Context: an optimization exercise on an open-source flow, tuned for small area and a short achievable clock period. The choices shown serve that exercise and are no tape-out recipe. Only simulation tests tie the RTL to the original design; equivalence was not proved. The series may have gaps, and a smaller design here may also do less where the tests do not look. Power figures rest on the tool's default switching activity, not on a simulated workload.

$ cat flow/constraint.sdc
create_clock -name core_clock -period 18.0 [get_ports {i_clk}]
set_input_delay 3.6000 -clock core_clock [delete_from_list [all_inputs] [get_ports {i_clk}]]
set_output_delay 3.6000 -clock core_clock [all_outputs]
set_load 0.01 [all_outputs]
$ cat flow/design.v
localparam [3:0]    REGOP       = 4'h0,  
                    MULT        = 4'h1,  
                    SWAP        = 4'h2,  
                    TRANS       = 4'h3,  
                    MTRANS      = 4'h4,  
                    BRANCH      = 4'h5,  
                    CODTRANS    = 4'h6,  
                    COREGOP     = 4'h7,  
                    CORTRANS    = 4'h8,  
                    SWI         = 4'h9;  
localparam [3:0] AND = 4'h0,         
                 EOR = 4'h1,         
                 SUB = 4'h2,         
                 RSB = 4'h3,         
                 ADD = 4'h4,         
                 ADC = 4'h5,         
                 SBC = 4'h6,         
                 RSC = 4'h7,         
                 TST = 4'h8,         
                 TEQ = 4'h9,         
                 CMP = 4'ha,        
                 CMN = 4'hb,        
                 ORR = 4'hc,        
                 MOV = 4'hd,        
                 BIC = 4'he,        
                 MVN = 4'hf;        
localparam [3:0] EQ  = 4'h0,         
                 NE  = 4'h1,         
                 CS  = 4'h2,         
                 CC  = 4'h3,         
                 MI  = 4'h4,         
                 PL  = 4'h5,         
                 VS  = 4'h6,         
                 VC  = 4'h7,         
                 HI  = 4'h8,         
                 LS  = 4'h9,         
                 GE  = 4'ha,         
                 LT  = 4'hb,         
                 GT  = 4'hc,         
                 LE  = 4'hd,         
                 AL  = 4'he,         
                 NV  = 4'hf;         
localparam [1:0] LSL = 2'h0,
                 LSR = 2'h1,
                 ASR = 2'h2,
                 RRX = 2'h3,
                 ROR = 2'h3; 
localparam [1:0] SVC  =  2'b11,   
                 IRQ  =  2'b10,   
                 FIRQ =  2'b01,   
                 USR  =  2'b00;   
localparam [5:0] OH_USR  = 0,
                 OH_IRQ  = 1,
                 OH_FIRQ = 2,
                 OH_SVC  = 3;
function [3:0] instruction_type;
input [31:0] instruction;
    begin
    casez ({instruction[27:20], instruction[7:4]})
        12'b00010?001001 : instruction_type = SWAP;
        12'b000000??1001 : instruction_type = MULT;
        12'b00?????????? : instruction_type = REGOP;
        12'b01?????????? : instruction_type = TRANS;   
        12'b100????????? : instruction_type = MTRANS;  
        12'b101????????? : instruction_type = BRANCH; 
        12'b110????????? : instruction_type = CODTRANS;
        12'b1110???????0 : instruction_type = COREGOP;         
        12'b1110???????1 : instruction_type = CORTRANS;       
        default:           instruction_type = SWI;
    endcase
    end
endfunction    
function [31:0] sel32_128;
input [1:0] select;
input [127:0] bus;
    begin
    sel32_128 = select==2'd0 ? bus[31:0] : select==2'd1 ? bus[63:32] : select==2'd2 ? bus[95:64] : bus[127:96];
    end
endfunction
function [31:0] pcf;
input [31:0] pc_reg;
    begin
    pcf = {6'd0, pc_reg[25:2], 2'd0};
    end
endfunction
function [14:0] decode;
input [3:0] reg_sel;
begin
case ( reg_sel )
    4'h0:    decode = 15'h0001;
    4'h1:    decode = 15'h0002;
    4'h2:    decode = 15'h0004;
    4'h3:    decode = 15'h0008;
    4'h4:    decode = 15'h0010;
    4'h5:    decode = 15'h0020;
    4'h6:    decode = 15'h0040;
    4'h7:    decode = 15'h0080;
    4'h8:    decode = 15'h0100;
    4'h9:    decode = 15'h0200;
    4'ha:    decode = 15'h0400;
    4'hb:    decode = 15'h0800;
    4'hc:    decode = 15'h1000;
    4'hd:    decode = 15'h2000;
    4'he:    decode = 15'h4000;
    default: decode = 15'h0000;
endcase
end
endfunction
function [3:0] oh_status_bits_mode;
input [1:0] fn_status_bits_mode;
begin
oh_status_bits_mode = 
    fn_status_bits_mode == SVC  ? 1'd1 << OH_SVC  :
    fn_status_bits_mode == IRQ  ? 1'd1 << OH_IRQ  :
    fn_status_bits_mode == FIRQ ? 1'd1 << OH_FIRQ :
                                  1'd1 << OH_USR  ;
end
endfunction
function [(14*8)-1:0]  mode_name;
input [4:0] mode;
begin
mode_name    = mode == USR  ? "User          " :
               mode == SVC  ? "Supervisor    " :
               mode == IRQ  ? "Interrupt     " :
               mode == FIRQ ? "Fast Interrupt" :
                              "UNKNOWN       " ;
end
endfunction
function conditional_execute;
input [3:0] condition;
input [3:0] flags;
begin
conditional_execute  
               = ( condition == AL                                        ) ||
                 ( condition == EQ  &&  flags[2]                          ) ||
                 ( condition == NE  && !flags[2]                          ) ||
                 ( condition == CS  &&  flags[1]                          ) ||
                 ( condition == CC  && !flags[1]                          ) ||
                 ( condition == MI  &&  flags[3]                          ) ||
                 ( condition == PL  && !flags[3]                          ) ||
                 ( condition == VS  &&  flags[0]                          ) ||
                 ( condition == VC  && !flags[0]                          ) ||
                 ( condition == HI  &&    flags[1] && !flags[2]           ) ||
                 ( condition == LS  &&  (!flags[1] ||  flags[2])          ) ||
                 ( condition == GE  &&  flags[3] == flags[0]              ) ||
                 ( condition == LT  &&  flags[3] != flags[0]              ) ||
                 ( condition == GT  &&  !flags[2] && flags[3] == flags[0] ) ||
                 ( condition == LE  &&  (flags[2] || flags[3] != flags[0])) ;
end
endfunction
function [31:0] log2;
input    [31:0] num;
integer i;
begin
  log2 = 32'd0;
  for (i=0; i<30; i=i+1)
    if ((2**i > num) && (log2 == 0))
      log2 = i-1;
end
endfunction
module a25_shifter #(
parameter FULL_BARREL = 1
)(
input       [31:0]          i_in,
input                       i_carry_in,
input       [7:0]           i_shift_amount,      
input                       i_shift_imm_zero,    
input       [1:0]           i_function,
output      [31:0]          o_out,
output                      o_carry_out
);
localparam [3:0]    REGOP       = 4'h0,  
                    MULT        = 4'h1,  
                    SWAP        = 4'h2,  
                    TRANS       = 4'h3,  
                    MTRANS      = 4'h4,  
                    BRANCH      = 4'h5,  
                    CODTRANS    = 4'h6,  
                    COREGOP     = 4'h7,  
                    CORTRANS    = 4'h8,  
                    SWI         = 4'h9;  
localparam [3:0] AND = 4'h0,         
                 EOR = 4'h1,         
                 SUB = 4'h2,         
                 RSB = 4'h3,         
                 ADD = 4'h4,         
                 ADC = 4'h5,         
                 SBC = 4'h6,         
                 RSC = 4'h7,         
                 TST = 4'h8,         
                 TEQ = 4'h9,         
                 CMP = 4'ha,        
                 CMN = 4'hb,        
                 ORR = 4'hc,        
                 MOV = 4'hd,        
                 BIC = 4'he,        
                 MVN = 4'hf;        
localparam [3:0] EQ  = 4'h0,         
                 NE  = 4'h1,         
                 CS  = 4'h2,         
                 CC  = 4'h3,         
                 MI  = 4'h4,         
                 PL  = 4'h5,         
                 VS  = 4'h6,         
                 VC  = 4'h7,         
                 HI  = 4'h8,         
                 LS  = 4'h9,         
                 GE  = 4'ha,         
                 LT  = 4'hb,         
                 GT  = 4'hc,         
                 LE  = 4'hd,         
                 AL  = 4'he,         
                 NV  = 4'hf;         
localparam [1:0] LSL = 2'h0,
                 LSR = 2'h1,
                 ASR = 2'h2,
                 RRX = 2'h3,
                 ROR = 2'h3; 
localparam [1:0] SVC  =  2'b11,   
                 IRQ  =  2'b10,   
                 FIRQ =  2'b01,   
                 USR  =  2'b00;   
localparam [5:0] OH_USR  = 0,
                 OH_IRQ  = 1,
                 OH_FIRQ = 2,
                 OH_SVC  = 3;
wire is_lsl = i_function == LSL;
wire is_lsr = i_function == LSR;
wire is_asr = i_function == ASR;
wire is_ror = i_function == ROR;
wire [32:0] pass_out = {i_carry_in, i_in};
wire [32:0] big_out  = {i_in[31], {32{is_asr & i_in[31]}}};
wire [32:0] rrx_out  = {i_in[0], i_carry_in, i_in[31:1]};
genvar i;
generate
if (FULL_BARREL == 1) begin : full
    wire [31:0] rev_in;
    for (i=0; i<32; i=i+1) begin : g_rev_in
        assign rev_in[i] = i_in[31-i];
    end
    wire [31:0] d    = is_lsl ? rev_in : i_in;
    wire        fill = is_asr & i_in[31];
    wire [32:0] z0 = {d, 1'd0};
    wire [32:0] z1, z2, z3, z4, z5;
    for (i=0; i<33; i=i+1) begin : g_stage
        assign z1[i] = !i_shift_amount[0] ? z0[i] : (i+1  <= 32) ? z0[(i+1 )%33] : is_ror ? z0[(i+1 -32)%33] : fill;
        assign z2[i] = !i_shift_amount[1] ? z1[i] : (i+2  <= 32) ? z1[(i+2 )%33] : is_ror ? z1[(i+2 -32)%33] : fill;
        assign z3[i] = !i_shift_amount[2] ? z2[i] : (i+4  <= 32) ? z2[(i+4 )%33] : is_ror ? z2[(i+4 -32)%33] : fill;
        assign z4[i] = !i_shift_amount[3] ? z3[i] : (i+8  <= 32) ? z3[(i+8 )%33] : is_ror ? z3[(i+8 -32)%33] : fill;
        assign z5[i] = !i_shift_amount[4] ? z4[i] : (i+16 <= 32) ? z4[(i+16)%33] : is_ror ? z4[(i+16-32)%33] : fill;
    end
    wire [31:0] r = z5[32:1];
    wire [31:0] rev_r;
    for (i=0; i<32; i=i+1) begin : g_rev_out
        assign rev_r[i] = r[31-i];
    end
    wire amt_zero = i_shift_amount == 8'd0;
    wire amt_ge32 = |i_shift_amount[7:5];
    wire amt_eq32 = i_shift_amount == 8'd32;
    assign {o_carry_out, o_out} =
        i_shift_imm_zero ? ( is_lsl ? pass_out : is_ror ? rrx_out : big_out ) :
        amt_zero         ? pass_out                                          :
        is_ror           ? {r[31], r}                                        :
        amt_ge32         ? {(is_asr & i_in[31]) | (amt_eq32 & d[31]), {32{fill}}} :
                           {z5[0], is_lsl ? rev_r : r}                       ;
end
else begin : quick
    wire lsl_q0 = i_shift_amount == 8'd0;
    wire lsl_q1 = i_shift_amount == 8'd1;
    wire lsl_q2 = i_shift_amount == 8'd2;
    wire [1:0] q = is_lsl ? ( lsl_q0 ? 2'd0 : lsl_q1 ? 2'd1 : lsl_q2 ? 2'd2 : 2'd3 ) :
                            i_shift_amount[1:0];
    wire        fill = is_asr & i_in[31];
    wire [34:0] rsrc = {is_ror ? i_in[2:0] : {3{fill}}, i_in};    
    wire [34:0] lsrc = {i_in, 3'd0};                               
    wire [31:0] sh_out;
    for (i=0; i<32; i=i+1) begin : g_bit
        assign sh_out[i] = q == 2'd1 ? ( is_lsl ? lsrc[i+2] : rsrc[i+1] ) :
                           q == 2'd2 ? ( is_lsl ? lsrc[i+1] : rsrc[i+2] ) :
                                       ( is_lsl ? lsrc[i  ] : rsrc[i+3] ) ;
    end
    wire sh_carry = q == 2'd1 ? ( is_lsl ? i_in[31] : i_in[0] ) :
                    q == 2'd2 ? ( is_lsl ? i_in[30] : i_in[1] ) :
                                ( is_lsl ? i_in[29] : i_in[2] ) ;
    assign {o_carry_out, o_out} =
        i_shift_imm_zero ? ( is_lsl ? pass_out : is_ror ? rrx_out : big_out ) :
        q == 2'd0        ? pass_out                                          :
                           {sh_carry, sh_out}                                ;
end
endgenerate
endmodule
module a25_barrel_shift (
input                       i_clk,
input                       i_rst,
input       [31:0]          i_in,
input                       i_carry_in,
input       [7:0]           i_shift_amount,      
input                       i_shift_imm_zero,    
input       [1:0]           i_function,
output      [31:0]          o_out,
output                      o_carry_out,
output                      o_stall
);
wire [31:0] quick_out;
wire        quick_carry_out;
wire [31:0] full_out;
wire        full_carry_out;
reg  [31:0] full_out_r;
reg         full_carry_out_r;
reg         use_quick_r;
assign o_stall      = (|i_shift_amount[7:2]) & use_quick_r;
assign o_out        = use_quick_r ? quick_out : full_out_r;
assign o_carry_out  = use_quick_r ? quick_carry_out : full_carry_out_r;
always @(posedge i_clk)
    if (i_rst)
        begin
        full_out_r       <= 'd0;
        full_carry_out_r <= 'd0;
        use_quick_r      <= 1'd1;
        end
    else
    begin
    full_out_r       <= full_out;
    full_carry_out_r <= full_carry_out;
    use_quick_r      <= !o_stall;
    end
a25_shifter #( 
    .FULL_BARREL (1)
    )
u_a25_shifter_full (
    .i_in               ( i_in             ),
    .i_carry_in         ( i_carry_in       ),
    .i_shift_amount     ( i_shift_amount   ),   
    .i_shift_imm_zero   ( i_shift_imm_zero ), 
    .i_function         ( i_function       ),
    .o_out              ( full_out         ),
    .o_carry_out        ( full_carry_out   )
);
a25_shifter #( 
    .FULL_BARREL        ( 0                ) 
    )
u_a25_shifter_quick (
    .i_in               ( i_in             ),
    .i_carry_in         ( i_carry_in       ),
    .i_shift_amount     ( i_shift_amount   ),   
    .i_shift_imm_zero   ( i_shift_imm_zero ), 
    .i_function         ( i_function       ),
    .o_out              ( quick_out        ),
    .o_carry_out        ( quick_carry_out  )
);
endmodule
module a25_alu (
input       [31:0]          i_a_in,
input       [31:0]          i_b_in,
input                       i_barrel_shift_carry,
input                       i_status_bits_carry,
input       [8:0]           i_function,
output      [31:0]          o_out,
output      [3:0]           o_flags,
output      [31:0]          o_out_plus4      
);
wire     [31:0]         a, b, b_not;
wire     [31:0]         and_out, or_out, xor_out;
wire     [31:0]         sign_ex8_out, sign_ex_16_out;
wire     [31:0]         zero_ex8_out, zero_ex_16_out;
wire     [32:0]         fadder_out;
wire                    swap_sel;
wire                    not_sel;
wire     [1:0]          cin_sel;
wire                    cout_sel;
wire     [3:0]          out_sel;
wire                    carry_in;
wire                    carry_out;
wire                    overflow_out;
wire                    fadder_carry_out;
assign  { swap_sel, not_sel, cin_sel, cout_sel, out_sel } = i_function;
assign a     = (swap_sel ) ? i_b_in : i_a_in ;
assign b     = (swap_sel ) ? i_a_in : i_b_in ;
assign b_not     = (not_sel ) ? ~b : b ;
assign carry_in  = (cin_sel==2'd0 ) ? 1'd0                   :
                   (cin_sel==2'd1 ) ? 1'd1                   :
                                      i_status_bits_carry    ;   
assign carry_out = (cout_sel==1'd0 ) ? fadder_carry_out     :
                                       i_barrel_shift_carry ;
assign  overflow_out    = out_sel == 4'd1 &&
                          ( (!a[31] && !b_not[31] && fadder_out[31]) ||
                            (a[31] && b_not[31] && !fadder_out[31])     );
wire [33:0] fadder_wide  = {1'd0, a, 1'd1} + {1'd0, b_not, carry_in};
assign fadder_out       = fadder_wide[33:1];
assign fadder_carry_out = fadder_out[32];
assign and_out          = a & b_not;
assign or_out           = a | b_not;
assign xor_out          = a ^ b_not;
assign zero_ex8_out     = {24'd0,  b_not[7:0]};
assign zero_ex_16_out   = {16'd0,  b_not[15:0]};
assign sign_ex8_out     = {{24{b_not[7]}},  b_not[7:0]};
assign sign_ex_16_out   = {{16{b_not[15]}}, b_not[15:0]};
wire [31:0] logic_out   = out_sel == 4'd0 ? b_not            : 
                          out_sel == 4'd2 ? zero_ex_16_out   :
                          out_sel == 4'd3 ? zero_ex8_out     :
                          out_sel == 4'd4 ? sign_ex_16_out   :
                          out_sel == 4'd5 ? sign_ex8_out     :
                          out_sel == 4'd6 ? xor_out          :
                          out_sel == 4'd7 ? or_out           :
                                            and_out          ;
assign o_out = out_sel == 4'd1 ? fadder_out[31:0] : logic_out;
wire [31:0] p_bits = a ^ b_not;
wire [31:0] g_bits = a & b_not;
wire [31:0] t_bits = {p_bits[31:3] ^ g_bits[30:2], fadder_out[2], 2'b11};
wire [31:0] ones;    
wire [31:0] pre0 = t_bits;
wire [31:0] pre1, pre2, pre3, pre4, pre5;
genvar i;
generate
for (i=0; i<32; i=i+1) begin : g_pre
    assign pre1[i] = (i %  2) >=  1 ? pre0[i] & pre0[i - (i %  2) +  0] : pre0[i];
    assign pre2[i] = (i %  4) >=  2 ? pre1[i] & pre1[i - (i %  4) +  1] : pre1[i];
    assign pre3[i] = (i %  8) >=  4 ? pre2[i] & pre2[i - (i %  8) +  3] : pre2[i];
    assign pre4[i] = (i % 16) >=  8 ? pre3[i] & pre3[i - (i % 16) +  7] : pre3[i];
    assign pre5[i] = (i % 32) >= 16 ? pre4[i] & pre4[i - (i % 32) + 15] : pre4[i];
end
endgenerate
assign ones = {pre5[30:2], 3'b100};
wire [31:0] sum_plus4   = {fadder_out[31:2] ^ ones[31:2], fadder_out[1:0]};
wire [31:0] logic_plus4 = logic_out + 32'd4;
assign o_out_plus4 = out_sel == 4'd1 ? sum_plus4 : logic_plus4;
assign o_flags       = {  o_out[31],       
                         |o_out == 1'd0,   
                         carry_out,        
                         overflow_out      
                         };
endmodule
module a25_multiply (
input                       i_clk,
input                       i_rst,
input                       i_core_stall,
input       [31:0]          i_a_in,          
input       [31:0]          i_b_in,          
input       [1:0]           i_function,
input                       i_execute,
output      [31:0]          o_out,
output      [1:0]           o_flags,         
output reg                  o_done     
);
wire        enable;
wire        accumulate;
wire [33:0] multiplier;
wire [33:0] sum;
wire [33:0] sum34_b;
reg  [5:0]  count;
reg  [5:0]  count_nxt;
reg  [67:0] product;
reg  [67:0] product_nxt;
reg  [1:0]  flags_nxt;
wire [32:0] sum_acc1;            
assign enable         = i_function[0];
assign accumulate     = i_function[1];
wire        booth_add = product[1:0] == 2'b01;
wire        booth_sub = product[1:0] == 2'b10;
assign multiplier     = { 2'd0, i_a_in } ;
assign sum34_b        = (booth_add | booth_sub) ? ( multiplier ^ {34{booth_sub}} ) : 34'd0 ;
wire        acc_step = count == 6'd34;
wire [33:0] add_a    = acc_step ? {2'd0, product[32:1]} : product[67:34];
wire [33:0] add_b    = acc_step ? multiplier            : sum34_b;
wire        add_cin  = !acc_step && booth_sub;
wire [35:0] add_wide = {1'd0, add_a, 1'd1} + {1'd0, add_b, add_cin};
assign sum      = add_wide[34:1];
assign sum_acc1 = sum[32:0];
always @*
    begin
    count_nxt           = count;
    product_nxt         = product;
    flags_nxt   = { product[32], product[32:1] == 32'd0 }; 
    if ( count == 6'd0 )
        product_nxt = {33'd0, 1'd0, i_b_in, 1'd0 } ;
    else if ( count <= 6'd33 )
        product_nxt = { sum[33], sum, product[33:1]} ;
    else if ( count == 6'd34 && accumulate )
        begin
        product_nxt         = { product[64:33], sum_acc1[31:0], 1'd0};  
        end
    if (count == 6'd0)   
        count_nxt   = enable ? 6'd1 : 6'd0;
    else if ((count == 6'd34 && !accumulate) ||   
             (count == 6'd35 &&  accumulate)  )   
        count_nxt   = 6'd0;
    else
        count_nxt   = count + 1'd1;
    end
always @ ( posedge i_clk )
    if ( i_rst )
        begin
        count           <= 'd0;
        product         <= 'd0;
        o_done          <= 'd0;
        end
    else if ( !i_core_stall )
        begin
        count           <= i_execute ? count_nxt          : count;           
        product         <= i_execute ? product_nxt        : product;        
        o_done          <= i_execute ? count == 6'd31     : o_done;          
        end
assign o_out   = product[32:1]; 
assign o_flags = flags_nxt;
endmodule
module a25_rca #(
parameter W = 8
)(
input       [W-1:0]         i_a,
input       [W-1:0]         i_b,
input                       i_cin,
output      [W-1:0]         o_sum,
output                      o_co
);
wire [W:0] carry;
assign carry[0] = i_cin;
genvar i;
generate
for (i=0; i<W; i=i+1) begin : g_bit
    assign o_sum[i]   = i_a[i] ^ i_b[i] ^ carry[i];
    assign carry[i+1] = (i_a[i] & i_b[i]) | (i_a[i] & carry[i]) | (i_b[i] & carry[i]);
end
endgenerate
assign o_co = carry[W];
endmodule
module a25_inc #(
parameter W = 8
)(
input       [W-1:0]         i_a,
output      [W-1:0]         o_sum,
output                      o_co
);
wire [W:0] carry;
assign carry[0] = 1'd1;
genvar i;
generate
for (i=0; i<W; i=i+1) begin : g_bit
    assign o_sum[i]   = i_a[i] ^ carry[i];
    assign carry[i+1] = i_a[i] & carry[i];
end
endgenerate
assign o_co = carry[W];
endmodule
module a25_register_bank (
input                       i_clk,
input                       i_rst,
input                       i_core_stall,
input                       i_mem_stall,
input       [1:0]           i_mode_idec,             
input       [1:0]           i_mode_exec,             
input       [3:0]           i_mode_rds_exec,         
input                       i_firq_not_user_mode,
input       [3:0]           i_rm_sel,
input       [3:0]           i_rs_sel,
input       [3:0]           i_rn_sel,
input                       i_pc_wen,
input       [14:0]          i_reg_bank_wen,
input       [23:0]          i_pc,                    
input       [31:0]          i_reg,
input       [31:0]          i_wb_read_data,
input                       i_wb_read_data_valid,
input       [3:0]           i_wb_read_data_rd,
input       [1:0]           i_wb_mode,
input       [3:0]           i_status_bits_flags,
input                       i_status_bits_irq_mask,
input                       i_status_bits_firq_mask,
input       [31:0]          i_fwd_data,              
input                       i_fwd_rm,                
input                       i_fwd_rn,                
output      [31:0]          o_rm,
output      [31:0]          o_rs,
output      [31:0]          o_rd,
output      [31:0]          o_rn,
output      [31:0]          o_pc
);
localparam [3:0]    REGOP       = 4'h0,  
                    MULT        = 4'h1,  
                    SWAP        = 4'h2,  
                    TRANS       = 4'h3,  
                    MTRANS      = 4'h4,  
                    BRANCH      = 4'h5,  
                    CODTRANS    = 4'h6,  
                    COREGOP     = 4'h7,  
                    CORTRANS    = 4'h8,  
                    SWI         = 4'h9;  
localparam [3:0] AND = 4'h0,         
                 EOR = 4'h1,         
                 SUB = 4'h2,         
                 RSB = 4'h3,         
                 ADD = 4'h4,         
                 ADC = 4'h5,         
                 SBC = 4'h6,         
                 RSC = 4'h7,         
                 TST = 4'h8,         
                 TEQ = 4'h9,         
                 CMP = 4'ha,        
                 CMN = 4'hb,        
                 ORR = 4'hc,        
                 MOV = 4'hd,        
                 BIC = 4'he,        
                 MVN = 4'hf;        
localparam [3:0] EQ  = 4'h0,         
                 NE  = 4'h1,         
                 CS  = 4'h2,         
                 CC  = 4'h3,         
                 MI  = 4'h4,         
                 PL  = 4'h5,         
                 VS  = 4'h6,         
                 VC  = 4'h7,         
                 HI  = 4'h8,         
                 LS  = 4'h9,         
                 GE  = 4'ha,         
                 LT  = 4'hb,         
                 GT  = 4'hc,         
                 LE  = 4'hd,         
                 AL  = 4'he,         
                 NV  = 4'hf;         
localparam [1:0] LSL = 2'h0,
                 LSR = 2'h1,
                 ASR = 2'h2,
                 RRX = 2'h3,
                 ROR = 2'h3; 
localparam [1:0] SVC  =  2'b11,   
                 IRQ  =  2'b10,   
                 FIRQ =  2'b01,   
                 USR  =  2'b00;   
localparam [5:0] OH_USR  = 0,
                 OH_IRQ  = 1,
                 OH_FIRQ = 2,
                 OH_SVC  = 3;
function [3:0] instruction_type;
input [31:0] instruction;
    begin
    casez ({instruction[27:20], instruction[7:4]})
        12'b00010?001001 : instruction_type = SWAP;
        12'b000000??1001 : instruction_type = MULT;
        12'b00?????????? : instruction_type = REGOP;
        12'b01?????????? : instruction_type = TRANS;   
        12'b100????????? : instruction_type = MTRANS;  
        12'b101????????? : instruction_type = BRANCH; 
        12'b110????????? : instruction_type = CODTRANS;
        12'b1110???????0 : instruction_type = COREGOP;         
        12'b1110???????1 : instruction_type = CORTRANS;       
        default:           instruction_type = SWI;
    endcase
    end
endfunction    
function [31:0] sel32_128;
input [1:0] select;
input [127:0] bus;
    begin
    sel32_128 = select==2'd0 ? bus[31:0] : select==2'd1 ? bus[63:32] : select==2'd2 ? bus[95:64] : bus[127:96];
    end
endfunction
function [31:0] pcf;
input [31:0] pc_reg;
    begin
    pcf = {6'd0, pc_reg[25:2], 2'd0};
    end
endfunction
function [14:0] decode;
input [3:0] reg_sel;
begin
case ( reg_sel )
    4'h0:    decode = 15'h0001;
    4'h1:    decode = 15'h0002;
    4'h2:    decode = 15'h0004;
    4'h3:    decode = 15'h0008;
    4'h4:    decode = 15'h0010;
    4'h5:    decode = 15'h0020;
    4'h6:    decode = 15'h0040;
    4'h7:    decode = 15'h0080;
    4'h8:    decode = 15'h0100;
    4'h9:    decode = 15'h0200;
    4'ha:    decode = 15'h0400;
    4'hb:    decode = 15'h0800;
    4'hc:    decode = 15'h1000;
    4'hd:    decode = 15'h2000;
    4'he:    decode = 15'h4000;
    default: decode = 15'h0000;
endcase
end
endfunction
function [3:0] oh_status_bits_mode;
input [1:0] fn_status_bits_mode;
begin
oh_status_bits_mode = 
    fn_status_bits_mode == SVC  ? 1'd1 << OH_SVC  :
    fn_status_bits_mode == IRQ  ? 1'd1 << OH_IRQ  :
    fn_status_bits_mode == FIRQ ? 1'd1 << OH_FIRQ :
                                  1'd1 << OH_USR  ;
end
endfunction
function [(14*8)-1:0]  mode_name;
input [4:0] mode;
begin
mode_name    = mode == USR  ? "User          " :
               mode == SVC  ? "Supervisor    " :
               mode == IRQ  ? "Interrupt     " :
               mode == FIRQ ? "Fast Interrupt" :
                              "UNKNOWN       " ;
end
endfunction
function conditional_execute;
input [3:0] condition;
input [3:0] flags;
begin
conditional_execute  
               = ( condition == AL                                        ) ||
                 ( condition == EQ  &&  flags[2]                          ) ||
                 ( condition == NE  && !flags[2]                          ) ||
                 ( condition == CS  &&  flags[1]                          ) ||
                 ( condition == CC  && !flags[1]                          ) ||
                 ( condition == MI  &&  flags[3]                          ) ||
                 ( condition == PL  && !flags[3]                          ) ||
                 ( condition == VS  &&  flags[0]                          ) ||
                 ( condition == VC  && !flags[0]                          ) ||
                 ( condition == HI  &&    flags[1] && !flags[2]           ) ||
                 ( condition == LS  &&  (!flags[1] ||  flags[2])          ) ||
                 ( condition == GE  &&  flags[3] == flags[0]              ) ||
                 ( condition == LT  &&  flags[3] != flags[0]              ) ||
                 ( condition == GT  &&  !flags[2] && flags[3] == flags[0] ) ||
                 ( condition == LE  &&  (flags[2] || flags[3] != flags[0])) ;
end
endfunction
function [31:0] log2;
input    [31:0] num;
integer i;
begin
  log2 = 32'd0;
  for (i=0; i<30; i=i+1)
    if ((2**i > num) && (log2 == 0))
      log2 = i-1;
end
endfunction
reg  [31:0] r0, r1, r2, r3, r4, r5, r6, r7, r8, r9, r10, r11, r12, r13, r14, r8_firq, r9_firq, r10_firq, r11_firq, r12_firq, r13_svc, r14_svc, r13_irq, r14_irq, r13_firq, r14_firq;
reg  [23:0] r15;
wire        usr_exec  = i_mode_exec == USR;
wire        svc_exec  = i_mode_exec == SVC;
wire        irq_exec  = i_mode_exec == IRQ;
wire        firq_exec = i_mode_exec == FIRQ;
wire        usr_idec  = i_mode_idec == USR;
wire        svc_idec  = i_mode_idec == SVC;
wire        irq_idec  = i_mode_idec == IRQ;
wire        firq_idec = i_firq_not_user_mode;
wire [14:0] read_data_wen  = {15{i_wb_read_data_valid & ~i_mem_stall}} & decode (i_wb_read_data_rd);
wire [14:0] reg_bank_wen_c = {15{~i_core_stall}} & i_reg_bank_wen;
wire        pc_wen_c       = ~i_core_stall & i_pc_wen;
wire        pc_dmem_wen    = i_wb_read_data_valid & ~i_mem_stall & i_wb_read_data_rd == 4'd15;
wire [31:0] wdata    = i_rst ? 32'hdead_beef : i_reg;
wire [23:0] wdata_pc = i_rst ? 24'hc0_ffee   : i_pc;
wire r0_w1        = i_rst || (reg_bank_wen_c[0]);
wire r0_w2        = read_data_wen[0];
wire r1_w1        = i_rst || (reg_bank_wen_c[1]);
wire r1_w2        = read_data_wen[1];
wire r2_w1        = i_rst || (reg_bank_wen_c[2]);
wire r2_w2        = read_data_wen[2];
wire r3_w1        = i_rst || (reg_bank_wen_c[3]);
wire r3_w2        = read_data_wen[3];
wire r4_w1        = i_rst || (reg_bank_wen_c[4]);
wire r4_w2        = read_data_wen[4];
wire r5_w1        = i_rst || (reg_bank_wen_c[5]);
wire r5_w2        = read_data_wen[5];
wire r6_w1        = i_rst || (reg_bank_wen_c[6]);
wire r6_w2        = read_data_wen[6];
wire r7_w1        = i_rst || (reg_bank_wen_c[7]);
wire r7_w2        = read_data_wen[7];
wire r8_w1        = i_rst || (reg_bank_wen_c[8] && !firq_idec);
wire r8_w2        = read_data_wen[8] && i_wb_mode != FIRQ;
wire r9_w1        = i_rst || (reg_bank_wen_c[9] && !firq_idec);
wire r9_w2        = read_data_wen[9] && i_wb_mode != FIRQ;
wire r10_w1       = i_rst || (reg_bank_wen_c[10] && !firq_idec);
wire r10_w2       = read_data_wen[10] && i_wb_mode != FIRQ;
wire r11_w1       = i_rst || (reg_bank_wen_c[11] && !firq_idec);
wire r11_w2       = read_data_wen[11] && i_wb_mode != FIRQ;
wire r12_w1       = i_rst || (reg_bank_wen_c[12] && !firq_idec);
wire r12_w2       = read_data_wen[12] && i_wb_mode != FIRQ;
wire r13_w1       = i_rst || (reg_bank_wen_c[13] && usr_idec);
wire r13_w2       = read_data_wen[13] && i_wb_mode == USR;
wire r14_w1       = i_rst || (reg_bank_wen_c[14] && usr_idec);
wire r14_w2       = read_data_wen[14] && i_wb_mode == USR;
wire r8_firq_w1   = i_rst || (reg_bank_wen_c[8] && firq_idec);
wire r8_firq_w2   = read_data_wen[8] && i_wb_mode == FIRQ;
wire r9_firq_w1   = i_rst || (reg_bank_wen_c[9] && firq_idec);
wire r9_firq_w2   = read_data_wen[9] && i_wb_mode == FIRQ;
wire r10_firq_w1  = i_rst || (reg_bank_wen_c[10] && firq_idec);
wire r10_firq_w2  = read_data_wen[10] && i_wb_mode == FIRQ;
wire r11_firq_w1  = i_rst || (reg_bank_wen_c[11] && firq_idec);
wire r11_firq_w2  = read_data_wen[11] && i_wb_mode == FIRQ;
wire r12_firq_w1  = i_rst || (reg_bank_wen_c[12] && firq_idec);
wire r12_firq_w2  = read_data_wen[12] && i_wb_mode == FIRQ;
wire r13_svc_w1   = i_rst || (reg_bank_wen_c[13] && svc_idec);
wire r13_svc_w2   = read_data_wen[13] && i_wb_mode == SVC;
wire r14_svc_w1   = i_rst || (reg_bank_wen_c[14] && svc_idec);
wire r14_svc_w2   = read_data_wen[14] && i_wb_mode == SVC;
wire r13_irq_w1   = i_rst || (reg_bank_wen_c[13] && irq_idec);
wire r13_irq_w2   = read_data_wen[13] && i_wb_mode == IRQ;
wire r14_irq_w1   = i_rst || (reg_bank_wen_c[14] && irq_idec);
wire r14_irq_w2   = read_data_wen[14] && i_wb_mode == IRQ;
wire r13_firq_w1  = i_rst || (reg_bank_wen_c[13] && firq_idec);
wire r13_firq_w2  = read_data_wen[13] && i_wb_mode == FIRQ;
wire r14_firq_w1  = i_rst || (reg_bank_wen_c[14] && firq_idec);
wire r14_firq_w2  = read_data_wen[14] && i_wb_mode == FIRQ;
wire r15_w1       = i_rst || pc_wen_c;
wire r15_w2       = pc_dmem_wen;
always @ ( posedge i_clk )
    begin
    r0       <= ({32{r0_w1}} & wdata) | ({32{!r0_w1 &&  r0_w2}} & i_wb_read_data) | ({32{!r0_w1 && !r0_w2}} & r0);
    r1       <= ({32{r1_w1}} & wdata) | ({32{!r1_w1 &&  r1_w2}} & i_wb_read_data) | ({32{!r1_w1 && !r1_w2}} & r1);
    r2       <= ({32{r2_w1}} & wdata) | ({32{!r2_w1 &&  r2_w2}} & i_wb_read_data) | ({32{!r2_w1 && !r2_w2}} & r2);
    r3       <= ({32{r3_w1}} & wdata) | ({32{!r3_w1 &&  r3_w2}} & i_wb_read_data) | ({32{!r3_w1 && !r3_w2}} & r3);
    r4       <= ({32{r4_w1}} & wdata) | ({32{!r4_w1 &&  r4_w2}} & i_wb_read_data) | ({32{!r4_w1 && !r4_w2}} & r4);
    r5       <= ({32{r5_w1}} & wdata) | ({32{!r5_w1 &&  r5_w2}} & i_wb_read_data) | ({32{!r5_w1 && !r5_w2}} & r5);
    r6       <= ({32{r6_w1}} & wdata) | ({32{!r6_w1 &&  r6_w2}} & i_wb_read_data) | ({32{!r6_w1 && !r6_w2}} & r6);
    r7       <= ({32{r7_w1}} & wdata) | ({32{!r7_w1 &&  r7_w2}} & i_wb_read_data) | ({32{!r7_w1 && !r7_w2}} & r7);
    r8       <= ({32{r8_w1}} & wdata) | ({32{!r8_w1 &&  r8_w2}} & i_wb_read_data) | ({32{!r8_w1 && !r8_w2}} & r8);
    r9       <= ({32{r9_w1}} & wdata) | ({32{!r9_w1 &&  r9_w2}} & i_wb_read_data) | ({32{!r9_w1 && !r9_w2}} & r9);
    r10      <= ({32{r10_w1}} & wdata) | ({32{!r10_w1 &&  r10_w2}} & i_wb_read_data) | ({32{!r10_w1 && !r10_w2}} & r10);
    r11      <= ({32{r11_w1}} & wdata) | ({32{!r11_w1 &&  r11_w2}} & i_wb_read_data) | ({32{!r11_w1 && !r11_w2}} & r11);
    r12      <= ({32{r12_w1}} & wdata) | ({32{!r12_w1 &&  r12_w2}} & i_wb_read_data) | ({32{!r12_w1 && !r12_w2}} & r12);
    r13      <= ({32{r13_w1}} & wdata) | ({32{!r13_w1 &&  r13_w2}} & i_wb_read_data) | ({32{!r13_w1 && !r13_w2}} & r13);
    r14      <= ({32{r14_w1}} & wdata) | ({32{!r14_w1 &&  r14_w2}} & i_wb_read_data) | ({32{!r14_w1 && !r14_w2}} & r14);
    r8_firq  <= ({32{r8_firq_w1}} & wdata) | ({32{!r8_firq_w1 &&  r8_firq_w2}} & i_wb_read_data) | ({32{!r8_firq_w1 && !r8_firq_w2}} & r8_firq);
    r9_firq  <= ({32{r9_firq_w1}} & wdata) | ({32{!r9_firq_w1 &&  r9_firq_w2}} & i_wb_read_data) | ({32{!r9_firq_w1 && !r9_firq_w2}} & r9_firq);
    r10_firq <= ({32{r10_firq_w1}} & wdata) | ({32{!r10_firq_w1 &&  r10_firq_w2}} & i_wb_read_data) | ({32{!r10_firq_w1 && !r10_firq_w2}} & r10_firq);
    r11_firq <= ({32{r11_firq_w1}} & wdata) | ({32{!r11_firq_w1 &&  r11_firq_w2}} & i_wb_read_data) | ({32{!r11_firq_w1 && !r11_firq_w2}} & r11_firq);
    r12_firq <= ({32{r12_firq_w1}} & wdata) | ({32{!r12_firq_w1 &&  r12_firq_w2}} & i_wb_read_data) | ({32{!r12_firq_w1 && !r12_firq_w2}} & r12_firq);
    r13_svc  <= ({32{r13_svc_w1}} & wdata) | ({32{!r13_svc_w1 &&  r13_svc_w2}} & i_wb_read_data) | ({32{!r13_svc_w1 && !r13_svc_w2}} & r13_svc);
    r14_svc  <= ({32{r14_svc_w1}} & wdata) | ({32{!r14_svc_w1 &&  r14_svc_w2}} & i_wb_read_data) | ({32{!r14_svc_w1 && !r14_svc_w2}} & r14_svc);
    r13_irq  <= ({32{r13_irq_w1}} & wdata) | ({32{!r13_irq_w1 &&  r13_irq_w2}} & i_wb_read_data) | ({32{!r13_irq_w1 && !r13_irq_w2}} & r13_irq);
    r14_irq  <= ({32{r14_irq_w1}} & wdata) | ({32{!r14_irq_w1 &&  r14_irq_w2}} & i_wb_read_data) | ({32{!r14_irq_w1 && !r14_irq_w2}} & r14_irq);
    r13_firq <= ({32{r13_firq_w1}} & wdata) | ({32{!r13_firq_w1 &&  r13_firq_w2}} & i_wb_read_data) | ({32{!r13_firq_w1 && !r13_firq_w2}} & r13_firq);
    r14_firq <= ({32{r14_firq_w1}} & wdata) | ({32{!r14_firq_w1 &&  r14_firq_w2}} & i_wb_read_data) | ({32{!r14_firq_w1 && !r14_firq_w2}} & r14_firq);
    r15      <= ({24{r15_w1}} & wdata_pc) | ({24{!r15_w1 &&  r15_w2}} & i_wb_read_data[25:2]) | ({24{!r15_w1 && !r15_w2}} & r15);
    end
wire [31:0] r15_out_rm     = { i_status_bits_flags, 
                              i_status_bits_irq_mask, 
                              i_status_bits_firq_mask, 
                              r15, 
                              i_mode_exec};
wire [31:0] r15_out_rm_nxt = { i_status_bits_flags, 
                              i_status_bits_irq_mask, 
                              i_status_bits_firq_mask, 
                              i_pc, 
                              i_mode_exec};
wire [31:0] r15_out_rn     = {6'd0, r15, 2'd0};
wire        rds_usr  = i_mode_rds_exec[OH_USR];
wire        rds_svc  = !i_mode_rds_exec[OH_USR] &&  i_mode_rds_exec[OH_SVC];
wire        rds_irq  = !i_mode_rds_exec[OH_USR] && !i_mode_rds_exec[OH_SVC] &&  i_mode_rds_exec[OH_IRQ];
wire        rds_firq = !i_mode_rds_exec[OH_USR] && !i_mode_rds_exec[OH_SVC] && !i_mode_rds_exec[OH_IRQ];
wire        rds_f8   = i_mode_rds_exec[OH_FIRQ];
wire [31:0] r8_out  = firq_exec ? r8_firq : r8;
wire [31:0] r9_out  = firq_exec ? r9_firq : r9;
wire [31:0] r10_out  = firq_exec ? r10_firq : r10;
wire [31:0] r11_out  = firq_exec ? r11_firq : r11;
wire [31:0] r12_out  = firq_exec ? r12_firq : r12;
wire [31:0] r13_out  = ({32{usr_exec}} & r13) | ({32{svc_exec}} & r13_svc) | ({32{irq_exec}} & r13_irq) | ({32{firq_exec}} & r13_firq);
wire [31:0] r14_out  = ({32{usr_exec}} & r14) | ({32{svc_exec}} & r14_svc) | ({32{irq_exec}} & r14_irq) | ({32{firq_exec}} & r14_firq);
wire [31:0] r8_rds  = rds_f8 ? r8_firq : r8;
wire [31:0] r9_rds  = rds_f8 ? r9_firq : r9;
wire [31:0] r10_rds  = rds_f8 ? r10_firq : r10;
wire [31:0] r11_rds  = rds_f8 ? r11_firq : r11;
wire [31:0] r12_rds  = rds_f8 ? r12_firq : r12;
wire [31:0] r13_rds  = ({32{rds_usr}} & r13) | ({32{rds_svc}} & r13_svc) | ({32{rds_irq}} & r13_irq) | ({32{rds_firq}} & r13_firq);
wire [31:0] r14_rds  = ({32{rds_usr}} & r14) | ({32{rds_svc}} & r14_svc) | ({32{rds_irq}} & r14_irq) | ({32{rds_firq}} & r14_firq);
wire [15:0] rm_dec = (16'd1 << i_rm_sel) & {16{!i_fwd_rm}};
wire [31:0] rm_bank = ({32{rm_dec[0]}} & r0)
                     | ({32{rm_dec[1]}} & r1)
                     | ({32{rm_dec[2]}} & r2)
                     | ({32{rm_dec[3]}} & r3)
                     | ({32{rm_dec[4]}} & r4)
                     | ({32{rm_dec[5]}} & r5)
                     | ({32{rm_dec[6]}} & r6)
                     | ({32{rm_dec[7]}} & r7)
                     | ({32{rm_dec[8]}} & r8_out)
                     | ({32{rm_dec[9]}} & r9_out)
                     | ({32{rm_dec[10]}} & r10_out)
                     | ({32{rm_dec[11]}} & r11_out)
                     | ({32{rm_dec[12]}} & r12_out)
                     | ({32{rm_dec[13]}} & r13_out)
                     | ({32{rm_dec[14]}} & r14_out)
                     | ({32{rm_dec[15]}} & r15_out_rm);
wire [15:0] rn_dec = (16'd1 << i_rn_sel) & {16{!i_fwd_rn}};
wire [31:0] rn_bank = ({32{rn_dec[0]}} & r0)
                     | ({32{rn_dec[1]}} & r1)
                     | ({32{rn_dec[2]}} & r2)
                     | ({32{rn_dec[3]}} & r3)
                     | ({32{rn_dec[4]}} & r4)
                     | ({32{rn_dec[5]}} & r5)
                     | ({32{rn_dec[6]}} & r6)
                     | ({32{rn_dec[7]}} & r7)
                     | ({32{rn_dec[8]}} & r8_out)
                     | ({32{rn_dec[9]}} & r9_out)
                     | ({32{rn_dec[10]}} & r10_out)
                     | ({32{rn_dec[11]}} & r11_out)
                     | ({32{rn_dec[12]}} & r12_out)
                     | ({32{rn_dec[13]}} & r13_out)
                     | ({32{rn_dec[14]}} & r14_out)
                     | ({32{rn_dec[15]}} & r15_out_rn);
wire [15:0] rs_dec = 16'd1 << i_rs_sel;
wire [31:0] rs_bank = ({32{rs_dec[0]}} & r0)
                     | ({32{rs_dec[1]}} & r1)
                     | ({32{rs_dec[2]}} & r2)
                     | ({32{rs_dec[3]}} & r3)
                     | ({32{rs_dec[4]}} & r4)
                     | ({32{rs_dec[5]}} & r5)
                     | ({32{rs_dec[6]}} & r6)
                     | ({32{rs_dec[7]}} & r7)
                     | ({32{rs_dec[8]}} & r8_rds)
                     | ({32{rs_dec[9]}} & r9_rds)
                     | ({32{rs_dec[10]}} & r10_rds)
                     | ({32{rs_dec[11]}} & r11_rds)
                     | ({32{rs_dec[12]}} & r12_rds)
                     | ({32{rs_dec[13]}} & r13_rds)
                     | ({32{rs_dec[14]}} & r14_rds)
                     | ({32{rs_dec[15]}} & r15_out_rn);
assign o_rm = rm_bank | ({32{i_fwd_rm}} & i_fwd_data);
assign o_rn = rn_bank | ({32{i_fwd_rn}} & i_fwd_data);
assign o_rs = rs_bank;
assign o_rd = i_rs_sel == 4'd15 ? r15_out_rm_nxt : rs_bank;
assign o_pc = r15_out_rn;
endmodule
module a25_execute (
input                       i_clk,
input                       i_rst,                       
input                       i_core_stall,                
input                       i_mem_stall,                 
output                      o_exec_stall,                
input       [31:0]          i_wb_read_data,              
input                       i_wb_read_data_valid,        
input       [10:0]          i_wb_load_rd,                
input       [31:0]          i_copro_read_data,           
input                       i_decode_iaccess,            
input                       i_decode_daccess,            
input       [7:0]           i_decode_load_rd,            
output reg  [31:0]          o_copro_write_data,
output reg  [31:0]          o_write_data,
output reg  [31:0]          o_iaddress,
output      [31:0]          o_iaddress_nxt,              
output reg                  o_iaddress_valid,      
output reg  [31:0]          o_daddress,          
output      [31:0]          o_daddress_nxt,              
output reg                  o_daddress_valid,      
output reg                  o_adex,                
output reg                  o_priviledged,         
output reg                  o_exclusive,           
output reg                  o_write_enable,
output reg  [3:0]           o_byte_enable,
output reg  [8:0]           o_exec_load_rd,        
output      [31:0]          o_status_bits,               
output                      o_multiply_done,
input      [1:0]            i_status_bits_mode,
input                       i_status_bits_irq_mask,
input                       i_status_bits_firq_mask,
input      [31:0]           i_imm32,
input      [4:0]            i_imm_shift_amount,
input                       i_shift_imm_zero,
input      [3:0]            i_condition,
input                       i_decode_exclusive,        
input      [3:0]            i_rm_sel,
input      [3:0]            i_rs_sel,
input      [3:0]            i_rn_sel,
input      [1:0]            i_barrel_shift_amount_sel,
input      [1:0]            i_barrel_shift_data_sel,
input      [1:0]            i_barrel_shift_function,
input      [8:0]            i_alu_function,
input      [1:0]            i_multiply_function,
input      [2:0]            i_interrupt_vector_sel,
input      [3:0]            i_iaddress_sel,
input      [3:0]            i_daddress_sel,
input      [2:0]            i_pc_sel,
input      [1:0]            i_byte_enable_sel,
input      [2:0]            i_status_bits_sel,
input      [2:0]            i_reg_write_sel,
input                       i_user_mode_regs_store_nxt,
input                       i_firq_not_user_mode,
input                       i_write_data_wen,
input                       i_base_address_wen,      
input                       i_pc_wen,
input      [14:0]           i_reg_bank_wen,
input                       i_status_bits_flags_wen,
input                       i_status_bits_mode_wen,
input                       i_status_bits_irq_mask_wen,
input                       i_status_bits_firq_mask_wen,
input                       i_copro_write_data_wen,
input                       i_conflict,
input                       i_rn_use_read,
input                       i_rm_use_read,
input                       i_rs_use_read,
input                       i_rd_use_read
);
localparam [3:0]    REGOP       = 4'h0,  
                    MULT        = 4'h1,  
                    SWAP        = 4'h2,  
                    TRANS       = 4'h3,  
                    MTRANS      = 4'h4,  
                    BRANCH      = 4'h5,  
                    CODTRANS    = 4'h6,  
                    COREGOP     = 4'h7,  
                    CORTRANS    = 4'h8,  
                    SWI         = 4'h9;  
localparam [3:0] AND = 4'h0,         
                 EOR = 4'h1,         
                 SUB = 4'h2,         
                 RSB = 4'h3,         
                 ADD = 4'h4,         
                 ADC = 4'h5,         
                 SBC = 4'h6,         
                 RSC = 4'h7,         
                 TST = 4'h8,         
                 TEQ = 4'h9,         
                 CMP = 4'ha,        
                 CMN = 4'hb,        
                 ORR = 4'hc,        
                 MOV = 4'hd,        
                 BIC = 4'he,        
                 MVN = 4'hf;        
localparam [3:0] EQ  = 4'h0,         
                 NE  = 4'h1,         
                 CS  = 4'h2,         
                 CC  = 4'h3,         
                 MI  = 4'h4,         
                 PL  = 4'h5,         
                 VS  = 4'h6,         
                 VC  = 4'h7,         
                 HI  = 4'h8,         
                 LS  = 4'h9,         
                 GE  = 4'ha,         
                 LT  = 4'hb,         
                 GT  = 4'hc,         
                 LE  = 4'hd,         
                 AL  = 4'he,         
                 NV  = 4'hf;         
localparam [1:0] LSL = 2'h0,
                 LSR = 2'h1,
                 ASR = 2'h2,
                 RRX = 2'h3,
                 ROR = 2'h3; 
localparam [1:0] SVC  =  2'b11,   
                 IRQ  =  2'b10,   
                 FIRQ =  2'b01,   
                 USR  =  2'b00;   
localparam [5:0] OH_USR  = 0,
                 OH_IRQ  = 1,
                 OH_FIRQ = 2,
                 OH_SVC  = 3;
function [3:0] instruction_type;
input [31:0] instruction;
    begin
    casez ({instruction[27:20], instruction[7:4]})
        12'b00010?001001 : instruction_type = SWAP;
        12'b000000??1001 : instruction_type = MULT;
        12'b00?????????? : instruction_type = REGOP;
        12'b01?????????? : instruction_type = TRANS;   
        12'b100????????? : instruction_type = MTRANS;  
        12'b101????????? : instruction_type = BRANCH; 
        12'b110????????? : instruction_type = CODTRANS;
        12'b1110???????0 : instruction_type = COREGOP;         
        12'b1110???????1 : instruction_type = CORTRANS;       
        default:           instruction_type = SWI;
    endcase
    end
endfunction    
function [31:0] sel32_128;
input [1:0] select;
input [127:0] bus;
    begin
    sel32_128 = select==2'd0 ? bus[31:0] : select==2'd1 ? bus[63:32] : select==2'd2 ? bus[95:64] : bus[127:96];
    end
endfunction
function [31:0] pcf;
input [31:0] pc_reg;
    begin
    pcf = {6'd0, pc_reg[25:2], 2'd0};
    end
endfunction
function [14:0] decode;
input [3:0] reg_sel;
begin
case ( reg_sel )
    4'h0:    decode = 15'h0001;
    4'h1:    decode = 15'h0002;
    4'h2:    decode = 15'h0004;
    4'h3:    decode = 15'h0008;
    4'h4:    decode = 15'h0010;
    4'h5:    decode = 15'h0020;
    4'h6:    decode = 15'h0040;
    4'h7:    decode = 15'h0080;
    4'h8:    decode = 15'h0100;
    4'h9:    decode = 15'h0200;
    4'ha:    decode = 15'h0400;
    4'hb:    decode = 15'h0800;
    4'hc:    decode = 15'h1000;
    4'hd:    decode = 15'h2000;
    4'he:    decode = 15'h4000;
    default: decode = 15'h0000;
endcase
end
endfunction
function [3:0] oh_status_bits_mode;
input [1:0] fn_status_bits_mode;
begin
oh_status_bits_mode = 
    fn_status_bits_mode == SVC  ? 1'd1 << OH_SVC  :
    fn_status_bits_mode == IRQ  ? 1'd1 << OH_IRQ  :
    fn_status_bits_mode == FIRQ ? 1'd1 << OH_FIRQ :
                                  1'd1 << OH_USR  ;
end
endfunction
function [(14*8)-1:0]  mode_name;
input [4:0] mode;
begin
mode_name    = mode == USR  ? "User          " :
               mode == SVC  ? "Supervisor    " :
               mode == IRQ  ? "Interrupt     " :
               mode == FIRQ ? "Fast Interrupt" :
                              "UNKNOWN       " ;
end
endfunction
function conditional_execute;
input [3:0] condition;
input [3:0] flags;
begin
conditional_execute  
               = ( condition == AL                                        ) ||
                 ( condition == EQ  &&  flags[2]                          ) ||
                 ( condition == NE  && !flags[2]                          ) ||
                 ( condition == CS  &&  flags[1]                          ) ||
                 ( condition == CC  && !flags[1]                          ) ||
                 ( condition == MI  &&  flags[3]                          ) ||
                 ( condition == PL  && !flags[3]                          ) ||
                 ( condition == VS  &&  flags[0]                          ) ||
                 ( condition == VC  && !flags[0]                          ) ||
                 ( condition == HI  &&    flags[1] && !flags[2]           ) ||
                 ( condition == LS  &&  (!flags[1] ||  flags[2])          ) ||
                 ( condition == GE  &&  flags[3] == flags[0]              ) ||
                 ( condition == LT  &&  flags[3] != flags[0]              ) ||
                 ( condition == GT  &&  !flags[2] && flags[3] == flags[0] ) ||
                 ( condition == LE  &&  (flags[2] || flags[3] != flags[0])) ;
end
endfunction
function [31:0] log2;
input    [31:0] num;
integer i;
begin
  log2 = 32'd0;
  for (i=0; i<30; i=i+1)
    if ((2**i > num) && (log2 == 0))
      log2 = i-1;
end
endfunction
wire [31:0]         write_data_nxt;
wire [3:0]          byte_enable_nxt;
wire [31:0]         pc_plus4;
wire [31:0]         pc_minus4;
wire [31:0]         daddress_plus4;
wire [31:0]         alu_plus4;
wire [31:0]         rn_plus4;
wire [31:0]         alu_out;
wire [31:0]         alu_out_plus4;
wire [3:0]          alu_flags;
wire [31:0]         rm;
wire [31:0]         rs;
wire [31:0]         rd;
wire [31:0]         rn;
wire [31:0]         reg_bank_rn;
wire [31:0]         reg_bank_rm;
wire [31:0]         reg_bank_rs;
wire [31:0]         reg_bank_rd;
wire [31:0]         pc;
wire [31:0]         pc_nxt;
wire [31:0]         interrupt_vector;
wire [7:0]          shift_amount;
wire [31:0]         barrel_shift_in;
wire [31:0]         barrel_shift_out;
wire                barrel_shift_carry;
wire                barrel_shift_stall;
wire [3:0]          status_bits_flags_nxt;
reg  [3:0]          status_bits_flags;
wire [1:0]          status_bits_mode_nxt;
reg  [1:0]          status_bits_mode;
wire [3:0]          status_bits_mode_rds_oh_nxt;
reg  [3:0]          status_bits_mode_rds_oh;
wire                status_bits_mode_rds_oh_update;
wire                status_bits_irq_mask_nxt;
reg                 status_bits_irq_mask;
wire                status_bits_firq_mask_nxt;
reg                 status_bits_firq_mask;
wire [8:0]          exec_load_rd_nxt;
wire                execute;                     
wire [31:0]         reg_write_nxt;
wire                pc_wen;
wire [14:0]         reg_bank_wen;
wire [31:0]         multiply_out;
wire [1:0]          multiply_flags;
reg  [31:0]         base_address;              
wire [31:0]         read_data_filtered1;
wire [31:0]         read_data_filtered;
wire [31:0]         read_data_filtered_c;
reg  [31:0]         read_data_filtered_r;
reg  [3:0]          load_rd_r;
wire [3:0]          load_rd_c;
wire                write_enable_nxt;
wire                daddress_valid_nxt;
wire                iaddress_valid_nxt;
wire                priviledged_nxt;      
wire                priviledged_update;
wire                iaddress_update;
wire                daddress_update;
wire                base_address_update;
wire                write_data_update;
wire                copro_write_data_update;
wire                byte_enable_update;
wire                exec_load_rd_update;
wire                write_enable_update;
wire                exclusive_update;
wire                status_bits_flags_update;
wire                status_bits_mode_update;
wire                status_bits_irq_mask_update;
wire                status_bits_firq_mask_update;
wire [31:0]         alu_out_pc_filtered;
wire                adex_nxt;
wire [31:0]         save_int_pc;
wire [31:0]         save_int_pc_m4;
wire                ldm_flags;
wire                ldm_status_bits;
wire [1:0] status_bits_mode_out;
assign status_bits_mode_out = (i_status_bits_mode_wen && i_status_bits_sel == 3'd1 && !ldm_status_bits) ? 
                                    alu_out[1:0] : status_bits_mode ;
assign o_status_bits = {   status_bits_flags,            
                           status_bits_irq_mask,         
                           status_bits_firq_mask,        
                           24'd0,
                           status_bits_mode_out };       
assign ldm_flags                 = i_wb_read_data_valid & ~i_mem_stall & i_wb_load_rd[8];
assign ldm_status_bits           = i_wb_read_data_valid & ~i_mem_stall & i_wb_load_rd[7];
assign status_bits_flags_nxt     = ldm_flags                 ? read_data_filtered[31:28]           :
                                   i_status_bits_sel == 3'd0 ? alu_flags                           :
                                   i_status_bits_sel == 3'd1 ? alu_out          [31:28]            :
                                   i_status_bits_sel == 3'd3 ? i_copro_read_data[31:28]            :
                                                        { multiply_flags, status_bits_flags[1:0] } ;
assign status_bits_mode_nxt      = ldm_status_bits           ? read_data_filtered [1:0] :
                                   i_status_bits_sel == 3'd0 ? i_status_bits_mode       :
                                   i_status_bits_sel == 3'd1 ? alu_out            [1:0] :
                                                               i_copro_read_data  [1:0] ;
assign status_bits_mode_rds_oh_nxt    = i_user_mode_regs_store_nxt ? 1'd1 << OH_USR                            :
                                        status_bits_mode_update    ? oh_status_bits_mode(status_bits_mode_nxt) :
                                                                     oh_status_bits_mode(status_bits_mode)     ;
assign status_bits_irq_mask_nxt  = ldm_status_bits           ? read_data_filtered     [27] :
                                   i_status_bits_sel == 3'd0 ? i_status_bits_irq_mask      :
                                   i_status_bits_sel == 3'd1 ? alu_out                [27] :
                                                               i_copro_read_data      [27] ;
assign status_bits_firq_mask_nxt = ldm_status_bits           ? read_data_filtered     [26] :
                                   i_status_bits_sel == 3'd0 ? i_status_bits_firq_mask     :
                                   i_status_bits_sel == 3'd1 ? alu_out                [26] :
                                                               i_copro_read_data      [26] ;
wire [23:0] pc_inc, pc_dec_n;
wire        pc_inc_co, pc_dec_co;
wire [29:0] daddress_inc;
a25_inc #(.W(24)) u_pc_inc       (.i_a( pc[25:2]),         .o_sum(pc_inc),       .o_co(pc_inc_co));
a25_inc #(.W(24)) u_pc_dec       (.i_a(~pc[25:2]),         .o_sum(pc_dec_n),     .o_co(pc_dec_co));
a25_inc #(.W(30)) u_daddress_inc (.i_a(o_daddress[31:2]),  .o_sum(daddress_inc), .o_co());
assign pc_plus4       = {5'd0, pc_inc_co, pc_inc, 2'd0};
assign pc_minus4      = {{6{pc_dec_co}}, ~pc_dec_n, 2'd0};      
assign daddress_plus4 = {daddress_inc, o_daddress[1:0]};
assign alu_plus4      = alu_out + 32'd4;
assign rn_plus4       = rn         + 32'd4;
assign shift_amount = i_barrel_shift_amount_sel == 2'd0 ? 8'd0                         :
                      i_barrel_shift_amount_sel == 2'd1 ? rs[7:0]                      :
                                                          {3'd0, i_imm_shift_amount  } ;
assign barrel_shift_in = i_barrel_shift_data_sel == 2'd0 ? i_imm32 : rm ;
assign interrupt_vector =  
                          (i_interrupt_vector_sel == 3'd0) ? 32'h00000000 :  
                          (i_interrupt_vector_sel == 3'd1) ? 32'h00000010 :
                          (i_interrupt_vector_sel == 3'd2) ? 32'h0000001c :
                          (i_interrupt_vector_sel == 3'd3) ? 32'h00000018 :
                          (i_interrupt_vector_sel == 3'd5) ? 32'h0000000c :
                          (i_interrupt_vector_sel == 3'd6) ? 32'h00000004 :
                          (i_interrupt_vector_sel == 3'd7) ? 32'h00000008 :
                                                             32'h00000014 ;
assign pc_dmem_wen    = i_wb_read_data_valid & ~i_mem_stall & i_wb_load_rd[3:0] == 4'd15;
assign alu_out_pc_filtered = pc_wen && i_pc_sel == 3'd1 ? pcf(alu_out) : alu_out;
assign o_iaddress_nxt = (pc_dmem_wen)            ? pcf(read_data_filtered) :
                        (!execute)               ? pc_plus4                : 
                        (i_iaddress_sel == 4'd0) ? pc_plus4                :
                        (i_iaddress_sel == 4'd1) ? alu_out_pc_filtered     :
                        (i_iaddress_sel == 4'd2) ? interrupt_vector        :
                                                   pc                      ;
assign o_daddress_nxt = (i_daddress_sel == 4'd1) ? alu_out_pc_filtered   :
                        (i_daddress_sel == 4'd2) ? interrupt_vector      :
                        (i_daddress_sel == 4'd4) ? rn                    :
                        (i_daddress_sel == 4'd5) ? daddress_plus4        :   
                        (i_daddress_sel == 4'd6) ? alu_plus4             :   
                                                   rn_plus4              ;   
assign adex_nxt      = |o_iaddress_nxt[31:26] && i_decode_iaccess;
assign read_data_filtered1 = i_wb_load_rd[10:9] == 2'd0 ? i_wb_read_data                                :
                             i_wb_load_rd[10:9] == 2'd1 ? {i_wb_read_data[7:0],  i_wb_read_data[31:8]}  :
                             i_wb_load_rd[10:9] == 2'd2 ? {i_wb_read_data[15:0], i_wb_read_data[31:16]} :
                                                          {i_wb_read_data[23:0], i_wb_read_data[31:24]} ;
assign read_data_filtered  = i_wb_load_rd[4] ? {24'd0, read_data_filtered1[7:0]} : read_data_filtered1 ; 
assign pc_nxt = (!execute)       ? pc_plus4                :
                i_pc_sel == 3'd0 ? pc_plus4                :
                i_pc_sel == 3'd1 ? alu_out                 :
                i_pc_sel == 3'd2 ? interrupt_vector        :
                i_pc_sel == 3'd3 ? pcf(read_data_filtered) :
                                   pc_minus4               ;
assign save_int_pc    = { status_bits_flags, 
                          status_bits_irq_mask, 
                          status_bits_firq_mask, 
                          pc[25:2], 
                          status_bits_mode      };
assign save_int_pc_m4 = { status_bits_flags, 
                          status_bits_irq_mask, 
                          status_bits_firq_mask, 
                          pc_minus4[25:2], 
                          status_bits_mode      };
assign reg_write_nxt = i_reg_write_sel == 3'd0 ? alu_out               :
                       i_reg_write_sel == 3'd1 ? save_int_pc_m4        :
                       i_reg_write_sel == 3'd2 ? multiply_out          :
                       i_reg_write_sel == 3'd3 ? o_status_bits         :
                       i_reg_write_sel == 3'd5 ? i_copro_read_data     :   
                       i_reg_write_sel == 3'd6 ? base_address          :
                                                 save_int_pc           ;  
assign byte_enable_nxt = i_byte_enable_sel == 2'd0   ? 4'b1111 :   
                         i_byte_enable_sel == 2'd2   ?             
                         ( o_daddress_nxt[1] == 1'd0 ? 4'b0011 : 
                                                       4'b1100  ) :
                         o_daddress_nxt[1:0] == 2'd0 ? 4'b0001 :   
                         o_daddress_nxt[1:0] == 2'd1 ? 4'b0010 :
                         o_daddress_nxt[1:0] == 2'd2 ? 4'b0100 :
                                                       4'b1000 ;
assign write_data_nxt = i_byte_enable_sel == 2'd0 ? rd            :
                                                    {4{rd[ 7:0]}} ;
assign execute = conditional_execute ( i_condition, status_bits_flags );
assign pc_wen       = (i_pc_wen || !execute) && !i_conflict;
assign reg_bank_wen = {{15{execute}} & i_reg_bank_wen};
assign priviledged_nxt  = ( i_status_bits_mode_wen ? status_bits_mode_nxt : status_bits_mode ) != USR ;
assign write_enable_nxt = execute && i_write_data_wen;
assign daddress_valid_nxt = execute && i_decode_daccess && !i_core_stall;
assign iaddress_valid_nxt = i_decode_iaccess || !execute;
wire   fwd_rn = i_rn_use_read && i_rn_sel == load_rd_c;
wire   fwd_rm = i_rm_use_read && i_rm_sel == load_rd_c;
assign rn = reg_bank_rn;
assign rm = reg_bank_rm;
assign rs = i_rs_use_read && i_rs_sel == load_rd_c ? read_data_filtered_c : reg_bank_rs;
assign rd = i_rd_use_read && i_rs_sel == load_rd_c ? read_data_filtered_c : reg_bank_rd;
always@( posedge i_clk )
    if ( i_rst )
        begin
        read_data_filtered_r <= 'd0;
        load_rd_r            <= 'd0;
        end
    else if ( i_wb_read_data_valid )
        begin
        read_data_filtered_r <= read_data_filtered;
        load_rd_r            <= i_wb_load_rd[3:0];
        end
assign read_data_filtered_c = i_wb_read_data_valid ? read_data_filtered : read_data_filtered_r;
assign load_rd_c            = i_wb_read_data_valid ? i_wb_load_rd[3:0]  : load_rd_r;
assign  exec_load_rd_nxt   = { i_decode_load_rd[7:6], 
                               i_decode_load_rd[5] ? USR : status_bits_mode,   
                               i_decode_load_rd[4:0] };
assign o_exec_stall                    = barrel_shift_stall;
assign daddress_update                 = !i_core_stall;
assign exec_load_rd_update             = !i_core_stall && execute;
assign priviledged_update              = !i_core_stall;       
assign exclusive_update                = !i_core_stall && execute;
assign write_enable_update             = !i_core_stall;
assign write_data_update               = !i_core_stall && execute && i_write_data_wen;
assign byte_enable_update              = !i_core_stall && execute && i_write_data_wen;
assign iaddress_update                 = pc_dmem_wen || (!i_core_stall && !i_conflict);
assign copro_write_data_update         = !i_core_stall && execute && i_copro_write_data_wen;
assign base_address_update             = !i_core_stall && execute && i_base_address_wen; 
assign status_bits_flags_update        = ldm_flags       || (!i_core_stall && execute && i_status_bits_flags_wen);
assign status_bits_mode_update         = ldm_status_bits || (!i_core_stall && execute && i_status_bits_mode_wen);
assign status_bits_mode_rds_oh_update  = !i_core_stall;
assign status_bits_irq_mask_update     = ldm_status_bits || (!i_core_stall && execute && i_status_bits_irq_mask_wen);
assign status_bits_firq_mask_update    = ldm_status_bits || (!i_core_stall && execute && i_status_bits_firq_mask_wen);
always @( posedge i_clk )
    if ( i_rst )
        begin
        o_daddress              <= 32'h0;
        o_daddress_valid        <= 'd0;
        o_exec_load_rd          <= 'd0;
        o_priviledged           <= 'd0;
        o_exclusive             <= 'd0;
        o_write_enable          <= 'd0;
        o_write_data            <= 'd0;
        o_byte_enable           <= 'd0;
        o_iaddress              <= 32'hdead_dead;
        o_iaddress_valid        <= 'd0;
        o_adex                  <= 'd0;
        o_copro_write_data      <= 'd0;
        base_address            <= 'd0;
        status_bits_flags       <= 'd0;
        status_bits_mode        <= SVC;
        status_bits_mode_rds_oh <= 1'd1 << OH_SVC;
        status_bits_irq_mask    <= 1'd1;
        status_bits_firq_mask   <= 1'd1;
        end
    else
    begin                                                                                                             
    o_daddress              <= daddress_update                ? o_daddress_nxt               : o_daddress;    
    o_daddress_valid        <= daddress_update                ? daddress_valid_nxt           : o_daddress_valid;
    o_exec_load_rd          <= exec_load_rd_update            ? exec_load_rd_nxt             : o_exec_load_rd;
    o_priviledged           <= priviledged_update             ? priviledged_nxt              : o_priviledged;
    o_exclusive             <= exclusive_update               ? i_decode_exclusive           : o_exclusive;
    o_write_enable          <= write_enable_update            ? write_enable_nxt             : o_write_enable;
    o_write_data            <= write_data_update              ? write_data_nxt               : o_write_data; 
    o_byte_enable           <= byte_enable_update             ? byte_enable_nxt              : o_byte_enable;
    o_iaddress              <= iaddress_update                ? o_iaddress_nxt               : o_iaddress;    
    o_iaddress_valid        <= iaddress_update                ? iaddress_valid_nxt           : o_iaddress_valid;
    o_adex                  <= iaddress_update                ? adex_nxt                     : o_adex;    
    o_copro_write_data      <= copro_write_data_update        ? write_data_nxt               : o_copro_write_data; 
    base_address            <= base_address_update            ? rn                           : base_address;    
    status_bits_flags       <= status_bits_flags_update       ? status_bits_flags_nxt        : status_bits_flags;
    status_bits_mode        <= status_bits_mode_update        ? status_bits_mode_nxt         : status_bits_mode;
    status_bits_mode_rds_oh <= status_bits_mode_rds_oh_update ? status_bits_mode_rds_oh_nxt  : status_bits_mode_rds_oh;
    status_bits_irq_mask    <= status_bits_irq_mask_update    ? status_bits_irq_mask_nxt     : status_bits_irq_mask;
    status_bits_firq_mask   <= status_bits_firq_mask_update   ? status_bits_firq_mask_nxt    : status_bits_firq_mask;
    end
a25_barrel_shift u_barrel_shift  (
    .i_clk            ( i_clk                     ),
    .i_rst            ( i_rst                     ),
    .i_in             ( barrel_shift_in           ),
    .i_carry_in       ( status_bits_flags[1]      ),
    .i_shift_amount   ( shift_amount              ),
    .i_shift_imm_zero ( i_shift_imm_zero          ),
    .i_function       ( i_barrel_shift_function   ),
    .o_out            ( barrel_shift_out          ),
    .o_carry_out      ( barrel_shift_carry        ),
    .o_stall          ( barrel_shift_stall        )
);
a25_alu u_alu (
    .i_a_in                 ( rn                    ),
    .i_b_in                 ( barrel_shift_out      ),
    .i_barrel_shift_carry   ( barrel_shift_carry    ),
    .i_status_bits_carry    ( status_bits_flags[1]  ),
    .i_function             ( i_alu_function        ),
    .o_out                  ( alu_out               ),
    .o_flags                ( alu_flags             ),
    .o_out_plus4            ( alu_out_plus4         )
);
a25_multiply u_multiply (
    .i_clk          ( i_clk                 ),
    .i_rst          ( i_rst                 ),
    .i_core_stall   ( i_core_stall          ),
    .i_a_in         ( rs                    ),
    .i_b_in         ( rm                    ),
    .i_function     ( i_multiply_function   ),
    .i_execute      ( execute               ),
    .o_out          ( multiply_out          ),
    .o_flags        ( multiply_flags        ),   
    .o_done         ( o_multiply_done       )     
);
a25_register_bank u_register_bank(
    .i_clk                   ( i_clk                     ),
    .i_rst                   ( i_rst                     ),
    .i_core_stall            ( i_core_stall              ),
    .i_mem_stall             ( i_mem_stall               ),
    .i_rm_sel                ( i_rm_sel                  ),
    .i_rs_sel                ( i_rs_sel                  ),
    .i_rn_sel                ( i_rn_sel                  ),
    .i_pc_wen                ( pc_wen                    ),
    .i_reg_bank_wen          ( reg_bank_wen              ),
    .i_pc                    ( pc_nxt[25:2]              ),
    .i_reg                   ( reg_write_nxt             ),
    .i_mode_idec             ( i_status_bits_mode        ),
    .i_mode_exec             ( status_bits_mode          ),
    .i_wb_read_data          ( read_data_filtered        ),
    .i_wb_read_data_valid    ( i_wb_read_data_valid      ),
    .i_wb_read_data_rd       ( i_wb_load_rd[3:0]         ),
    .i_wb_mode               ( i_wb_load_rd[6:5]         ),
    .i_status_bits_flags     ( status_bits_flags         ),
    .i_status_bits_irq_mask  ( status_bits_irq_mask      ),
    .i_status_bits_firq_mask ( status_bits_firq_mask     ),
    .i_firq_not_user_mode    ( i_firq_not_user_mode      ),
    .i_mode_rds_exec         ( status_bits_mode_rds_oh   ),  
    .i_fwd_data              ( read_data_filtered_c      ),
    .i_fwd_rm                ( fwd_rm                    ),
    .i_fwd_rn                ( fwd_rn                    ),
    .o_rm                    ( reg_bank_rm               ),
    .o_rs                    ( reg_bank_rs               ),
    .o_rd                    ( reg_bank_rd               ),
    .o_rn                    ( reg_bank_rn               ),
    .o_pc                    ( pc                        )
);
wire    [(2*8)-1:0]    xCONDITION;
wire    [(4*8)-1:0]    xMODE;
assign  xCONDITION           = i_condition == EQ ? "EQ"  :
                               i_condition == NE ? "NE"  :
                               i_condition == CS ? "CS"  :
                               i_condition == CC ? "CC"  :
                               i_condition == MI ? "MI"  :
                               i_condition == PL ? "PL"  :
                               i_condition == VS ? "VS"  :
                               i_condition == VC ? "VC"  :
                               i_condition == HI ? "HI"  :
                               i_condition == LS ? "LS"  :
                               i_condition == GE ? "GE"  :
                               i_condition == LT ? "LT"  :
                               i_condition == GT ? "GT"  :
                               i_condition == LE ? "LE"  :
                               i_condition == AL ? "AL"  :
                                                   "NV " ;
assign  xMODE  =  status_bits_mode == SVC  ? "SVC"  :
                  status_bits_mode == IRQ  ? "IRQ"  :
                  status_bits_mode == FIRQ ? "FIRQ" :
                  status_bits_mode == USR  ? "USR"  :
                                             "XXX"  ;
endmodule
$ cat flow/run.sh
#!/bin/bash
# synth_recipe.tcl (not shown) runs the flow's synth.tcl, then flattens the netlist and writes it again
# the make line also repeats each setting of config.mk as NAME=value (left out here)
make -C /OpenROAD-flow-scripts/flow DESIGN_CONFIG=/design/flow/config.mk WORK_HOME=/design/flow/orfs CLKGATE_MAP_FILE= SYNTH_SCRIPT=/design/flow/synth_recipe.tcl finish
$ cat flow/config.mk
export PLATFORM = sky130hd
export DESIGN_NAME = a25_execute
export DESIGN_NICKNAME = a25_execute
export VERILOG_FILES = /design/flow/design.v
export SDC_FILE = /design/flow/constraint.sdc
export NUM_CORES = 4
export LEC_CHECK = 0
export ABC_AREA = 1
export CAP_MARGIN = 20
export CORE_MARGIN = 2
export CORE_UTILIZATION = 35
export PLACE_DENSITY = 0.5
export SETUP_SLACK_MARGIN = 4
export SLEW_MARGIN = 20
export TNS_END_PERCENT = 20
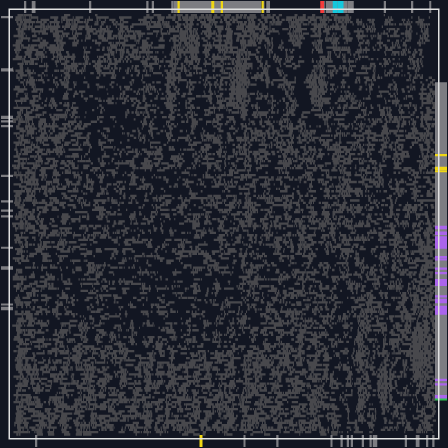
(run_1/io_placement.png)
Pins as bars across the die edge, other pins in gray.
[i_multiply_function] red | pins: 2 | direction: input | edge: top
[i_wb_load_rd] yellow | pins: 11 | direction: input | edge: 5 top, 4 right, 2 bottom
[i_imm_shift_amount] cyan | pins: 5 | direction: input | edge: top
[o_iaddress_nxt] purple | pins: 32 | direction: output | edge: right
[i_core_stall] green | pins: 1 | direction: input | edge: right

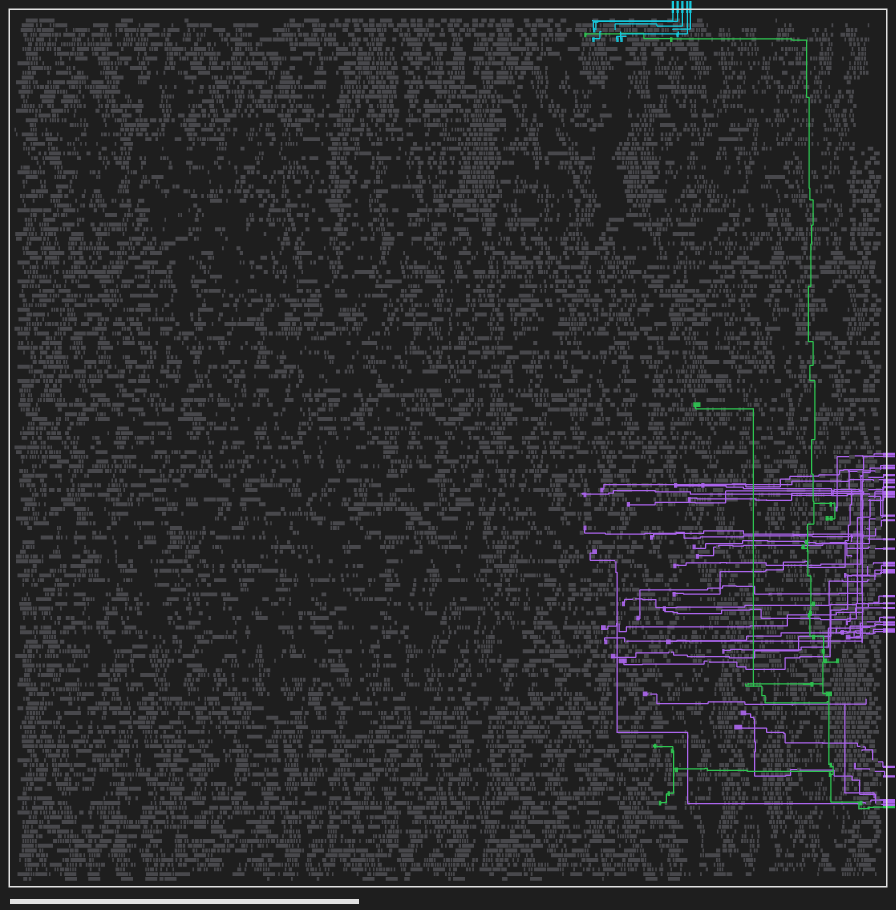
(run_1/io_fan.png)
The bar under the picture is 200 µm long.
[o_iaddress_nxt] purple | bits: 32 | direction: output | edge: right | end cells: 32 | buffers: 43 | wire: 4500 µm
[i_imm_shift_amount] cyan | bits: 5 | direction: input | edge: top | end cells: 5 | buffers: 5 | wire: 267 µm
[i_core_stall] green | bits: 1 | direction: input | edge: right | end cells: 25 | buffers: 2 | wire: 1140 µm

==> impl_table.tex, run 1 <==
\begin{tabular}{lr}
\hline
Metric & Value \\
\hline
\multicolumn{2}{l}{\textbf{Power}} \\
Power Density & $\sim$110 nW/µm² \\
Final Power & 11600 µW \\
Worst vdd rail ir drop & between 100 and 150 µV \\
Internal power consumption & approximately 6200 µW \\
Relative contribution of combinational cells to total power & 0.431 \\
Proportion of power drawn by the clock network & 0.294 \\
Net switching share of the total power & 0.464 \\
Total leakage power & 0.0490 µW \\
Share of total power in sequential cells & 0.275 \\
\multicolumn{2}{l}{\textbf{Cells and area}} \\
Area added between synthesis and finish & 25.4\% \\
Area occupied by multi-input gates & roughly 57000 µm² \\
Number of fill cells & 25800 \\
Largest register FFs & between 60 and 70 \\
Sequential cell area & roughly 24000 µm² \\
Layout cells sized above 1 & 0.148 \\
\multicolumn{2}{l}{\textbf{Outcome}} \\
Failing layout criteria & capacitance limit, slew limit \\
Result of the run & complete, but fails checks \\
\multicolumn{2}{l}{\textbf{Critical path}} \\
Stages on worst setup path & 91 \\
Depth of the worst register-to-register path & between 80 and 90 \\
Delay of the slowest cell on the worst path & 0.56 ns \\
Most prevalent standard cell on the critical path & buf\_4 \\
Data arrival at the endpoint of the critical path & between 15 and 20 ns \\
Critical path's top delay family & buffers and inverters \\
Library cell contributing the largest single delay on the critical path & nand4\_1 \\
CP Capture Type & flop \\
Flop2flop setup slack & 3.83 ns \\
Worst r2r src & status\_bits\_mode[0] \\
Type of the setup path with the least slack & in -> reg \\
R2r endpoint & o\_daddress[29] \\
Number of buffers and inverters on the critical path & 50 \\
\multicolumn{2}{l}{\textbf{Route}} \\
Routed metal-1 wire length & between 200000 and 300000 µm \\
Pre-antenna DRT Iters & 10 \\
Antenna viol nets, final & 0 \\
Highest metal used & met5 \\
Residual DRC & 0 \\
Ratio of routed vias to standard cells & between 6 and 7 \\
Number of DRC markers in iteration 0 & about 22000 \\
Length of routed met2 wiring & roughly 280000 µm \\
Per-cell routed wire length & approximately 40 µm \\
Met3 wire length & between 100000 and 150000 µm \\
\multicolumn{2}{l}{\textbf{Yosys}} \\
Ys async rst share & 0 \\
Library cells used by synthesis & 76 \\
Number of synthesized flops with an enable pin & 0 \\
Synthesized area per cell & 6.14 µm² \\
Yosys reg bits & $\sim$1200 \\
Number of instances in the synthesized netlist & 14200 \\
Post-synthesis instance area & just under 90000 µm² \\
Sequential fraction of the synthesis area & 0.274 \\
\multicolumn{2}{l}{\textbf{CTS}} \\
Inserted Clock Buffers & $\sim$150 \\
Max clock buf depth & 3 \\
Reg clk slew, reported paths & $\sim$0.060 ns \\
Clock tree from TritonCTS & yes \\
H-tree depth reported by CTS & 4 \\
Clock root buffer master & clkbuf\_16 \\
Sink Count & about 1200 \\
\multicolumn{2}{l}{\textbf{Floorplan}} \\
Number of top-level pins & $\sim$460 \\
Row count & 182 \\
Die area & roughly 250000 µm² \\
Vert. Die Dim & $\sim$500 µm \\
Effective utilization at floorplan & 0.353 \\
Width of the die & 502 µm \\
Core Box Area & 246000 µm² \\
\multicolumn{2}{l}{\textbf{STA}} \\
Share of the cycle needed by the critical path after routing & 0.814 \\
Setup total negative slack & 0 ns \\
Number of setup violations in the final report & 0 \\
Achievable Freq & a little under 0.07 GHz \\
Slew Limit Fails & 2 \\
Unrepaired setup endpoints after global routing & true \\
Max-slew headroom at the worst pin & -0.0394 \\
Worst clock skew & 0.0876 ns \\
Final hold violation count & 0 \\
\multicolumn{2}{l}{\textbf{Global route}} \\
GRT Util Overall & 0.554 \\
Global-route wire length before repair & $\sim$960000 µm \\
Vias in the first global route & between 100k and 150k \\
Number of antenna violations at the first check in global routing & 87 \\
Pin count of the biggest net entering global routing & 122 \\
\multicolumn{2}{l}{\textbf{Placed design}} \\
Detailed-placement wirelength estimate & 544000 µm \\
Count of port buffers added during placement & 438 \\
RePlAce Congestion & 1.18 \\
\multicolumn{2}{l}{\textbf{Worst hold path}} \\
Depth of the worst hold-timing path & 2 \\
Worst min-delay path startpoint & u\_multiply.product[38] \\
Worst Hold End & u\_multiply.product[38] \\
\multicolumn{2}{l}{\textbf{Run}} \\
Number of max-cap violations & 1 \\
\hline
\end{tabular}
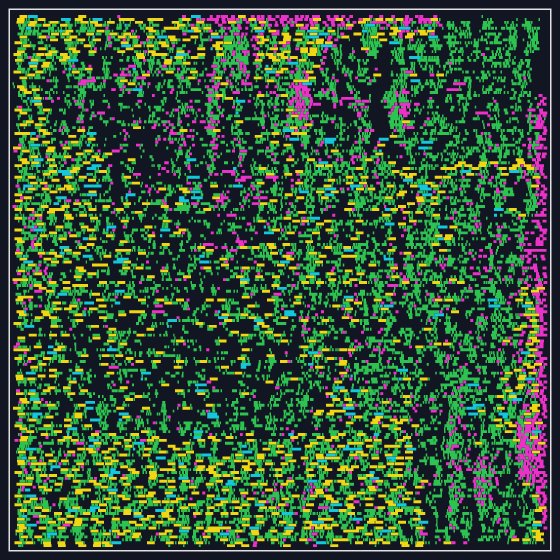
(run_1/placement_by_type.png)
[flops] yellow | cells: 1191 | share of their area: 23%
[other buffers and delay cells] magenta | cells: 1449 | share of their area: 12%
[combinational and other logic] green | cells: 11976 | share of their area: 60%
[clock drivers and dummy loads] cyan | cells: 277 | share of their area: 5.2%

==> run 1: cell usage in the layout (no fill, tap or decap), types with 178 or more instances in the layout <==
cell	n
o221ai_1	246
a22oi_1	178
clkdlybuf4s50_1	387
nand2_1	4227
inv_1	1305
o22ai_1	211
o211ai_1	583
a21oi_1	557
nor2_1	777
o21ai_0	1003
buf_4	912
dfxtp_1	1189
nand3_1	938
==> run 1: per-stage QoR <==
stage	hold WS, ns	utilization	setup WS [ns]	area (µm²)
floorplan	0.436	-	4.55	87100
global placement	0.446	0.394	0.525	97100
detailed placement	0.452	0.395	0.886	97200
CTS	0.459	0.434	3.80	107000
global route	0.482	0.442	3.14	109000
finish	0.460	0.442	3.34	109000
==> run 1: per-layer routing <==
layer  up-vias  track usage
met4        36        0.545
li1      49000            -
met5         -       0.0192
met1     57000        0.626
met3      3318        0.258
met2     11400        0.749
==> run 1: cells by family after synthesis <==
group           share of synthesized area
compound gates                      0.254
xor+xnor                          0.00734
fa+ha+maj                          0.0261
buf+inv                             0.114
flops                               0.274
mux                               0.00128
other cells                     0.0000431
simple gates                        0.323
==> run 1: how the worst max path moves through the flow <==
stage,startpoint,to
3_5_place_dp,i_wb_load_rd[0],o_daddress_nxt[30]
2_1_floorplan,i_wb_read_data_valid,o_daddress_nxt[31]
3_3_place_gp,i_wb_load_rd[0],o_daddress_nxt[30]
5_1_grt,i_rs_sel[2],o_daddress_nxt[28]
4_1_cts,i_rn_sel[3],o_daddress_nxt[19]
6_report,i_wb_load_rd[0],o_daddress[29]
==> run 1: synthesized netlist by cell type (17+ instances only) <==
cell       number  share of area
o22ai_1       211          0.015
dfxtp_1      1191           0.27
o21ai_0      1106          0.064
a21oi_1       573          0.033
o21bai_1       59         0.0051
inv_1        1349          0.058
o31ai_1        43         0.0037
nand3_1      1038          0.060
or2_2          90         0.0065
nand2_1      4389           0.19
a221oi_1       74         0.0075
o221ai_1      246          0.025
a211oi_1       78         0.0067
a22o_1         17         0.0017
clkbuf_1      682          0.029
nand4_1       129         0.0093
buf_4          74         0.0064
xnor2_1        20         0.0020
o211ai_1      583          0.050
ha_1          178          0.026
o21ai_1        70         0.0040
inv_2          47         0.0020
clkinv_1       31         0.0013
nand3_2        30         0.0035
nor3_1         77         0.0044
o2111ai_1      53         0.0053
nor2_1        904          0.039
nor4_1         25         0.0018
nor2_2         19         0.0014
nand2_2        40         0.0029
buf_2         149         0.0086
buf_1          84         0.0036
a31oi_1        39         0.0028
xor2_1         51         0.0051
buf_6          32         0.0041
a22oi_1       180          0.016
a2111oi_0      58         0.0058
==> run 1: layout make-up <==
type,count,share of cell area
Antenna cell,70,0.00161
Clock buffer,216,0.0407
Clock inverter,61,0.00886
Inverter,1428,0.0501
Multi-Input combinational cell,10500,0.524
Sequential cell,1191,0.219
Tap cell,3312,0.0380
Timing Repair Buffer,1449,0.118
==> run 1: tightest hold or removal path, cell delays in order, from the launching register on <==
cell	delay (ns)
dfxtp_1	0.30
nand2_1	0.06
a21oi_1	0.05
==> run 1: power by group through the flow <==
stage                     registers (µW)  logic [µW]  clock network (µW)
after floorplan                     3150        1970                   0
after global placement              3230        4210                   0
after detailed placement            3240        4210                   0
after CTS                           3180        4470                3400
after global routing                3220        5010                3500
final                               3210        5020                3420
==> run 1: repair_timing <==
item | CTS | global route
cloned | 11 | 3
resized for setup | 746 | 313
hold endpoints to repair | 0 | 0
pin swaps | 135 | 153
setup endpoints to repair | 63 | 74
buffers inserted | 235 | 60
==> run 2: changes to the inputs <==
--- a/flow/config.mk
+++ b/flow/config.mk
@@ -9,7 +9,6 @@
 export CAP_MARGIN = 20
 export CORE_MARGIN = 2
-export CORE_UTILIZATION = 35
-export PLACE_DENSITY = 0.5
-export SETUP_SLACK_MARGIN = 4
+export CORE_UTILIZATION = 30
+export PLACE_DENSITY = 0.45
+export SETUP_SLACK_MARGIN = 2
 export SLEW_MARGIN = 20
-export TNS_END_PERCENT = 20
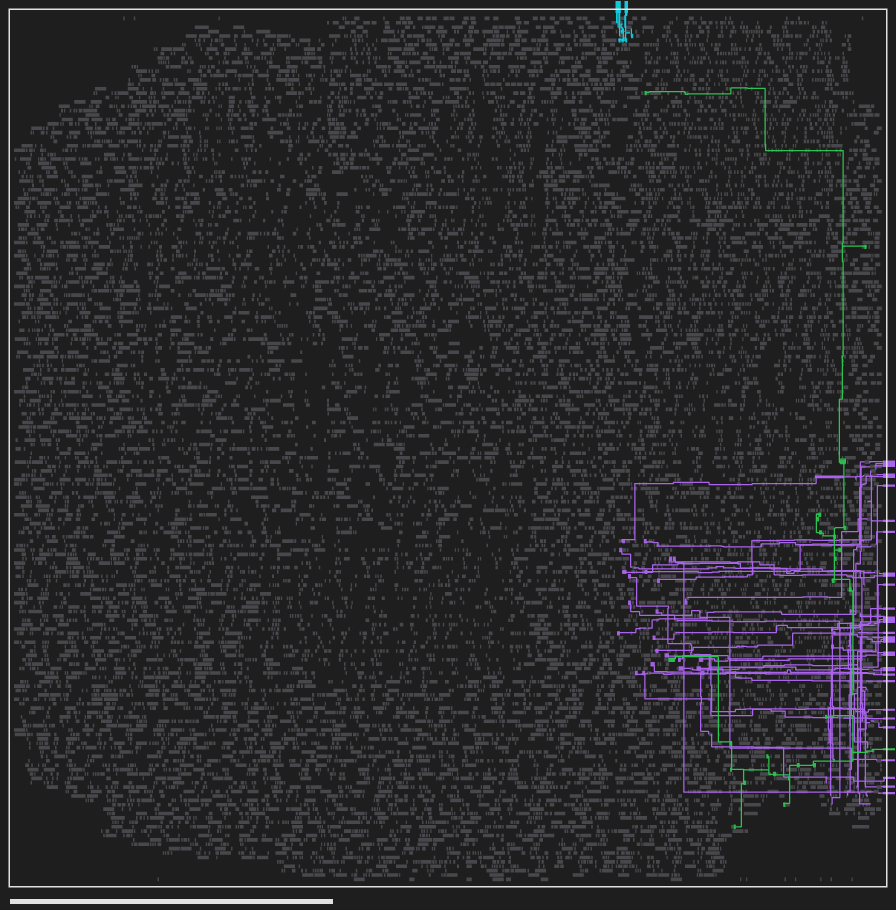
(run_2/io_fan.png)
The bar under the picture is 200 µm long.
[i_core_stall] green | bits: 1 | direction: input | edge: right | end cells: 25 | buffers: 2 | wire: 933 µm
[i_imm_shift_amount] cyan | bits: 5 | direction: input | edge: top | end cells: 5 | buffers: 5 | wire: 94.1 µm
[o_iaddress_nxt] purple | bits: 32 | direction: output | edge: right | end cells: 32 | buffers: 47 | wire: 5750 µm
number of top-level pins: 463
count of port buffers added during placement: 438

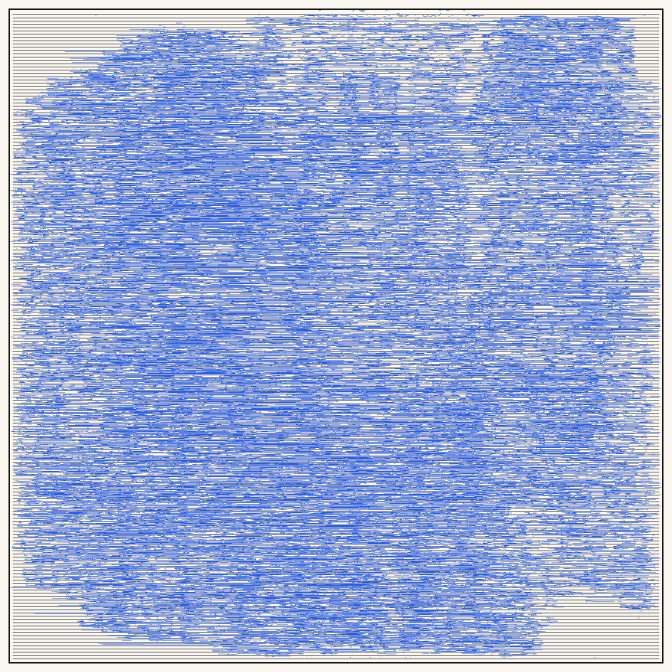
(run_2/layer_met1.png)
Supply wires on this layer in gray.
share of all routed wire: 37%
nets with wire on the layer: 14022
main direction: horizontal

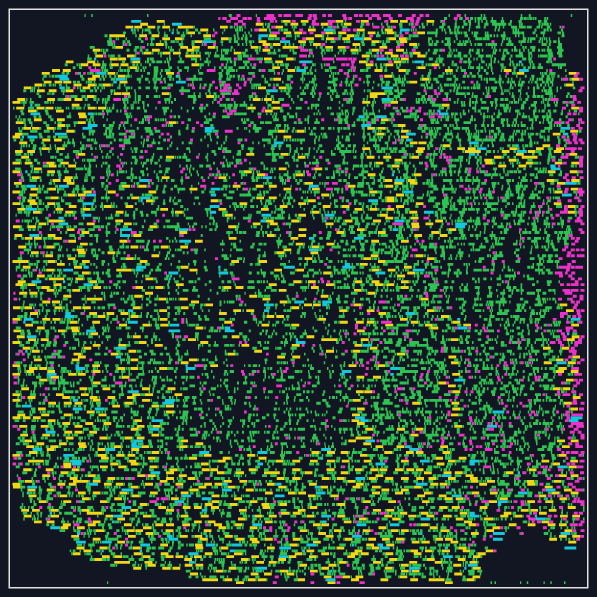
(run_2/placement_by_type.png)
[combinational and other logic] green | cells: 11975 | share of their area: 60%
[other buffers and delay cells] magenta | cells: 1159 | share of their area: 10%
[clock drivers and dummy loads] cyan | cells: 286 | share of their area: 5.5%
[flops] yellow | cells: 1191 | share of their area: 24%

==> run 2 against run 1 <==
Effect of this change:
- now clean on timing, DRC and antenna
- utilization down 8.0 points
- count of clock-buffer cells in the layout up 23
- first-iteration DRC count down 16%
- via count down 4.8%
- maximum frequency down 8.7%
- clock skew down 0.015 ns
- power down 2.5%
- critical path type is now reg -> out
- area after synthesis unchanged
- sequential power about the same
- clock power up 3%
- register-to-register slack better by 1.6 ns
==> impl_table.tex, run 2 <==
\begin{tabular}{lr}
\hline
Metric & Value \\
\hline
\multicolumn{2}{l}{\textbf{Placed design}} \\
Detailed-placement wirelength estimate & 566000 µm (+3.9\%) \\
Placed instance area & 98000 µm² (+0.77\%) \\
RePlAce Congestion & 1.13 (-3.9\%) \\
\multicolumn{2}{l}{\textbf{Route}} \\
Number of DRC markers in iteration 0 & 18500 (-16\%) \\
Pre-antenna DRT Iters & 9 (-1) \\
Antenna viol nets, final & 0 (unchanged) \\
Residual DRC & 0 (unchanged) \\
Per-cell routed wire length & 40.2 µm (about the same) \\
Ratio of routed vias to standard cells & 6.23 (-5.8\%) \\
\multicolumn{2}{l}{\textbf{STA}} \\
Setup total negative slack & 0 ns (unchanged) \\
Achievable Freq & 0.0623 GHz (-8.7\%) \\
Unrepaired setup endpoints after global routing & true \\
Final hold violation count & 0 (unchanged) \\
Max-slew headroom at the worst pin & 0.0749 (+0.114) \\
Share of the cycle needed by the critical path after routing & 0.892 (+0.0774) \\
Number of setup violations in the final report & 0 (unchanged) \\
Worst clock skew & 0.0723 ns (-0.0154 ns) \\
Slew Limit Fails & 0 (-2) \\
Worst Max-Slew Pin Slew & between 1 and 1.5 ns \\
\multicolumn{2}{l}{\textbf{Run}} \\
Number of max-cap violations & 0 (-1) \\
\multicolumn{2}{l}{\textbf{Critical path}} \\
Delay of the slowest cell on the worst path & 1.22 ns (+0.66 ns) \\
R2r endpoint & u\_register\_bank.r1[29] \\
Library cell contributing the largest single delay on the critical path & clkinv\_1 \\
Most prevalent standard cell on the critical path & nand2\_1 \\
Depth of the worst register-to-register path & 54 (-39\%) \\
Data arrival at the endpoint of the critical path & 12.45 ns (-3.02 ns) \\
Flop2flop setup slack & 5.46 ns (+1.63 ns) \\
Type of the setup path with the least slack & reg -> out \\
Setup crit start kind & flop \\
Worst r2r src & status\_bits\_mode[0] \\
CP Capture Type & output port \\
\multicolumn{2}{l}{\textbf{Power}} \\
Worst vdd rail ir drop & 93.3 µV (-8.3\%) \\
Power Density & 109 nW/µm² (+1.9\%) \\
Final Power & 11400 µW (-2.5\%) \\
Total leakage power & 0.0469 µW (-4.4\%) \\
\multicolumn{2}{l}{\textbf{Cells and area}} \\
Commonest non-fill, non-tap cell in the layout & nand2\_1 \\
Non-Filler Cell Area, Final & 104000 µm² (-4.3\%) \\
Number of fill cells & 32000 (+24\%) \\
Area added between synthesis and finish & 19.9\% \\
Layout cells sized above 1 & 0.102 (-0.0460) \\
Largest register FFs & 67 (unchanged) \\
Most used cells in the layout excluding fill and tap cells & nand2\_1, inv\_1, dfxtp\_1 \\
Register name with the most flops & u\_multiply.product \\
\multicolumn{2}{l}{\textbf{Yosys}} \\
Combinational family with the most area after synthesis & simple AND/OR/NAND/NOR gates \\
Synth top area cells & dfxtp\_1, nand2\_1, o21ai\_0 \\
Simple-gate share of the synthesized area & 0.323 (unchanged) \\
Yosys synthesis warning count & 5 \\
Yosys reg bits & 1191 (unchanged) \\
Fraction of synthesized area in multiplexers & 0.00128 (unchanged) \\
XOR/XNOR Fraction of Synth Area & 0.00734 (unchanged) \\
Cell taking the most area after synthesis & dfxtp\_1 \\
Adder-cell share of the synthesized area & 0.0261 (unchanged) \\
Library cells used by synthesis & 76 (unchanged) \\
Fraction of the mapped netlist area in compound gates & 0.254 (unchanged) \\
Sequential fraction of the synthesis area & 0.274 (unchanged) \\
Number of synthesized flops with an enable pin & 0 (unchanged) \\
Number of instances in the synthesized netlist & 14200 (unchanged) \\
Ys async rst share & 0 (unchanged) \\
Synthesized area per cell & 6.14 µm² (unchanged) \\
Post-synthesis instance area & 87000 µm² (unchanged) \\
Share of the synthesized area in the top cell type & 0.274 (unchanged) \\
List of most frequent post-synthesis cells & nand2\_1, inv\_1, dfxtp\_1 \\
Dominant cell by count in the synthesized netlist & nand2\_1 \\
\multicolumn{2}{l}{\textbf{Floorplan}} \\
Width of the die & 542 µm (+7.9\%) \\
Effective utilization at floorplan & 0.302 (-0.0511) \\
Core Box Area & 288000 µm² (+17\%) \\
Vert. Die Dim & 542 µm (+7.9\%) \\
Die area & 294000 µm² (+17\%) \\
Row count & 197 (+8.2\%) \\
\multicolumn{2}{l}{\textbf{CTS}} \\
Hold-fix buffers at CTS & 0 \\
Reg clk slew, reported paths & 0.06 ns (about the same) \\
Sink Count & 1191 (unchanged) \\
Clock tree from TritonCTS & yes \\
Clock root buffer master & clkbuf\_16 \\
Inserted Clock Buffers & 164 (+7.2\%) \\
Max clock buf depth & 4 (+1) \\
H-tree depth reported by CTS & 4 (unchanged) \\
\multicolumn{2}{l}{\textbf{Worst hold path}} \\
Worst Hold End & o\_iaddress[1] \\
Class of the tightest hold or removal check & reg -> reg \\
Depth of the worst hold-timing path & 2 (unchanged) \\
Worst min-delay path startpoint & o\_iaddress[1] \\
\multicolumn{2}{l}{\textbf{Outcome}} \\
Result of the run & timing/DRC/antenna clean \\
\multicolumn{2}{l}{\textbf{Global route}} \\
Number of antenna violations at the first check in global routing & 89 (+2.3\%) \\
Vias in the first global route & 101000 (-5.5\%) \\
GRT Util Overall & 0.484 (-0.0699) \\
Pin count of the biggest net entering global routing & 123 (+0.82\%) \\
Global-route wire length before repair & 968000 µm (+0.71\%) \\
\hline
\end{tabular}
[run 2: metrics by stage]
step | hold WS (ns) | worst slack [ns] | utilization | cells
5_1_grt | 0.480 | 1.74 | 0.361 | 18400
6_report | 0.466 | 1.95 | 0.362 | 18500
4_1_cts | 0.467 | 2.01 | 0.360 | 18400
3_3_place_gp | 0.454 | 0.733 | 0.340 | 18100
2_1_floorplan | 0.436 | 4.55 | - | 14200
3_5_place_dp | 0.456 | 0.686 | 0.340 | 18100
[run 2: critical path: cells and delay by family (launching register included)]
family,cells,cell delay [ns]
AO/OA/AOI/OAI,11,1.58
adder cells (fa/ha/maj),1,0.28
buffers and inverters,11,3.24
flip-flops,1,0.91
AND/OR/NAND/NOR,36,5.47
[run 2: where the power goes]
group | leakage [µW] | internal (µW) | total, µW | switching [µW]
Sequential | 0.00992 | 2950 | 3200 | 250
Combinational | 0.0343 | 1140 | 4630 | 3500
Clock | 0.00267 | 2020 | 3520 | 1500
[run 2: metal layers]
metal / up-vias / wire length [µm] / global-route usage
met5: - / 114 / 0.00164
li1: 48400 / - / -
met2: 9064 / 295000 / 0.680
met3: 2180 / 92000 / 0.159
met1: 55300 / 276000 / 0.583
met4: 16 / 79700 / 0.436
[run 2: worst max-delay path by stage]
stage,slack (ns),startpoint,to
after global routing,1.74,i_wb_load_rd[9],o_daddress_nxt[30]
final,1.95,status_bits_mode[0],o_daddress_nxt[30]
after detailed placement,0.69,i_rm_sel[3],o_daddress_nxt[29]
after global placement,0.73,i_rm_sel[3],o_daddress_nxt[29]
after CTS,2.01,i_wb_load_rd[0],o_daddress_nxt[25]
after floorplan,4.55,i_wb_read_data_valid,o_daddress_nxt[31]
[run 2: area by class of cell]
| type | instances | area, µm² | area share |
|---|---|---|---|
| multi-input combinational | 10500 | 54600 | 0.523 |
| sequential | 1191 | 23800 | 0.229 |
| timing repair buffer | 1159 | 10100 | 0.0969 |
| inverter | 1428 | 5390 | 0.0517 |
| tap | 3781 | 4730 | 0.0454 |
| clock buffer | 239 | 4730 | 0.0453 |
| clock inverter | 47 | 757 | 0.00726 |
| antenna | 79 | 198 | 0.00190 |
[run 2: cell families after synthesis]
logic type               count (synthesis)
AND/OR/NAND/NOR                       6788
AO/OA/AOI/OAI                         3472
other                                    1
multiplexers                            11
adder cells (fa/ha/maj)                180
XOR/XNOR                                72
flip-flops                            1191
buffers and inverters                 2449
[run 2: repair_timing]
action	in CTS	in global routing
pin swaps	8	9
gates resized for setup	75	88
setup endpoints to repair	44	32
setup buffers	4	4
==> run 3: changes to the inputs <==
--- a/flow/config.mk
+++ b/flow/config.mk
@@ -8,7 +8,10 @@
 export ABC_AREA = 1
 export CAP_MARGIN = 20
+export CELL_PAD_IN_SITES_DETAIL_PLACEMENT = 1
+export CELL_PAD_IN_SITES_GLOBAL_PLACEMENT = 2
 export CORE_MARGIN = 2
 export CORE_UTILIZATION = 30
 export PLACE_DENSITY = 0.45
-export SETUP_SLACK_MARGIN = 2
+export SETUP_SLACK_MARGIN = 4
 export SLEW_MARGIN = 20
+export TNS_END_PERCENT = 20
==> run 3 against run 2 <==
Effect of this change:
- still clean on timing, DRC and antenna
- synthesized cell count stayed put
- wire length is 6.0% higher
- power up 4.0%
- clock power is 2% higher
- area after synthesis stayed put
- register-to-register slack improved by 1.2 ns
- critical endpoint is now o_iaddress_nxt[19]
- largest power group unchanged
==> impl_table.tex, run 3 <==
\begin{tabular}{lr}
\hline
Metric & Value \\
\hline
\multicolumn{2}{l}{\textbf{Outcome}} \\
Result of the run & timing/DRC/antenna clean \\
\multicolumn{2}{l}{\textbf{Global route}} \\
Pin count of the biggest net entering global routing & 126 (+2.4\%) \\
GRT Util Overall & 0.512 (+0.0275) \\
Global-route wire length before repair & 1030000 µm (+6.3\%) \\
Vias in the first global route & 112000 (+11\%) \\
Congestion Overflow GR & 0 \\
Number of antenna violations at the first check in global routing & 96 (+7.9\%) \\
\multicolumn{2}{l}{\textbf{Yosys}} \\
Yosys reg bits & 1191 (unchanged) \\
Number of synthesized flops with an enable pin & 0 (unchanged) \\
Cell taking the most area after synthesis & dfxtp\_1 \\
Synthesized area per cell & 6.14 µm² (unchanged) \\
Number of instances in the synthesized netlist & 14200 (unchanged) \\
Dominant cell by count in the synthesized netlist & nand2\_1 \\
Synth top area cells & dfxtp\_1, nand2\_1, o21ai\_0 \\
Yosys synthesis warning count & 5 (unchanged) \\
Sequential fraction of the synthesis area & 0.274 (unchanged) \\
Library cells used by synthesis & 76 (unchanged) \\
List of most frequent post-synthesis cells & nand2\_1, inv\_1, dfxtp\_1 \\
\multicolumn{2}{l}{\textbf{CTS}} \\
H-tree depth reported by CTS & 4 (unchanged) \\
Clock tree from TritonCTS & yes \\
Reg clk slew, reported paths & 0.06 ns (about the same) \\
Max clock buf depth & 4 (unchanged) \\
Inserted Clock Buffers & 163 (-0.61\%) \\
Worst-Skew Late Latency & between 0.9 and 1 ns \\
Clock root buffer master & clkbuf\_16 \\
\multicolumn{2}{l}{\textbf{Cells and area}} \\
Commonest non-fill, non-tap cell in the layout & nand2\_1 \\
Most used cells in the layout excluding fill and tap cells & nand2\_1, inv\_1, dfxtp\_1 \\
Area added between synthesis and finish & 24.3\% \\
Register name with the most flops & u\_multiply.product \\
Layout cells sized above 1 & 0.137 (+0.0346) \\
Largest register FFs & 67 (unchanged) \\
NumNets Final & roughly 15000 \\
\multicolumn{2}{l}{\textbf{Critical path}} \\
Depth of the worst register-to-register path & 52 (-3.7\%) \\
Delay of the slowest cell on the worst path & 0.68 ns (-0.54 ns) \\
CP Capture Type & output port \\
Library cell contributing the largest single delay on the critical path & clkdlybuf4s50\_1 \\
Type of the setup path with the least slack & in -> out \\
Setup crit start kind & input port \\
Data arrival at the endpoint of the critical path & 11.10 ns (-1.35 ns) \\
\multicolumn{2}{l}{\textbf{Run}} \\
Number of max-cap violations & 0 (unchanged) \\
\multicolumn{2}{l}{\textbf{Power}} \\
Worst vdd rail ir drop & 76.4 µV (-18\%) \\
Total leakage power & 0.0484 µW (+3.1\%) \\
\multicolumn{2}{l}{\textbf{STA}} \\
Final hold violation count & 0 (unchanged) \\
Share of the cycle needed by the critical path after routing & 0.817 (-0.0749) \\
PnR worst setup slack & 3.30 ns (+1.35 ns) \\
Achievable Freq & 0.0680 GHz (+9.2\%) \\
Worst clock skew & 0.0525 ns (-0.0198 ns) \\
Slew Limit Fails & 0 (unchanged) \\
Unrepaired setup endpoints after global routing & true \\
Max-slew headroom at the worst pin & 0.0765 (+0.00159) \\
Number of setup violations in the final report & 0 (unchanged) \\
Worst Max-Slew Pin Slew & 1.37 ns (-0.0142 ns) \\
Minimum hold slack & 0.466 ns (-0.000213 ns) \\
\multicolumn{2}{l}{\textbf{Floorplan}} \\
Die area & 294000 µm² (unchanged) \\
Row count & 197 (unchanged) \\
Effective utilization at floorplan & 0.302 (unchanged) \\
Core Box Area & 288000 µm² (unchanged) \\
Number of top-level pins & 463 (unchanged) \\
\multicolumn{2}{l}{\textbf{Route}} \\
Per-cell routed wire length & 42.4 µm (+5.4\%) \\
Pre-antenna DRT Iters & 6 (-3) \\
Residual DRC & 0 (unchanged) \\
Ratio of routed vias to standard cells & 6.48 (+4.0\%) \\
Antenna viol nets, final & 0 (unchanged) \\
Number of DRC markers in iteration 0 & 18900 (+1.9\%) \\
\multicolumn{2}{l}{\textbf{Placed design}} \\
Dpl ws & 0.805 ns (+0.120 ns) \\
Count of port buffers added during placement & 438 (unchanged) \\
Detailed-placement wirelength estimate & 587000 µm (+3.8\%) \\
RePlAce Congestion & 1.14 (+0.34\%) \\
\multicolumn{2}{l}{\textbf{Worst hold path}} \\
Depth of the worst hold-timing path & 2 (unchanged) \\
Class of the tightest hold or removal check & reg -> reg \\
\hline
\end{tabular}
[run 3: layout make-up]
class | instances | area (µm²)
Fill cell | 36800 | 180000
Antenna cell | 52 | 130
Multi-Input combinational cell | 10500 | 56600
Tap cell | 3781 | 4730
Clock buffer | 240 | 4950
Timing Repair inverter | 1 | 7.51
Inverter | 1428 | 5460
Sequential cell | 1191 | 23800
Clock inverter | 49 | 648
Timing Repair Buffer | 1280 | 11700
[run 3: per-stage QoR]
step | setup TNS [ns] | std cells | utilization | cell area, µm² | power, µW
2_1_floorplan | 0 | 14200 | - | 87100 | 5120
3_3_place_gp | -0.388 | 18000 | 0.338 | 97300 | 7570
3_5_place_dp | 0 | 18000 | 0.338 | 97400 | 7630
4_1_cts | 0 | 18400 | 0.369 | 106000 | 11300
5_1_grt | 0 | 18500 | 0.375 | 108000 | 11900
6_report | 0 | 18600 | 0.375 | 108000 | 11800
[run 3: routing by layer]
layer | up-vias | GRT usage | part of all wire
met4 | 46 | 0.458 | 0.11
met3 | 2488 | 0.178 | 0.13
li1 | 48600 | - | -
met1 | 59800 | 0.617 | 0.37
met2 | 9277 | 0.711 | 0.39
met5 | - | 0.000329 | 0.00072
[run 3: cell families (layout without fill, tap and decap cells)]
family,count (synthesis),count (layout),synth area share
buf+inv,2449,2998,0.114
compound gates,3472,3472,0.254
xor+xnor,72,72,0.00734
mux,11,11,0.00128
fa+ha+maj,180,180,0.0261
other cells,1,76,0.0000431
simple gates,6788,6788,0.323
flops,1191,1191,0.274
[run 3: what timing repair did]
item	CTS	global route
pin swaps	101	133
buffers inserted	106	62
resized for setup	654	238
hold buffers	0	0
setup endpoints to repair	65	56
gates cloned	12	10
[run 3: critical path: cells and delay by family]
kind	cells	cell delay, ns
AO/OA/AOI/OAI	6	1.48
XOR/XNOR	1	0.14
adder cells (fa/ha/maj)	1	0.41
buffers and inverters	9	2.52
AND/OR/NAND/NOR	13	2.89
[run 3: path summary, 6_finish.rpt]
| kind | startpoint | to | slack (ns) |
|---|---|---|---|
| worst max-delay path | i_rn_sel[1] | o_iaddress_nxt[19] | 3.30 |
| worst min-delay path | u_multiply.o_done | u_multiply.o_done | 0.47 |
| worst max register to register | status_bits_mode[0] | u_register_bank.r1[20] | 6.66 |
| worst min register to register | u_multiply.o_done | u_multiply.o_done | 0.47 |
[run 3: report_power, final]
group / leakage (µW) / switching [µW] / internal, µW / total (µW)
Combinational: 0.0357 / 3730 / 1250 / 4980
Sequential: 0.00992 / 277 / 2950 / 3230
Clock: 0.00276 / 1520 / 2080 / 3590
Total: 0.0484 / 5520 / 6280 / 11800
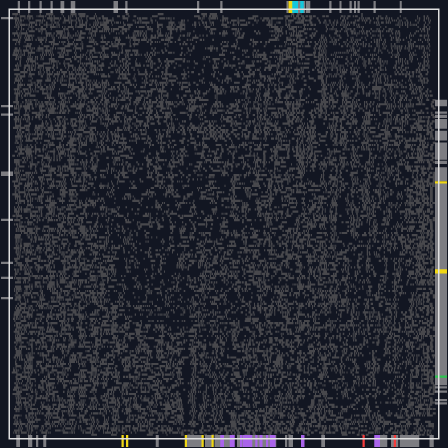
(run_3/io_placement.png)
Pins as bars across the die edge, other pins in gray.
[i_core_stall] green | pins: 1 | direction: input | edge: right
[i_multiply_function] red | pins: 2 | direction: input | edge: bottom
[o_iaddress_nxt] purple | pins: 32 | direction: output | edge: bottom
[i_imm_shift_amount] cyan | pins: 5 | direction: input | edge: top
[i_wb_load_rd] yellow | pins: 11 | direction: input | edge: 5 bottom, 3 top, 3 right
width of the die: 542 µm
Vert. Die Dim: 542 µm

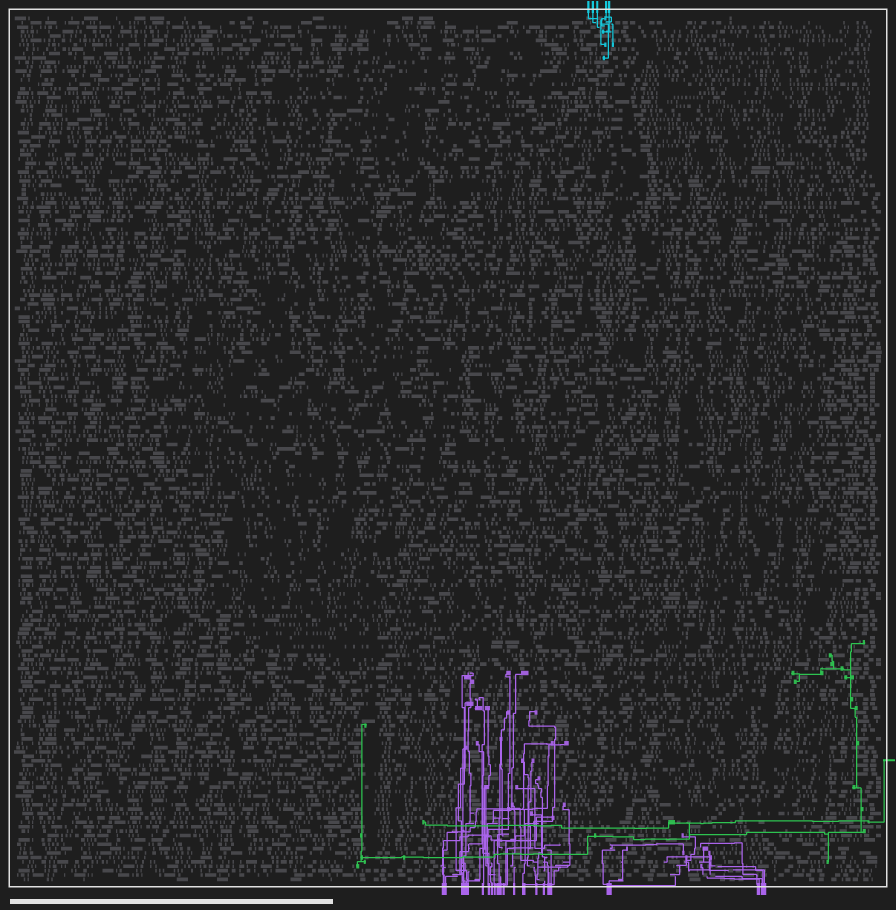
(run_3/io_fan.png)
The bar under the picture is 200 µm long.
[o_iaddress_nxt] purple | bits: 32 | direction: output | edge: bottom | end cells: 32 | buffers: 34 | wire: 3260 µm
[i_core_stall] green | bits: 1 | direction: input | edge: right | end cells: 25 | buffers: 2 | wire: 998 µm
[i_imm_shift_amount] cyan | bits: 5 | direction: input | edge: top | end cells: 5 | buffers: 5 | wire: 137 µm

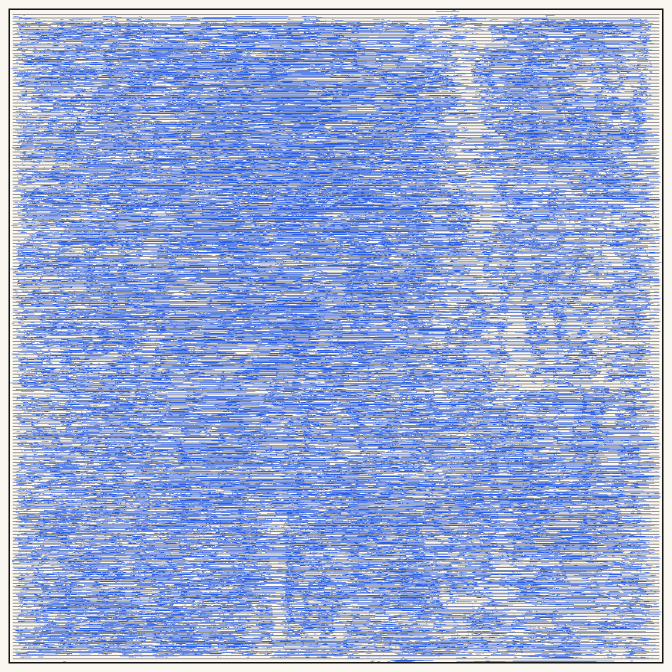
(run_3/layer_met1.png)
Supply wires on this layer in gray.
longest straight run: 139 µm
main direction: horizontal
nets with wire on the layer: 14193
wire length on this layer: 294 mm

==> run 4: changes to the inputs <==
--- a/flow/config.mk
+++ b/flow/config.mk
@@ -15,3 +15,3 @@
 export SETUP_SLACK_MARGIN = 4
 export SLEW_MARGIN = 20
-export TNS_END_PERCENT = 20
+export TNS_END_PERCENT = 5
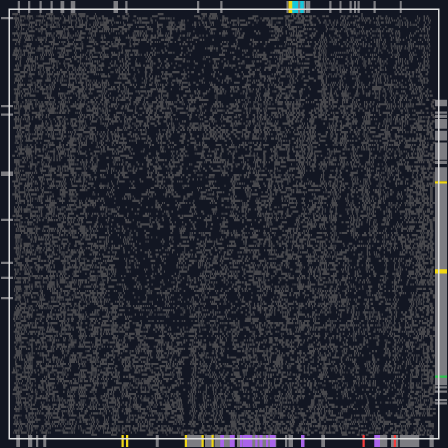
(run_4/io_placement.png)
Pins as bars across the die edge, other pins in gray.
[i_multiply_function] red | pins: 2 | direction: input | edge: bottom
[i_core_stall] green | pins: 1 | direction: input | edge: right
[o_iaddress_nxt] purple | pins: 32 | direction: output | edge: bottom
[i_imm_shift_amount] cyan | pins: 5 | direction: input | edge: top
[i_wb_load_rd] yellow | pins: 11 | direction: input | edge: 5 bottom, 3 top, 3 right
all pins by edge: 231 right, 174 bottom, 49 top, 9 left

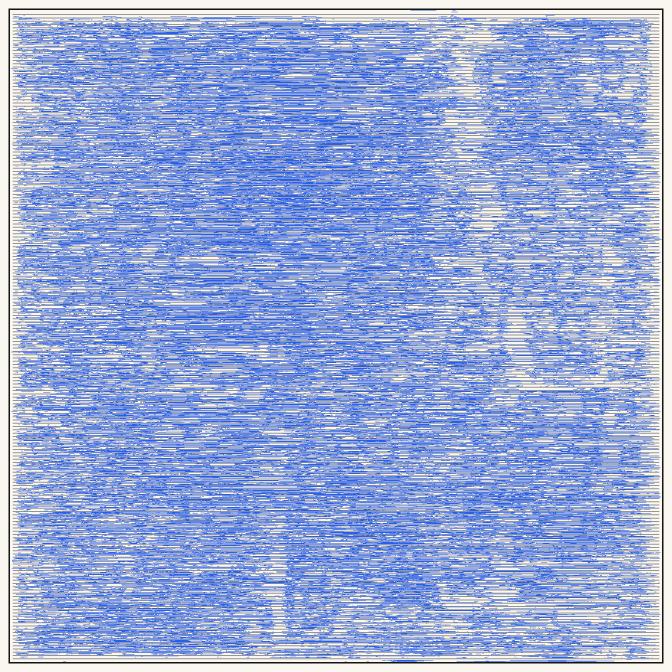
(run_4/layer_met1.png)
Supply wires on this layer in gray.
longest straight run: 151 µm
wire length on this layer: 294 mm

==> run 4 against run 3 <==
Effect of this change:
- setup slack lost 0.00097 ns
- utilization is essentially flat
- flip-flop and latch count is the same
- area after synthesis is the same
- sequential share of layout area is essentially flat
- clock skew grew 0.0018 ns
- wire length is essentially flat
- largest power group unchanged
==> impl_table.tex, run 4 <==
\begin{tabular}{lr}
\hline
Metric & Value \\
\hline
\multicolumn{2}{l}{\textbf{Outcome}} \\
Result of the run & timing/DRC/antenna clean \\
\multicolumn{2}{l}{\textbf{Yosys}} \\
Number of synthesized flops with an enable pin & 0 (unchanged) \\
List of most frequent post-synthesis cells & nand2\_1, inv\_1, dfxtp\_1 \\
Combinational family with the most area after synthesis & simple AND/OR/NAND/NOR gates \\
Synth top area cells & dfxtp\_1, nand2\_1, o21ai\_0 \\
Yosys synthesis warning count & 5 (unchanged) \\
Library cells used by synthesis & 76 (unchanged) \\
Sequential fraction of the synthesis area & 0.274 (unchanged) \\
Simple-gate share of the synthesized area & 0.323 (unchanged) \\
Dominant cell by count in the synthesized netlist & nand2\_1 \\
Yosys reg bits & 1191 (unchanged) \\
XOR/XNOR Fraction of Synth Area & 0.00734 (unchanged) \\
Cell taking the most area after synthesis & dfxtp\_1 \\
\multicolumn{2}{l}{\textbf{Cells and area}} \\
NumNets Final & 15000 (+0.020\%) \\
Layout cells sized above 1 & 0.135 (-0.00186) \\
Area occupied by multi-input gates & 56600 µm² (about the same) \\
Area added between synthesis and finish & 24.4\% \\
Largest register FFs & 67 (unchanged) \\
Number of fill cells & 36800 (-0.043\%) \\
Sequential cell area & 23800 µm² (unchanged) \\
Commonest non-fill, non-tap cell in the layout & nand2\_1 \\
Register name with the most flops & u\_multiply.product \\
\multicolumn{2}{l}{\textbf{Route}} \\
Met3 wire length & 98700 µm (-0.70\%) \\
Antenna viol nets, final & 0 (unchanged) \\
Highest metal used & met5 \\
Ratio of routed vias to standard cells & 6.48 (about the same) \\
Length of routed met2 wiring & 308000 µm (+0.16\%) \\
Residual DRC & 0 (unchanged) \\
Per-cell routed wire length & 42.4 µm (about the same) \\
Number of DRC markers in iteration 0 & 18300 (-2.9\%) \\
Pre-antenna DRT Iters & 7 (+1) \\
\multicolumn{2}{l}{\textbf{Power}} \\
Net switching share of the total power & 0.468 (about the same) \\
Final Power & 11800 µW (about the same) \\
Relative contribution of combinational cells to total power & 0.422 (about the same) \\
Switching power & 5520 µW (about the same) \\
Proportion of power drawn by the clock network & 0.305 (about the same) \\
Share of total power in sequential cells & 0.274 (about the same) \\
Internal power consumption & 6280 µW (about the same) \\
\multicolumn{2}{l}{\textbf{CTS}} \\
Clock tree from TritonCTS & yes \\
H-tree depth reported by CTS & 4 (unchanged) \\
Inserted Clock Buffers & 163 (unchanged) \\
Clock root buffer master & clkbuf\_16 \\
\multicolumn{2}{l}{\textbf{Global route}} \\
Vias in the first global route & 112000 (+0.036\%) \\
Global-route wire length before repair & 1030000 µm (about the same) \\
Congestion Overflow GR & 0 (unchanged) \\
GRT Util Overall & 0.512 (about the same) \\
\multicolumn{2}{l}{\textbf{Critical path}} \\
Flop2flop setup slack & 6.64 ns (-0.02 ns) \\
CP Capture Type & output port \\
Depth of the worst register-to-register path & 52 (unchanged) \\
Delay of the slowest cell on the worst path & 0.62 ns (-0.06 ns) \\
Setup crit start kind & input port \\
Worst r2r src & status\_bits\_mode[0] \\
\multicolumn{2}{l}{\textbf{Floorplan}} \\
Effective utilization at floorplan & 0.302 (unchanged) \\
Core Box Area & 288000 µm² (unchanged) \\
Vert. Die Dim & 542 µm (unchanged) \\
\multicolumn{2}{l}{\textbf{STA}} \\
PnR worst setup slack & 3.30 ns (-0.000970 ns) \\
Unrepaired setup endpoints after global routing & true \\
Final hold violation count & 0 (unchanged) \\
Max-slew headroom at the worst pin & 0.0615 (-0.0149) \\
Worst clock skew & 0.0543 ns (+0.00177 ns) \\
Setup total negative slack & 0 ns (unchanged) \\
Worst Max-Slew Pin Slew & 1.39 ns (+0.0222 ns) \\
\multicolumn{2}{l}{\textbf{Run}} \\
Number of max-cap violations & 0 (unchanged) \\
\multicolumn{2}{l}{\textbf{Worst hold path}} \\
Worst min-delay path startpoint & u\_multiply.o\_done \\
\hline
\end{tabular}
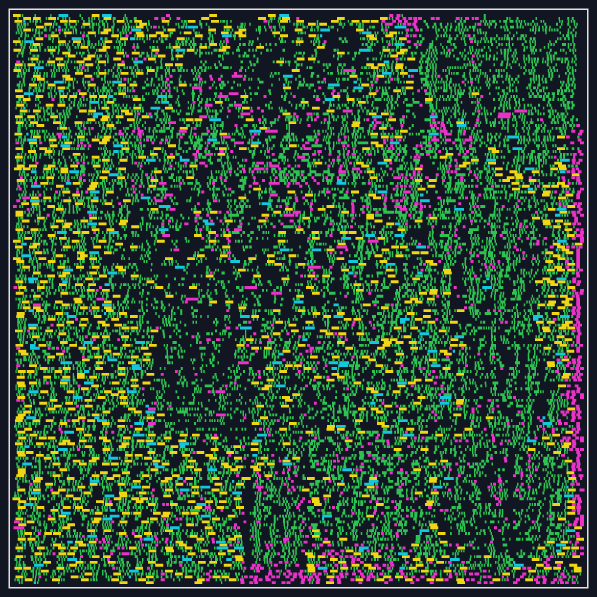
(run_4/placement_by_type.png)
[flops] yellow | cells: 1191 | share of their area: 23%
[clock drivers and dummy loads] cyan | cells: 289 | share of their area: 5.4%
[other buffers and delay cells] magenta | cells: 1283 | share of their area: 11%
[combinational and other logic] green | cells: 11976 | share of their area: 60%
row count: 197
Non-Filler Cell Area, Final: 108000 µm²

[run 4: kinds of logic (layout without fill, tap and decap cells)]
group,count (synthesis),in the layout
muxes,11,11
and+or+nand+nor,6788,6788
DFF,1191,1191
xor gates and xnor gates,72,72
adders and majority gates,180,180
AOI/OAI and AO/OA,3472,3472
other,1,88
buffers and inverters,2449,3001
[run 4: how the worst max path moves through the flow]
stage,start,end,cells past startpoint
after floorplan,i_wb_read_data_valid,o_daddress_nxt[31],53
after global placement,i_wb_load_rd[3],o_daddress_nxt[30],49
after detailed placement,i_wb_load_rd[3],o_daddress_nxt[31],53
after CTS,i_wb_read_data_valid,o_iaddress_nxt[30],38
after global routing,i_wb_read_data_valid,o_daddress_nxt[29],60
final,i_rn_sel[3],o_iaddress_nxt[21],38
[run 4: layer usage]
layer,up-vias,global-route usage
li1,48700,-
met1,59700,0.619
met2,9386,0.712
met3,2539,0.175
met4,44,0.461
met5,-,0.00115
[run 4: power by group through the flow]
stage          Combinational, µW  Sequential, µW  Clock, µW
6_report                    4980            3230       3590
5_1_grt                     4990            3240       3670
4_1_cts                     4550            3200       3580
3_5_place_dp                4370            3250          0
3_3_place_gp                4330            3240          0
2_1_floorplan               1970            3150          0
[run 4: critical path: cells and delay by family]
| kind | cells | cell delay (ns) |
|---|---|---|
| and+or+nand+nor | 14 | 2.62 |
| buffers and inverters | 11 | 2.57 |
| AOI/OAI and AO/OA | 11 | 1.76 |
| adders and majority gates | 1 | 0.29 |
| xor gates and xnor gates | 1 | 0.21 |
[run 4: area by class of cell]
class	instances	share of cell area
multi-input cells	10500	0.523
flip-flops and latches	1191	0.220
repair buffers	1283	0.109
inverters	1428	0.0504
clock buffers	240	0.0457
well taps	3781	0.0437
clock inverters	49	0.00599
diodes	64	0.00148
repair inverters	1	0.0000694
[run 4: what timing repair did]
action                                  4_1_cts  5_1_grt
gates resized for setup                     651      228
hold buffers                                  0        0
setup buffers                               105       67
endpoints found under the setup margin       65       56
pin swaps                                   100      128
cloned                                       12        8
[run 4: stage by stage]
stage	hold WS (ns)	std cells	instance area, µm²	util
after floorplan	0.436	14200	87100	-
after global placement	0.449	18000	97300	0.338
final	0.467	18600	108000	0.376
after CTS	0.467	18400	106000	0.369
after global routing	0.482	18500	108000	0.375
after detailed placement	0.457	18000	97400	0.338

-- afterwards: timing with drivers on the ports --
Ports are ideal in the flow. The routed layouts listed here were re-timed in OpenROAD. Step 1: set_driving_cell puts a clkbuf_16 on i_clk and a buf_2 on each other input, an assumption about the parent block. Step 2 times the ports against the registers' clock, not the clock port: input delays grow and output delays shrink by t, the midpoint of the rising clock arrivals with the driver on. Three values: ideal ports, drivers, drivers and shift; two values: the first two.
run | t (ns) | setup slack, ns | hold slack, ns | latest minus earliest clock arrival (ns) | cell pins on the clock port's net
run 1 | 0.985 | 3.342 / 3.340 / 2.402 | 0.460 / 0.460 / 0.460 | 0.088 / 0.088 | 1
run 2 | 1.014 | 1.950 / 1.831 / 1.851 | 0.466 / 0.466 / 0.466 | 0.073 / 0.073 | 1
run 3 | 1.035 | 3.297 / 3.180 / 3.180 | 0.466 / 0.466 / 0.466 | 0.053 / 0.052 | 1
run 4 | 1.024 | 3.296 / 3.167 / 3.167 | 0.467 / 0.467 / 0.467 | 0.054 / 0.054 | 1
For run 1, which loses most, drivers alone change the setup slack by -0.002 ns; drivers and shift together by -0.940 ns.
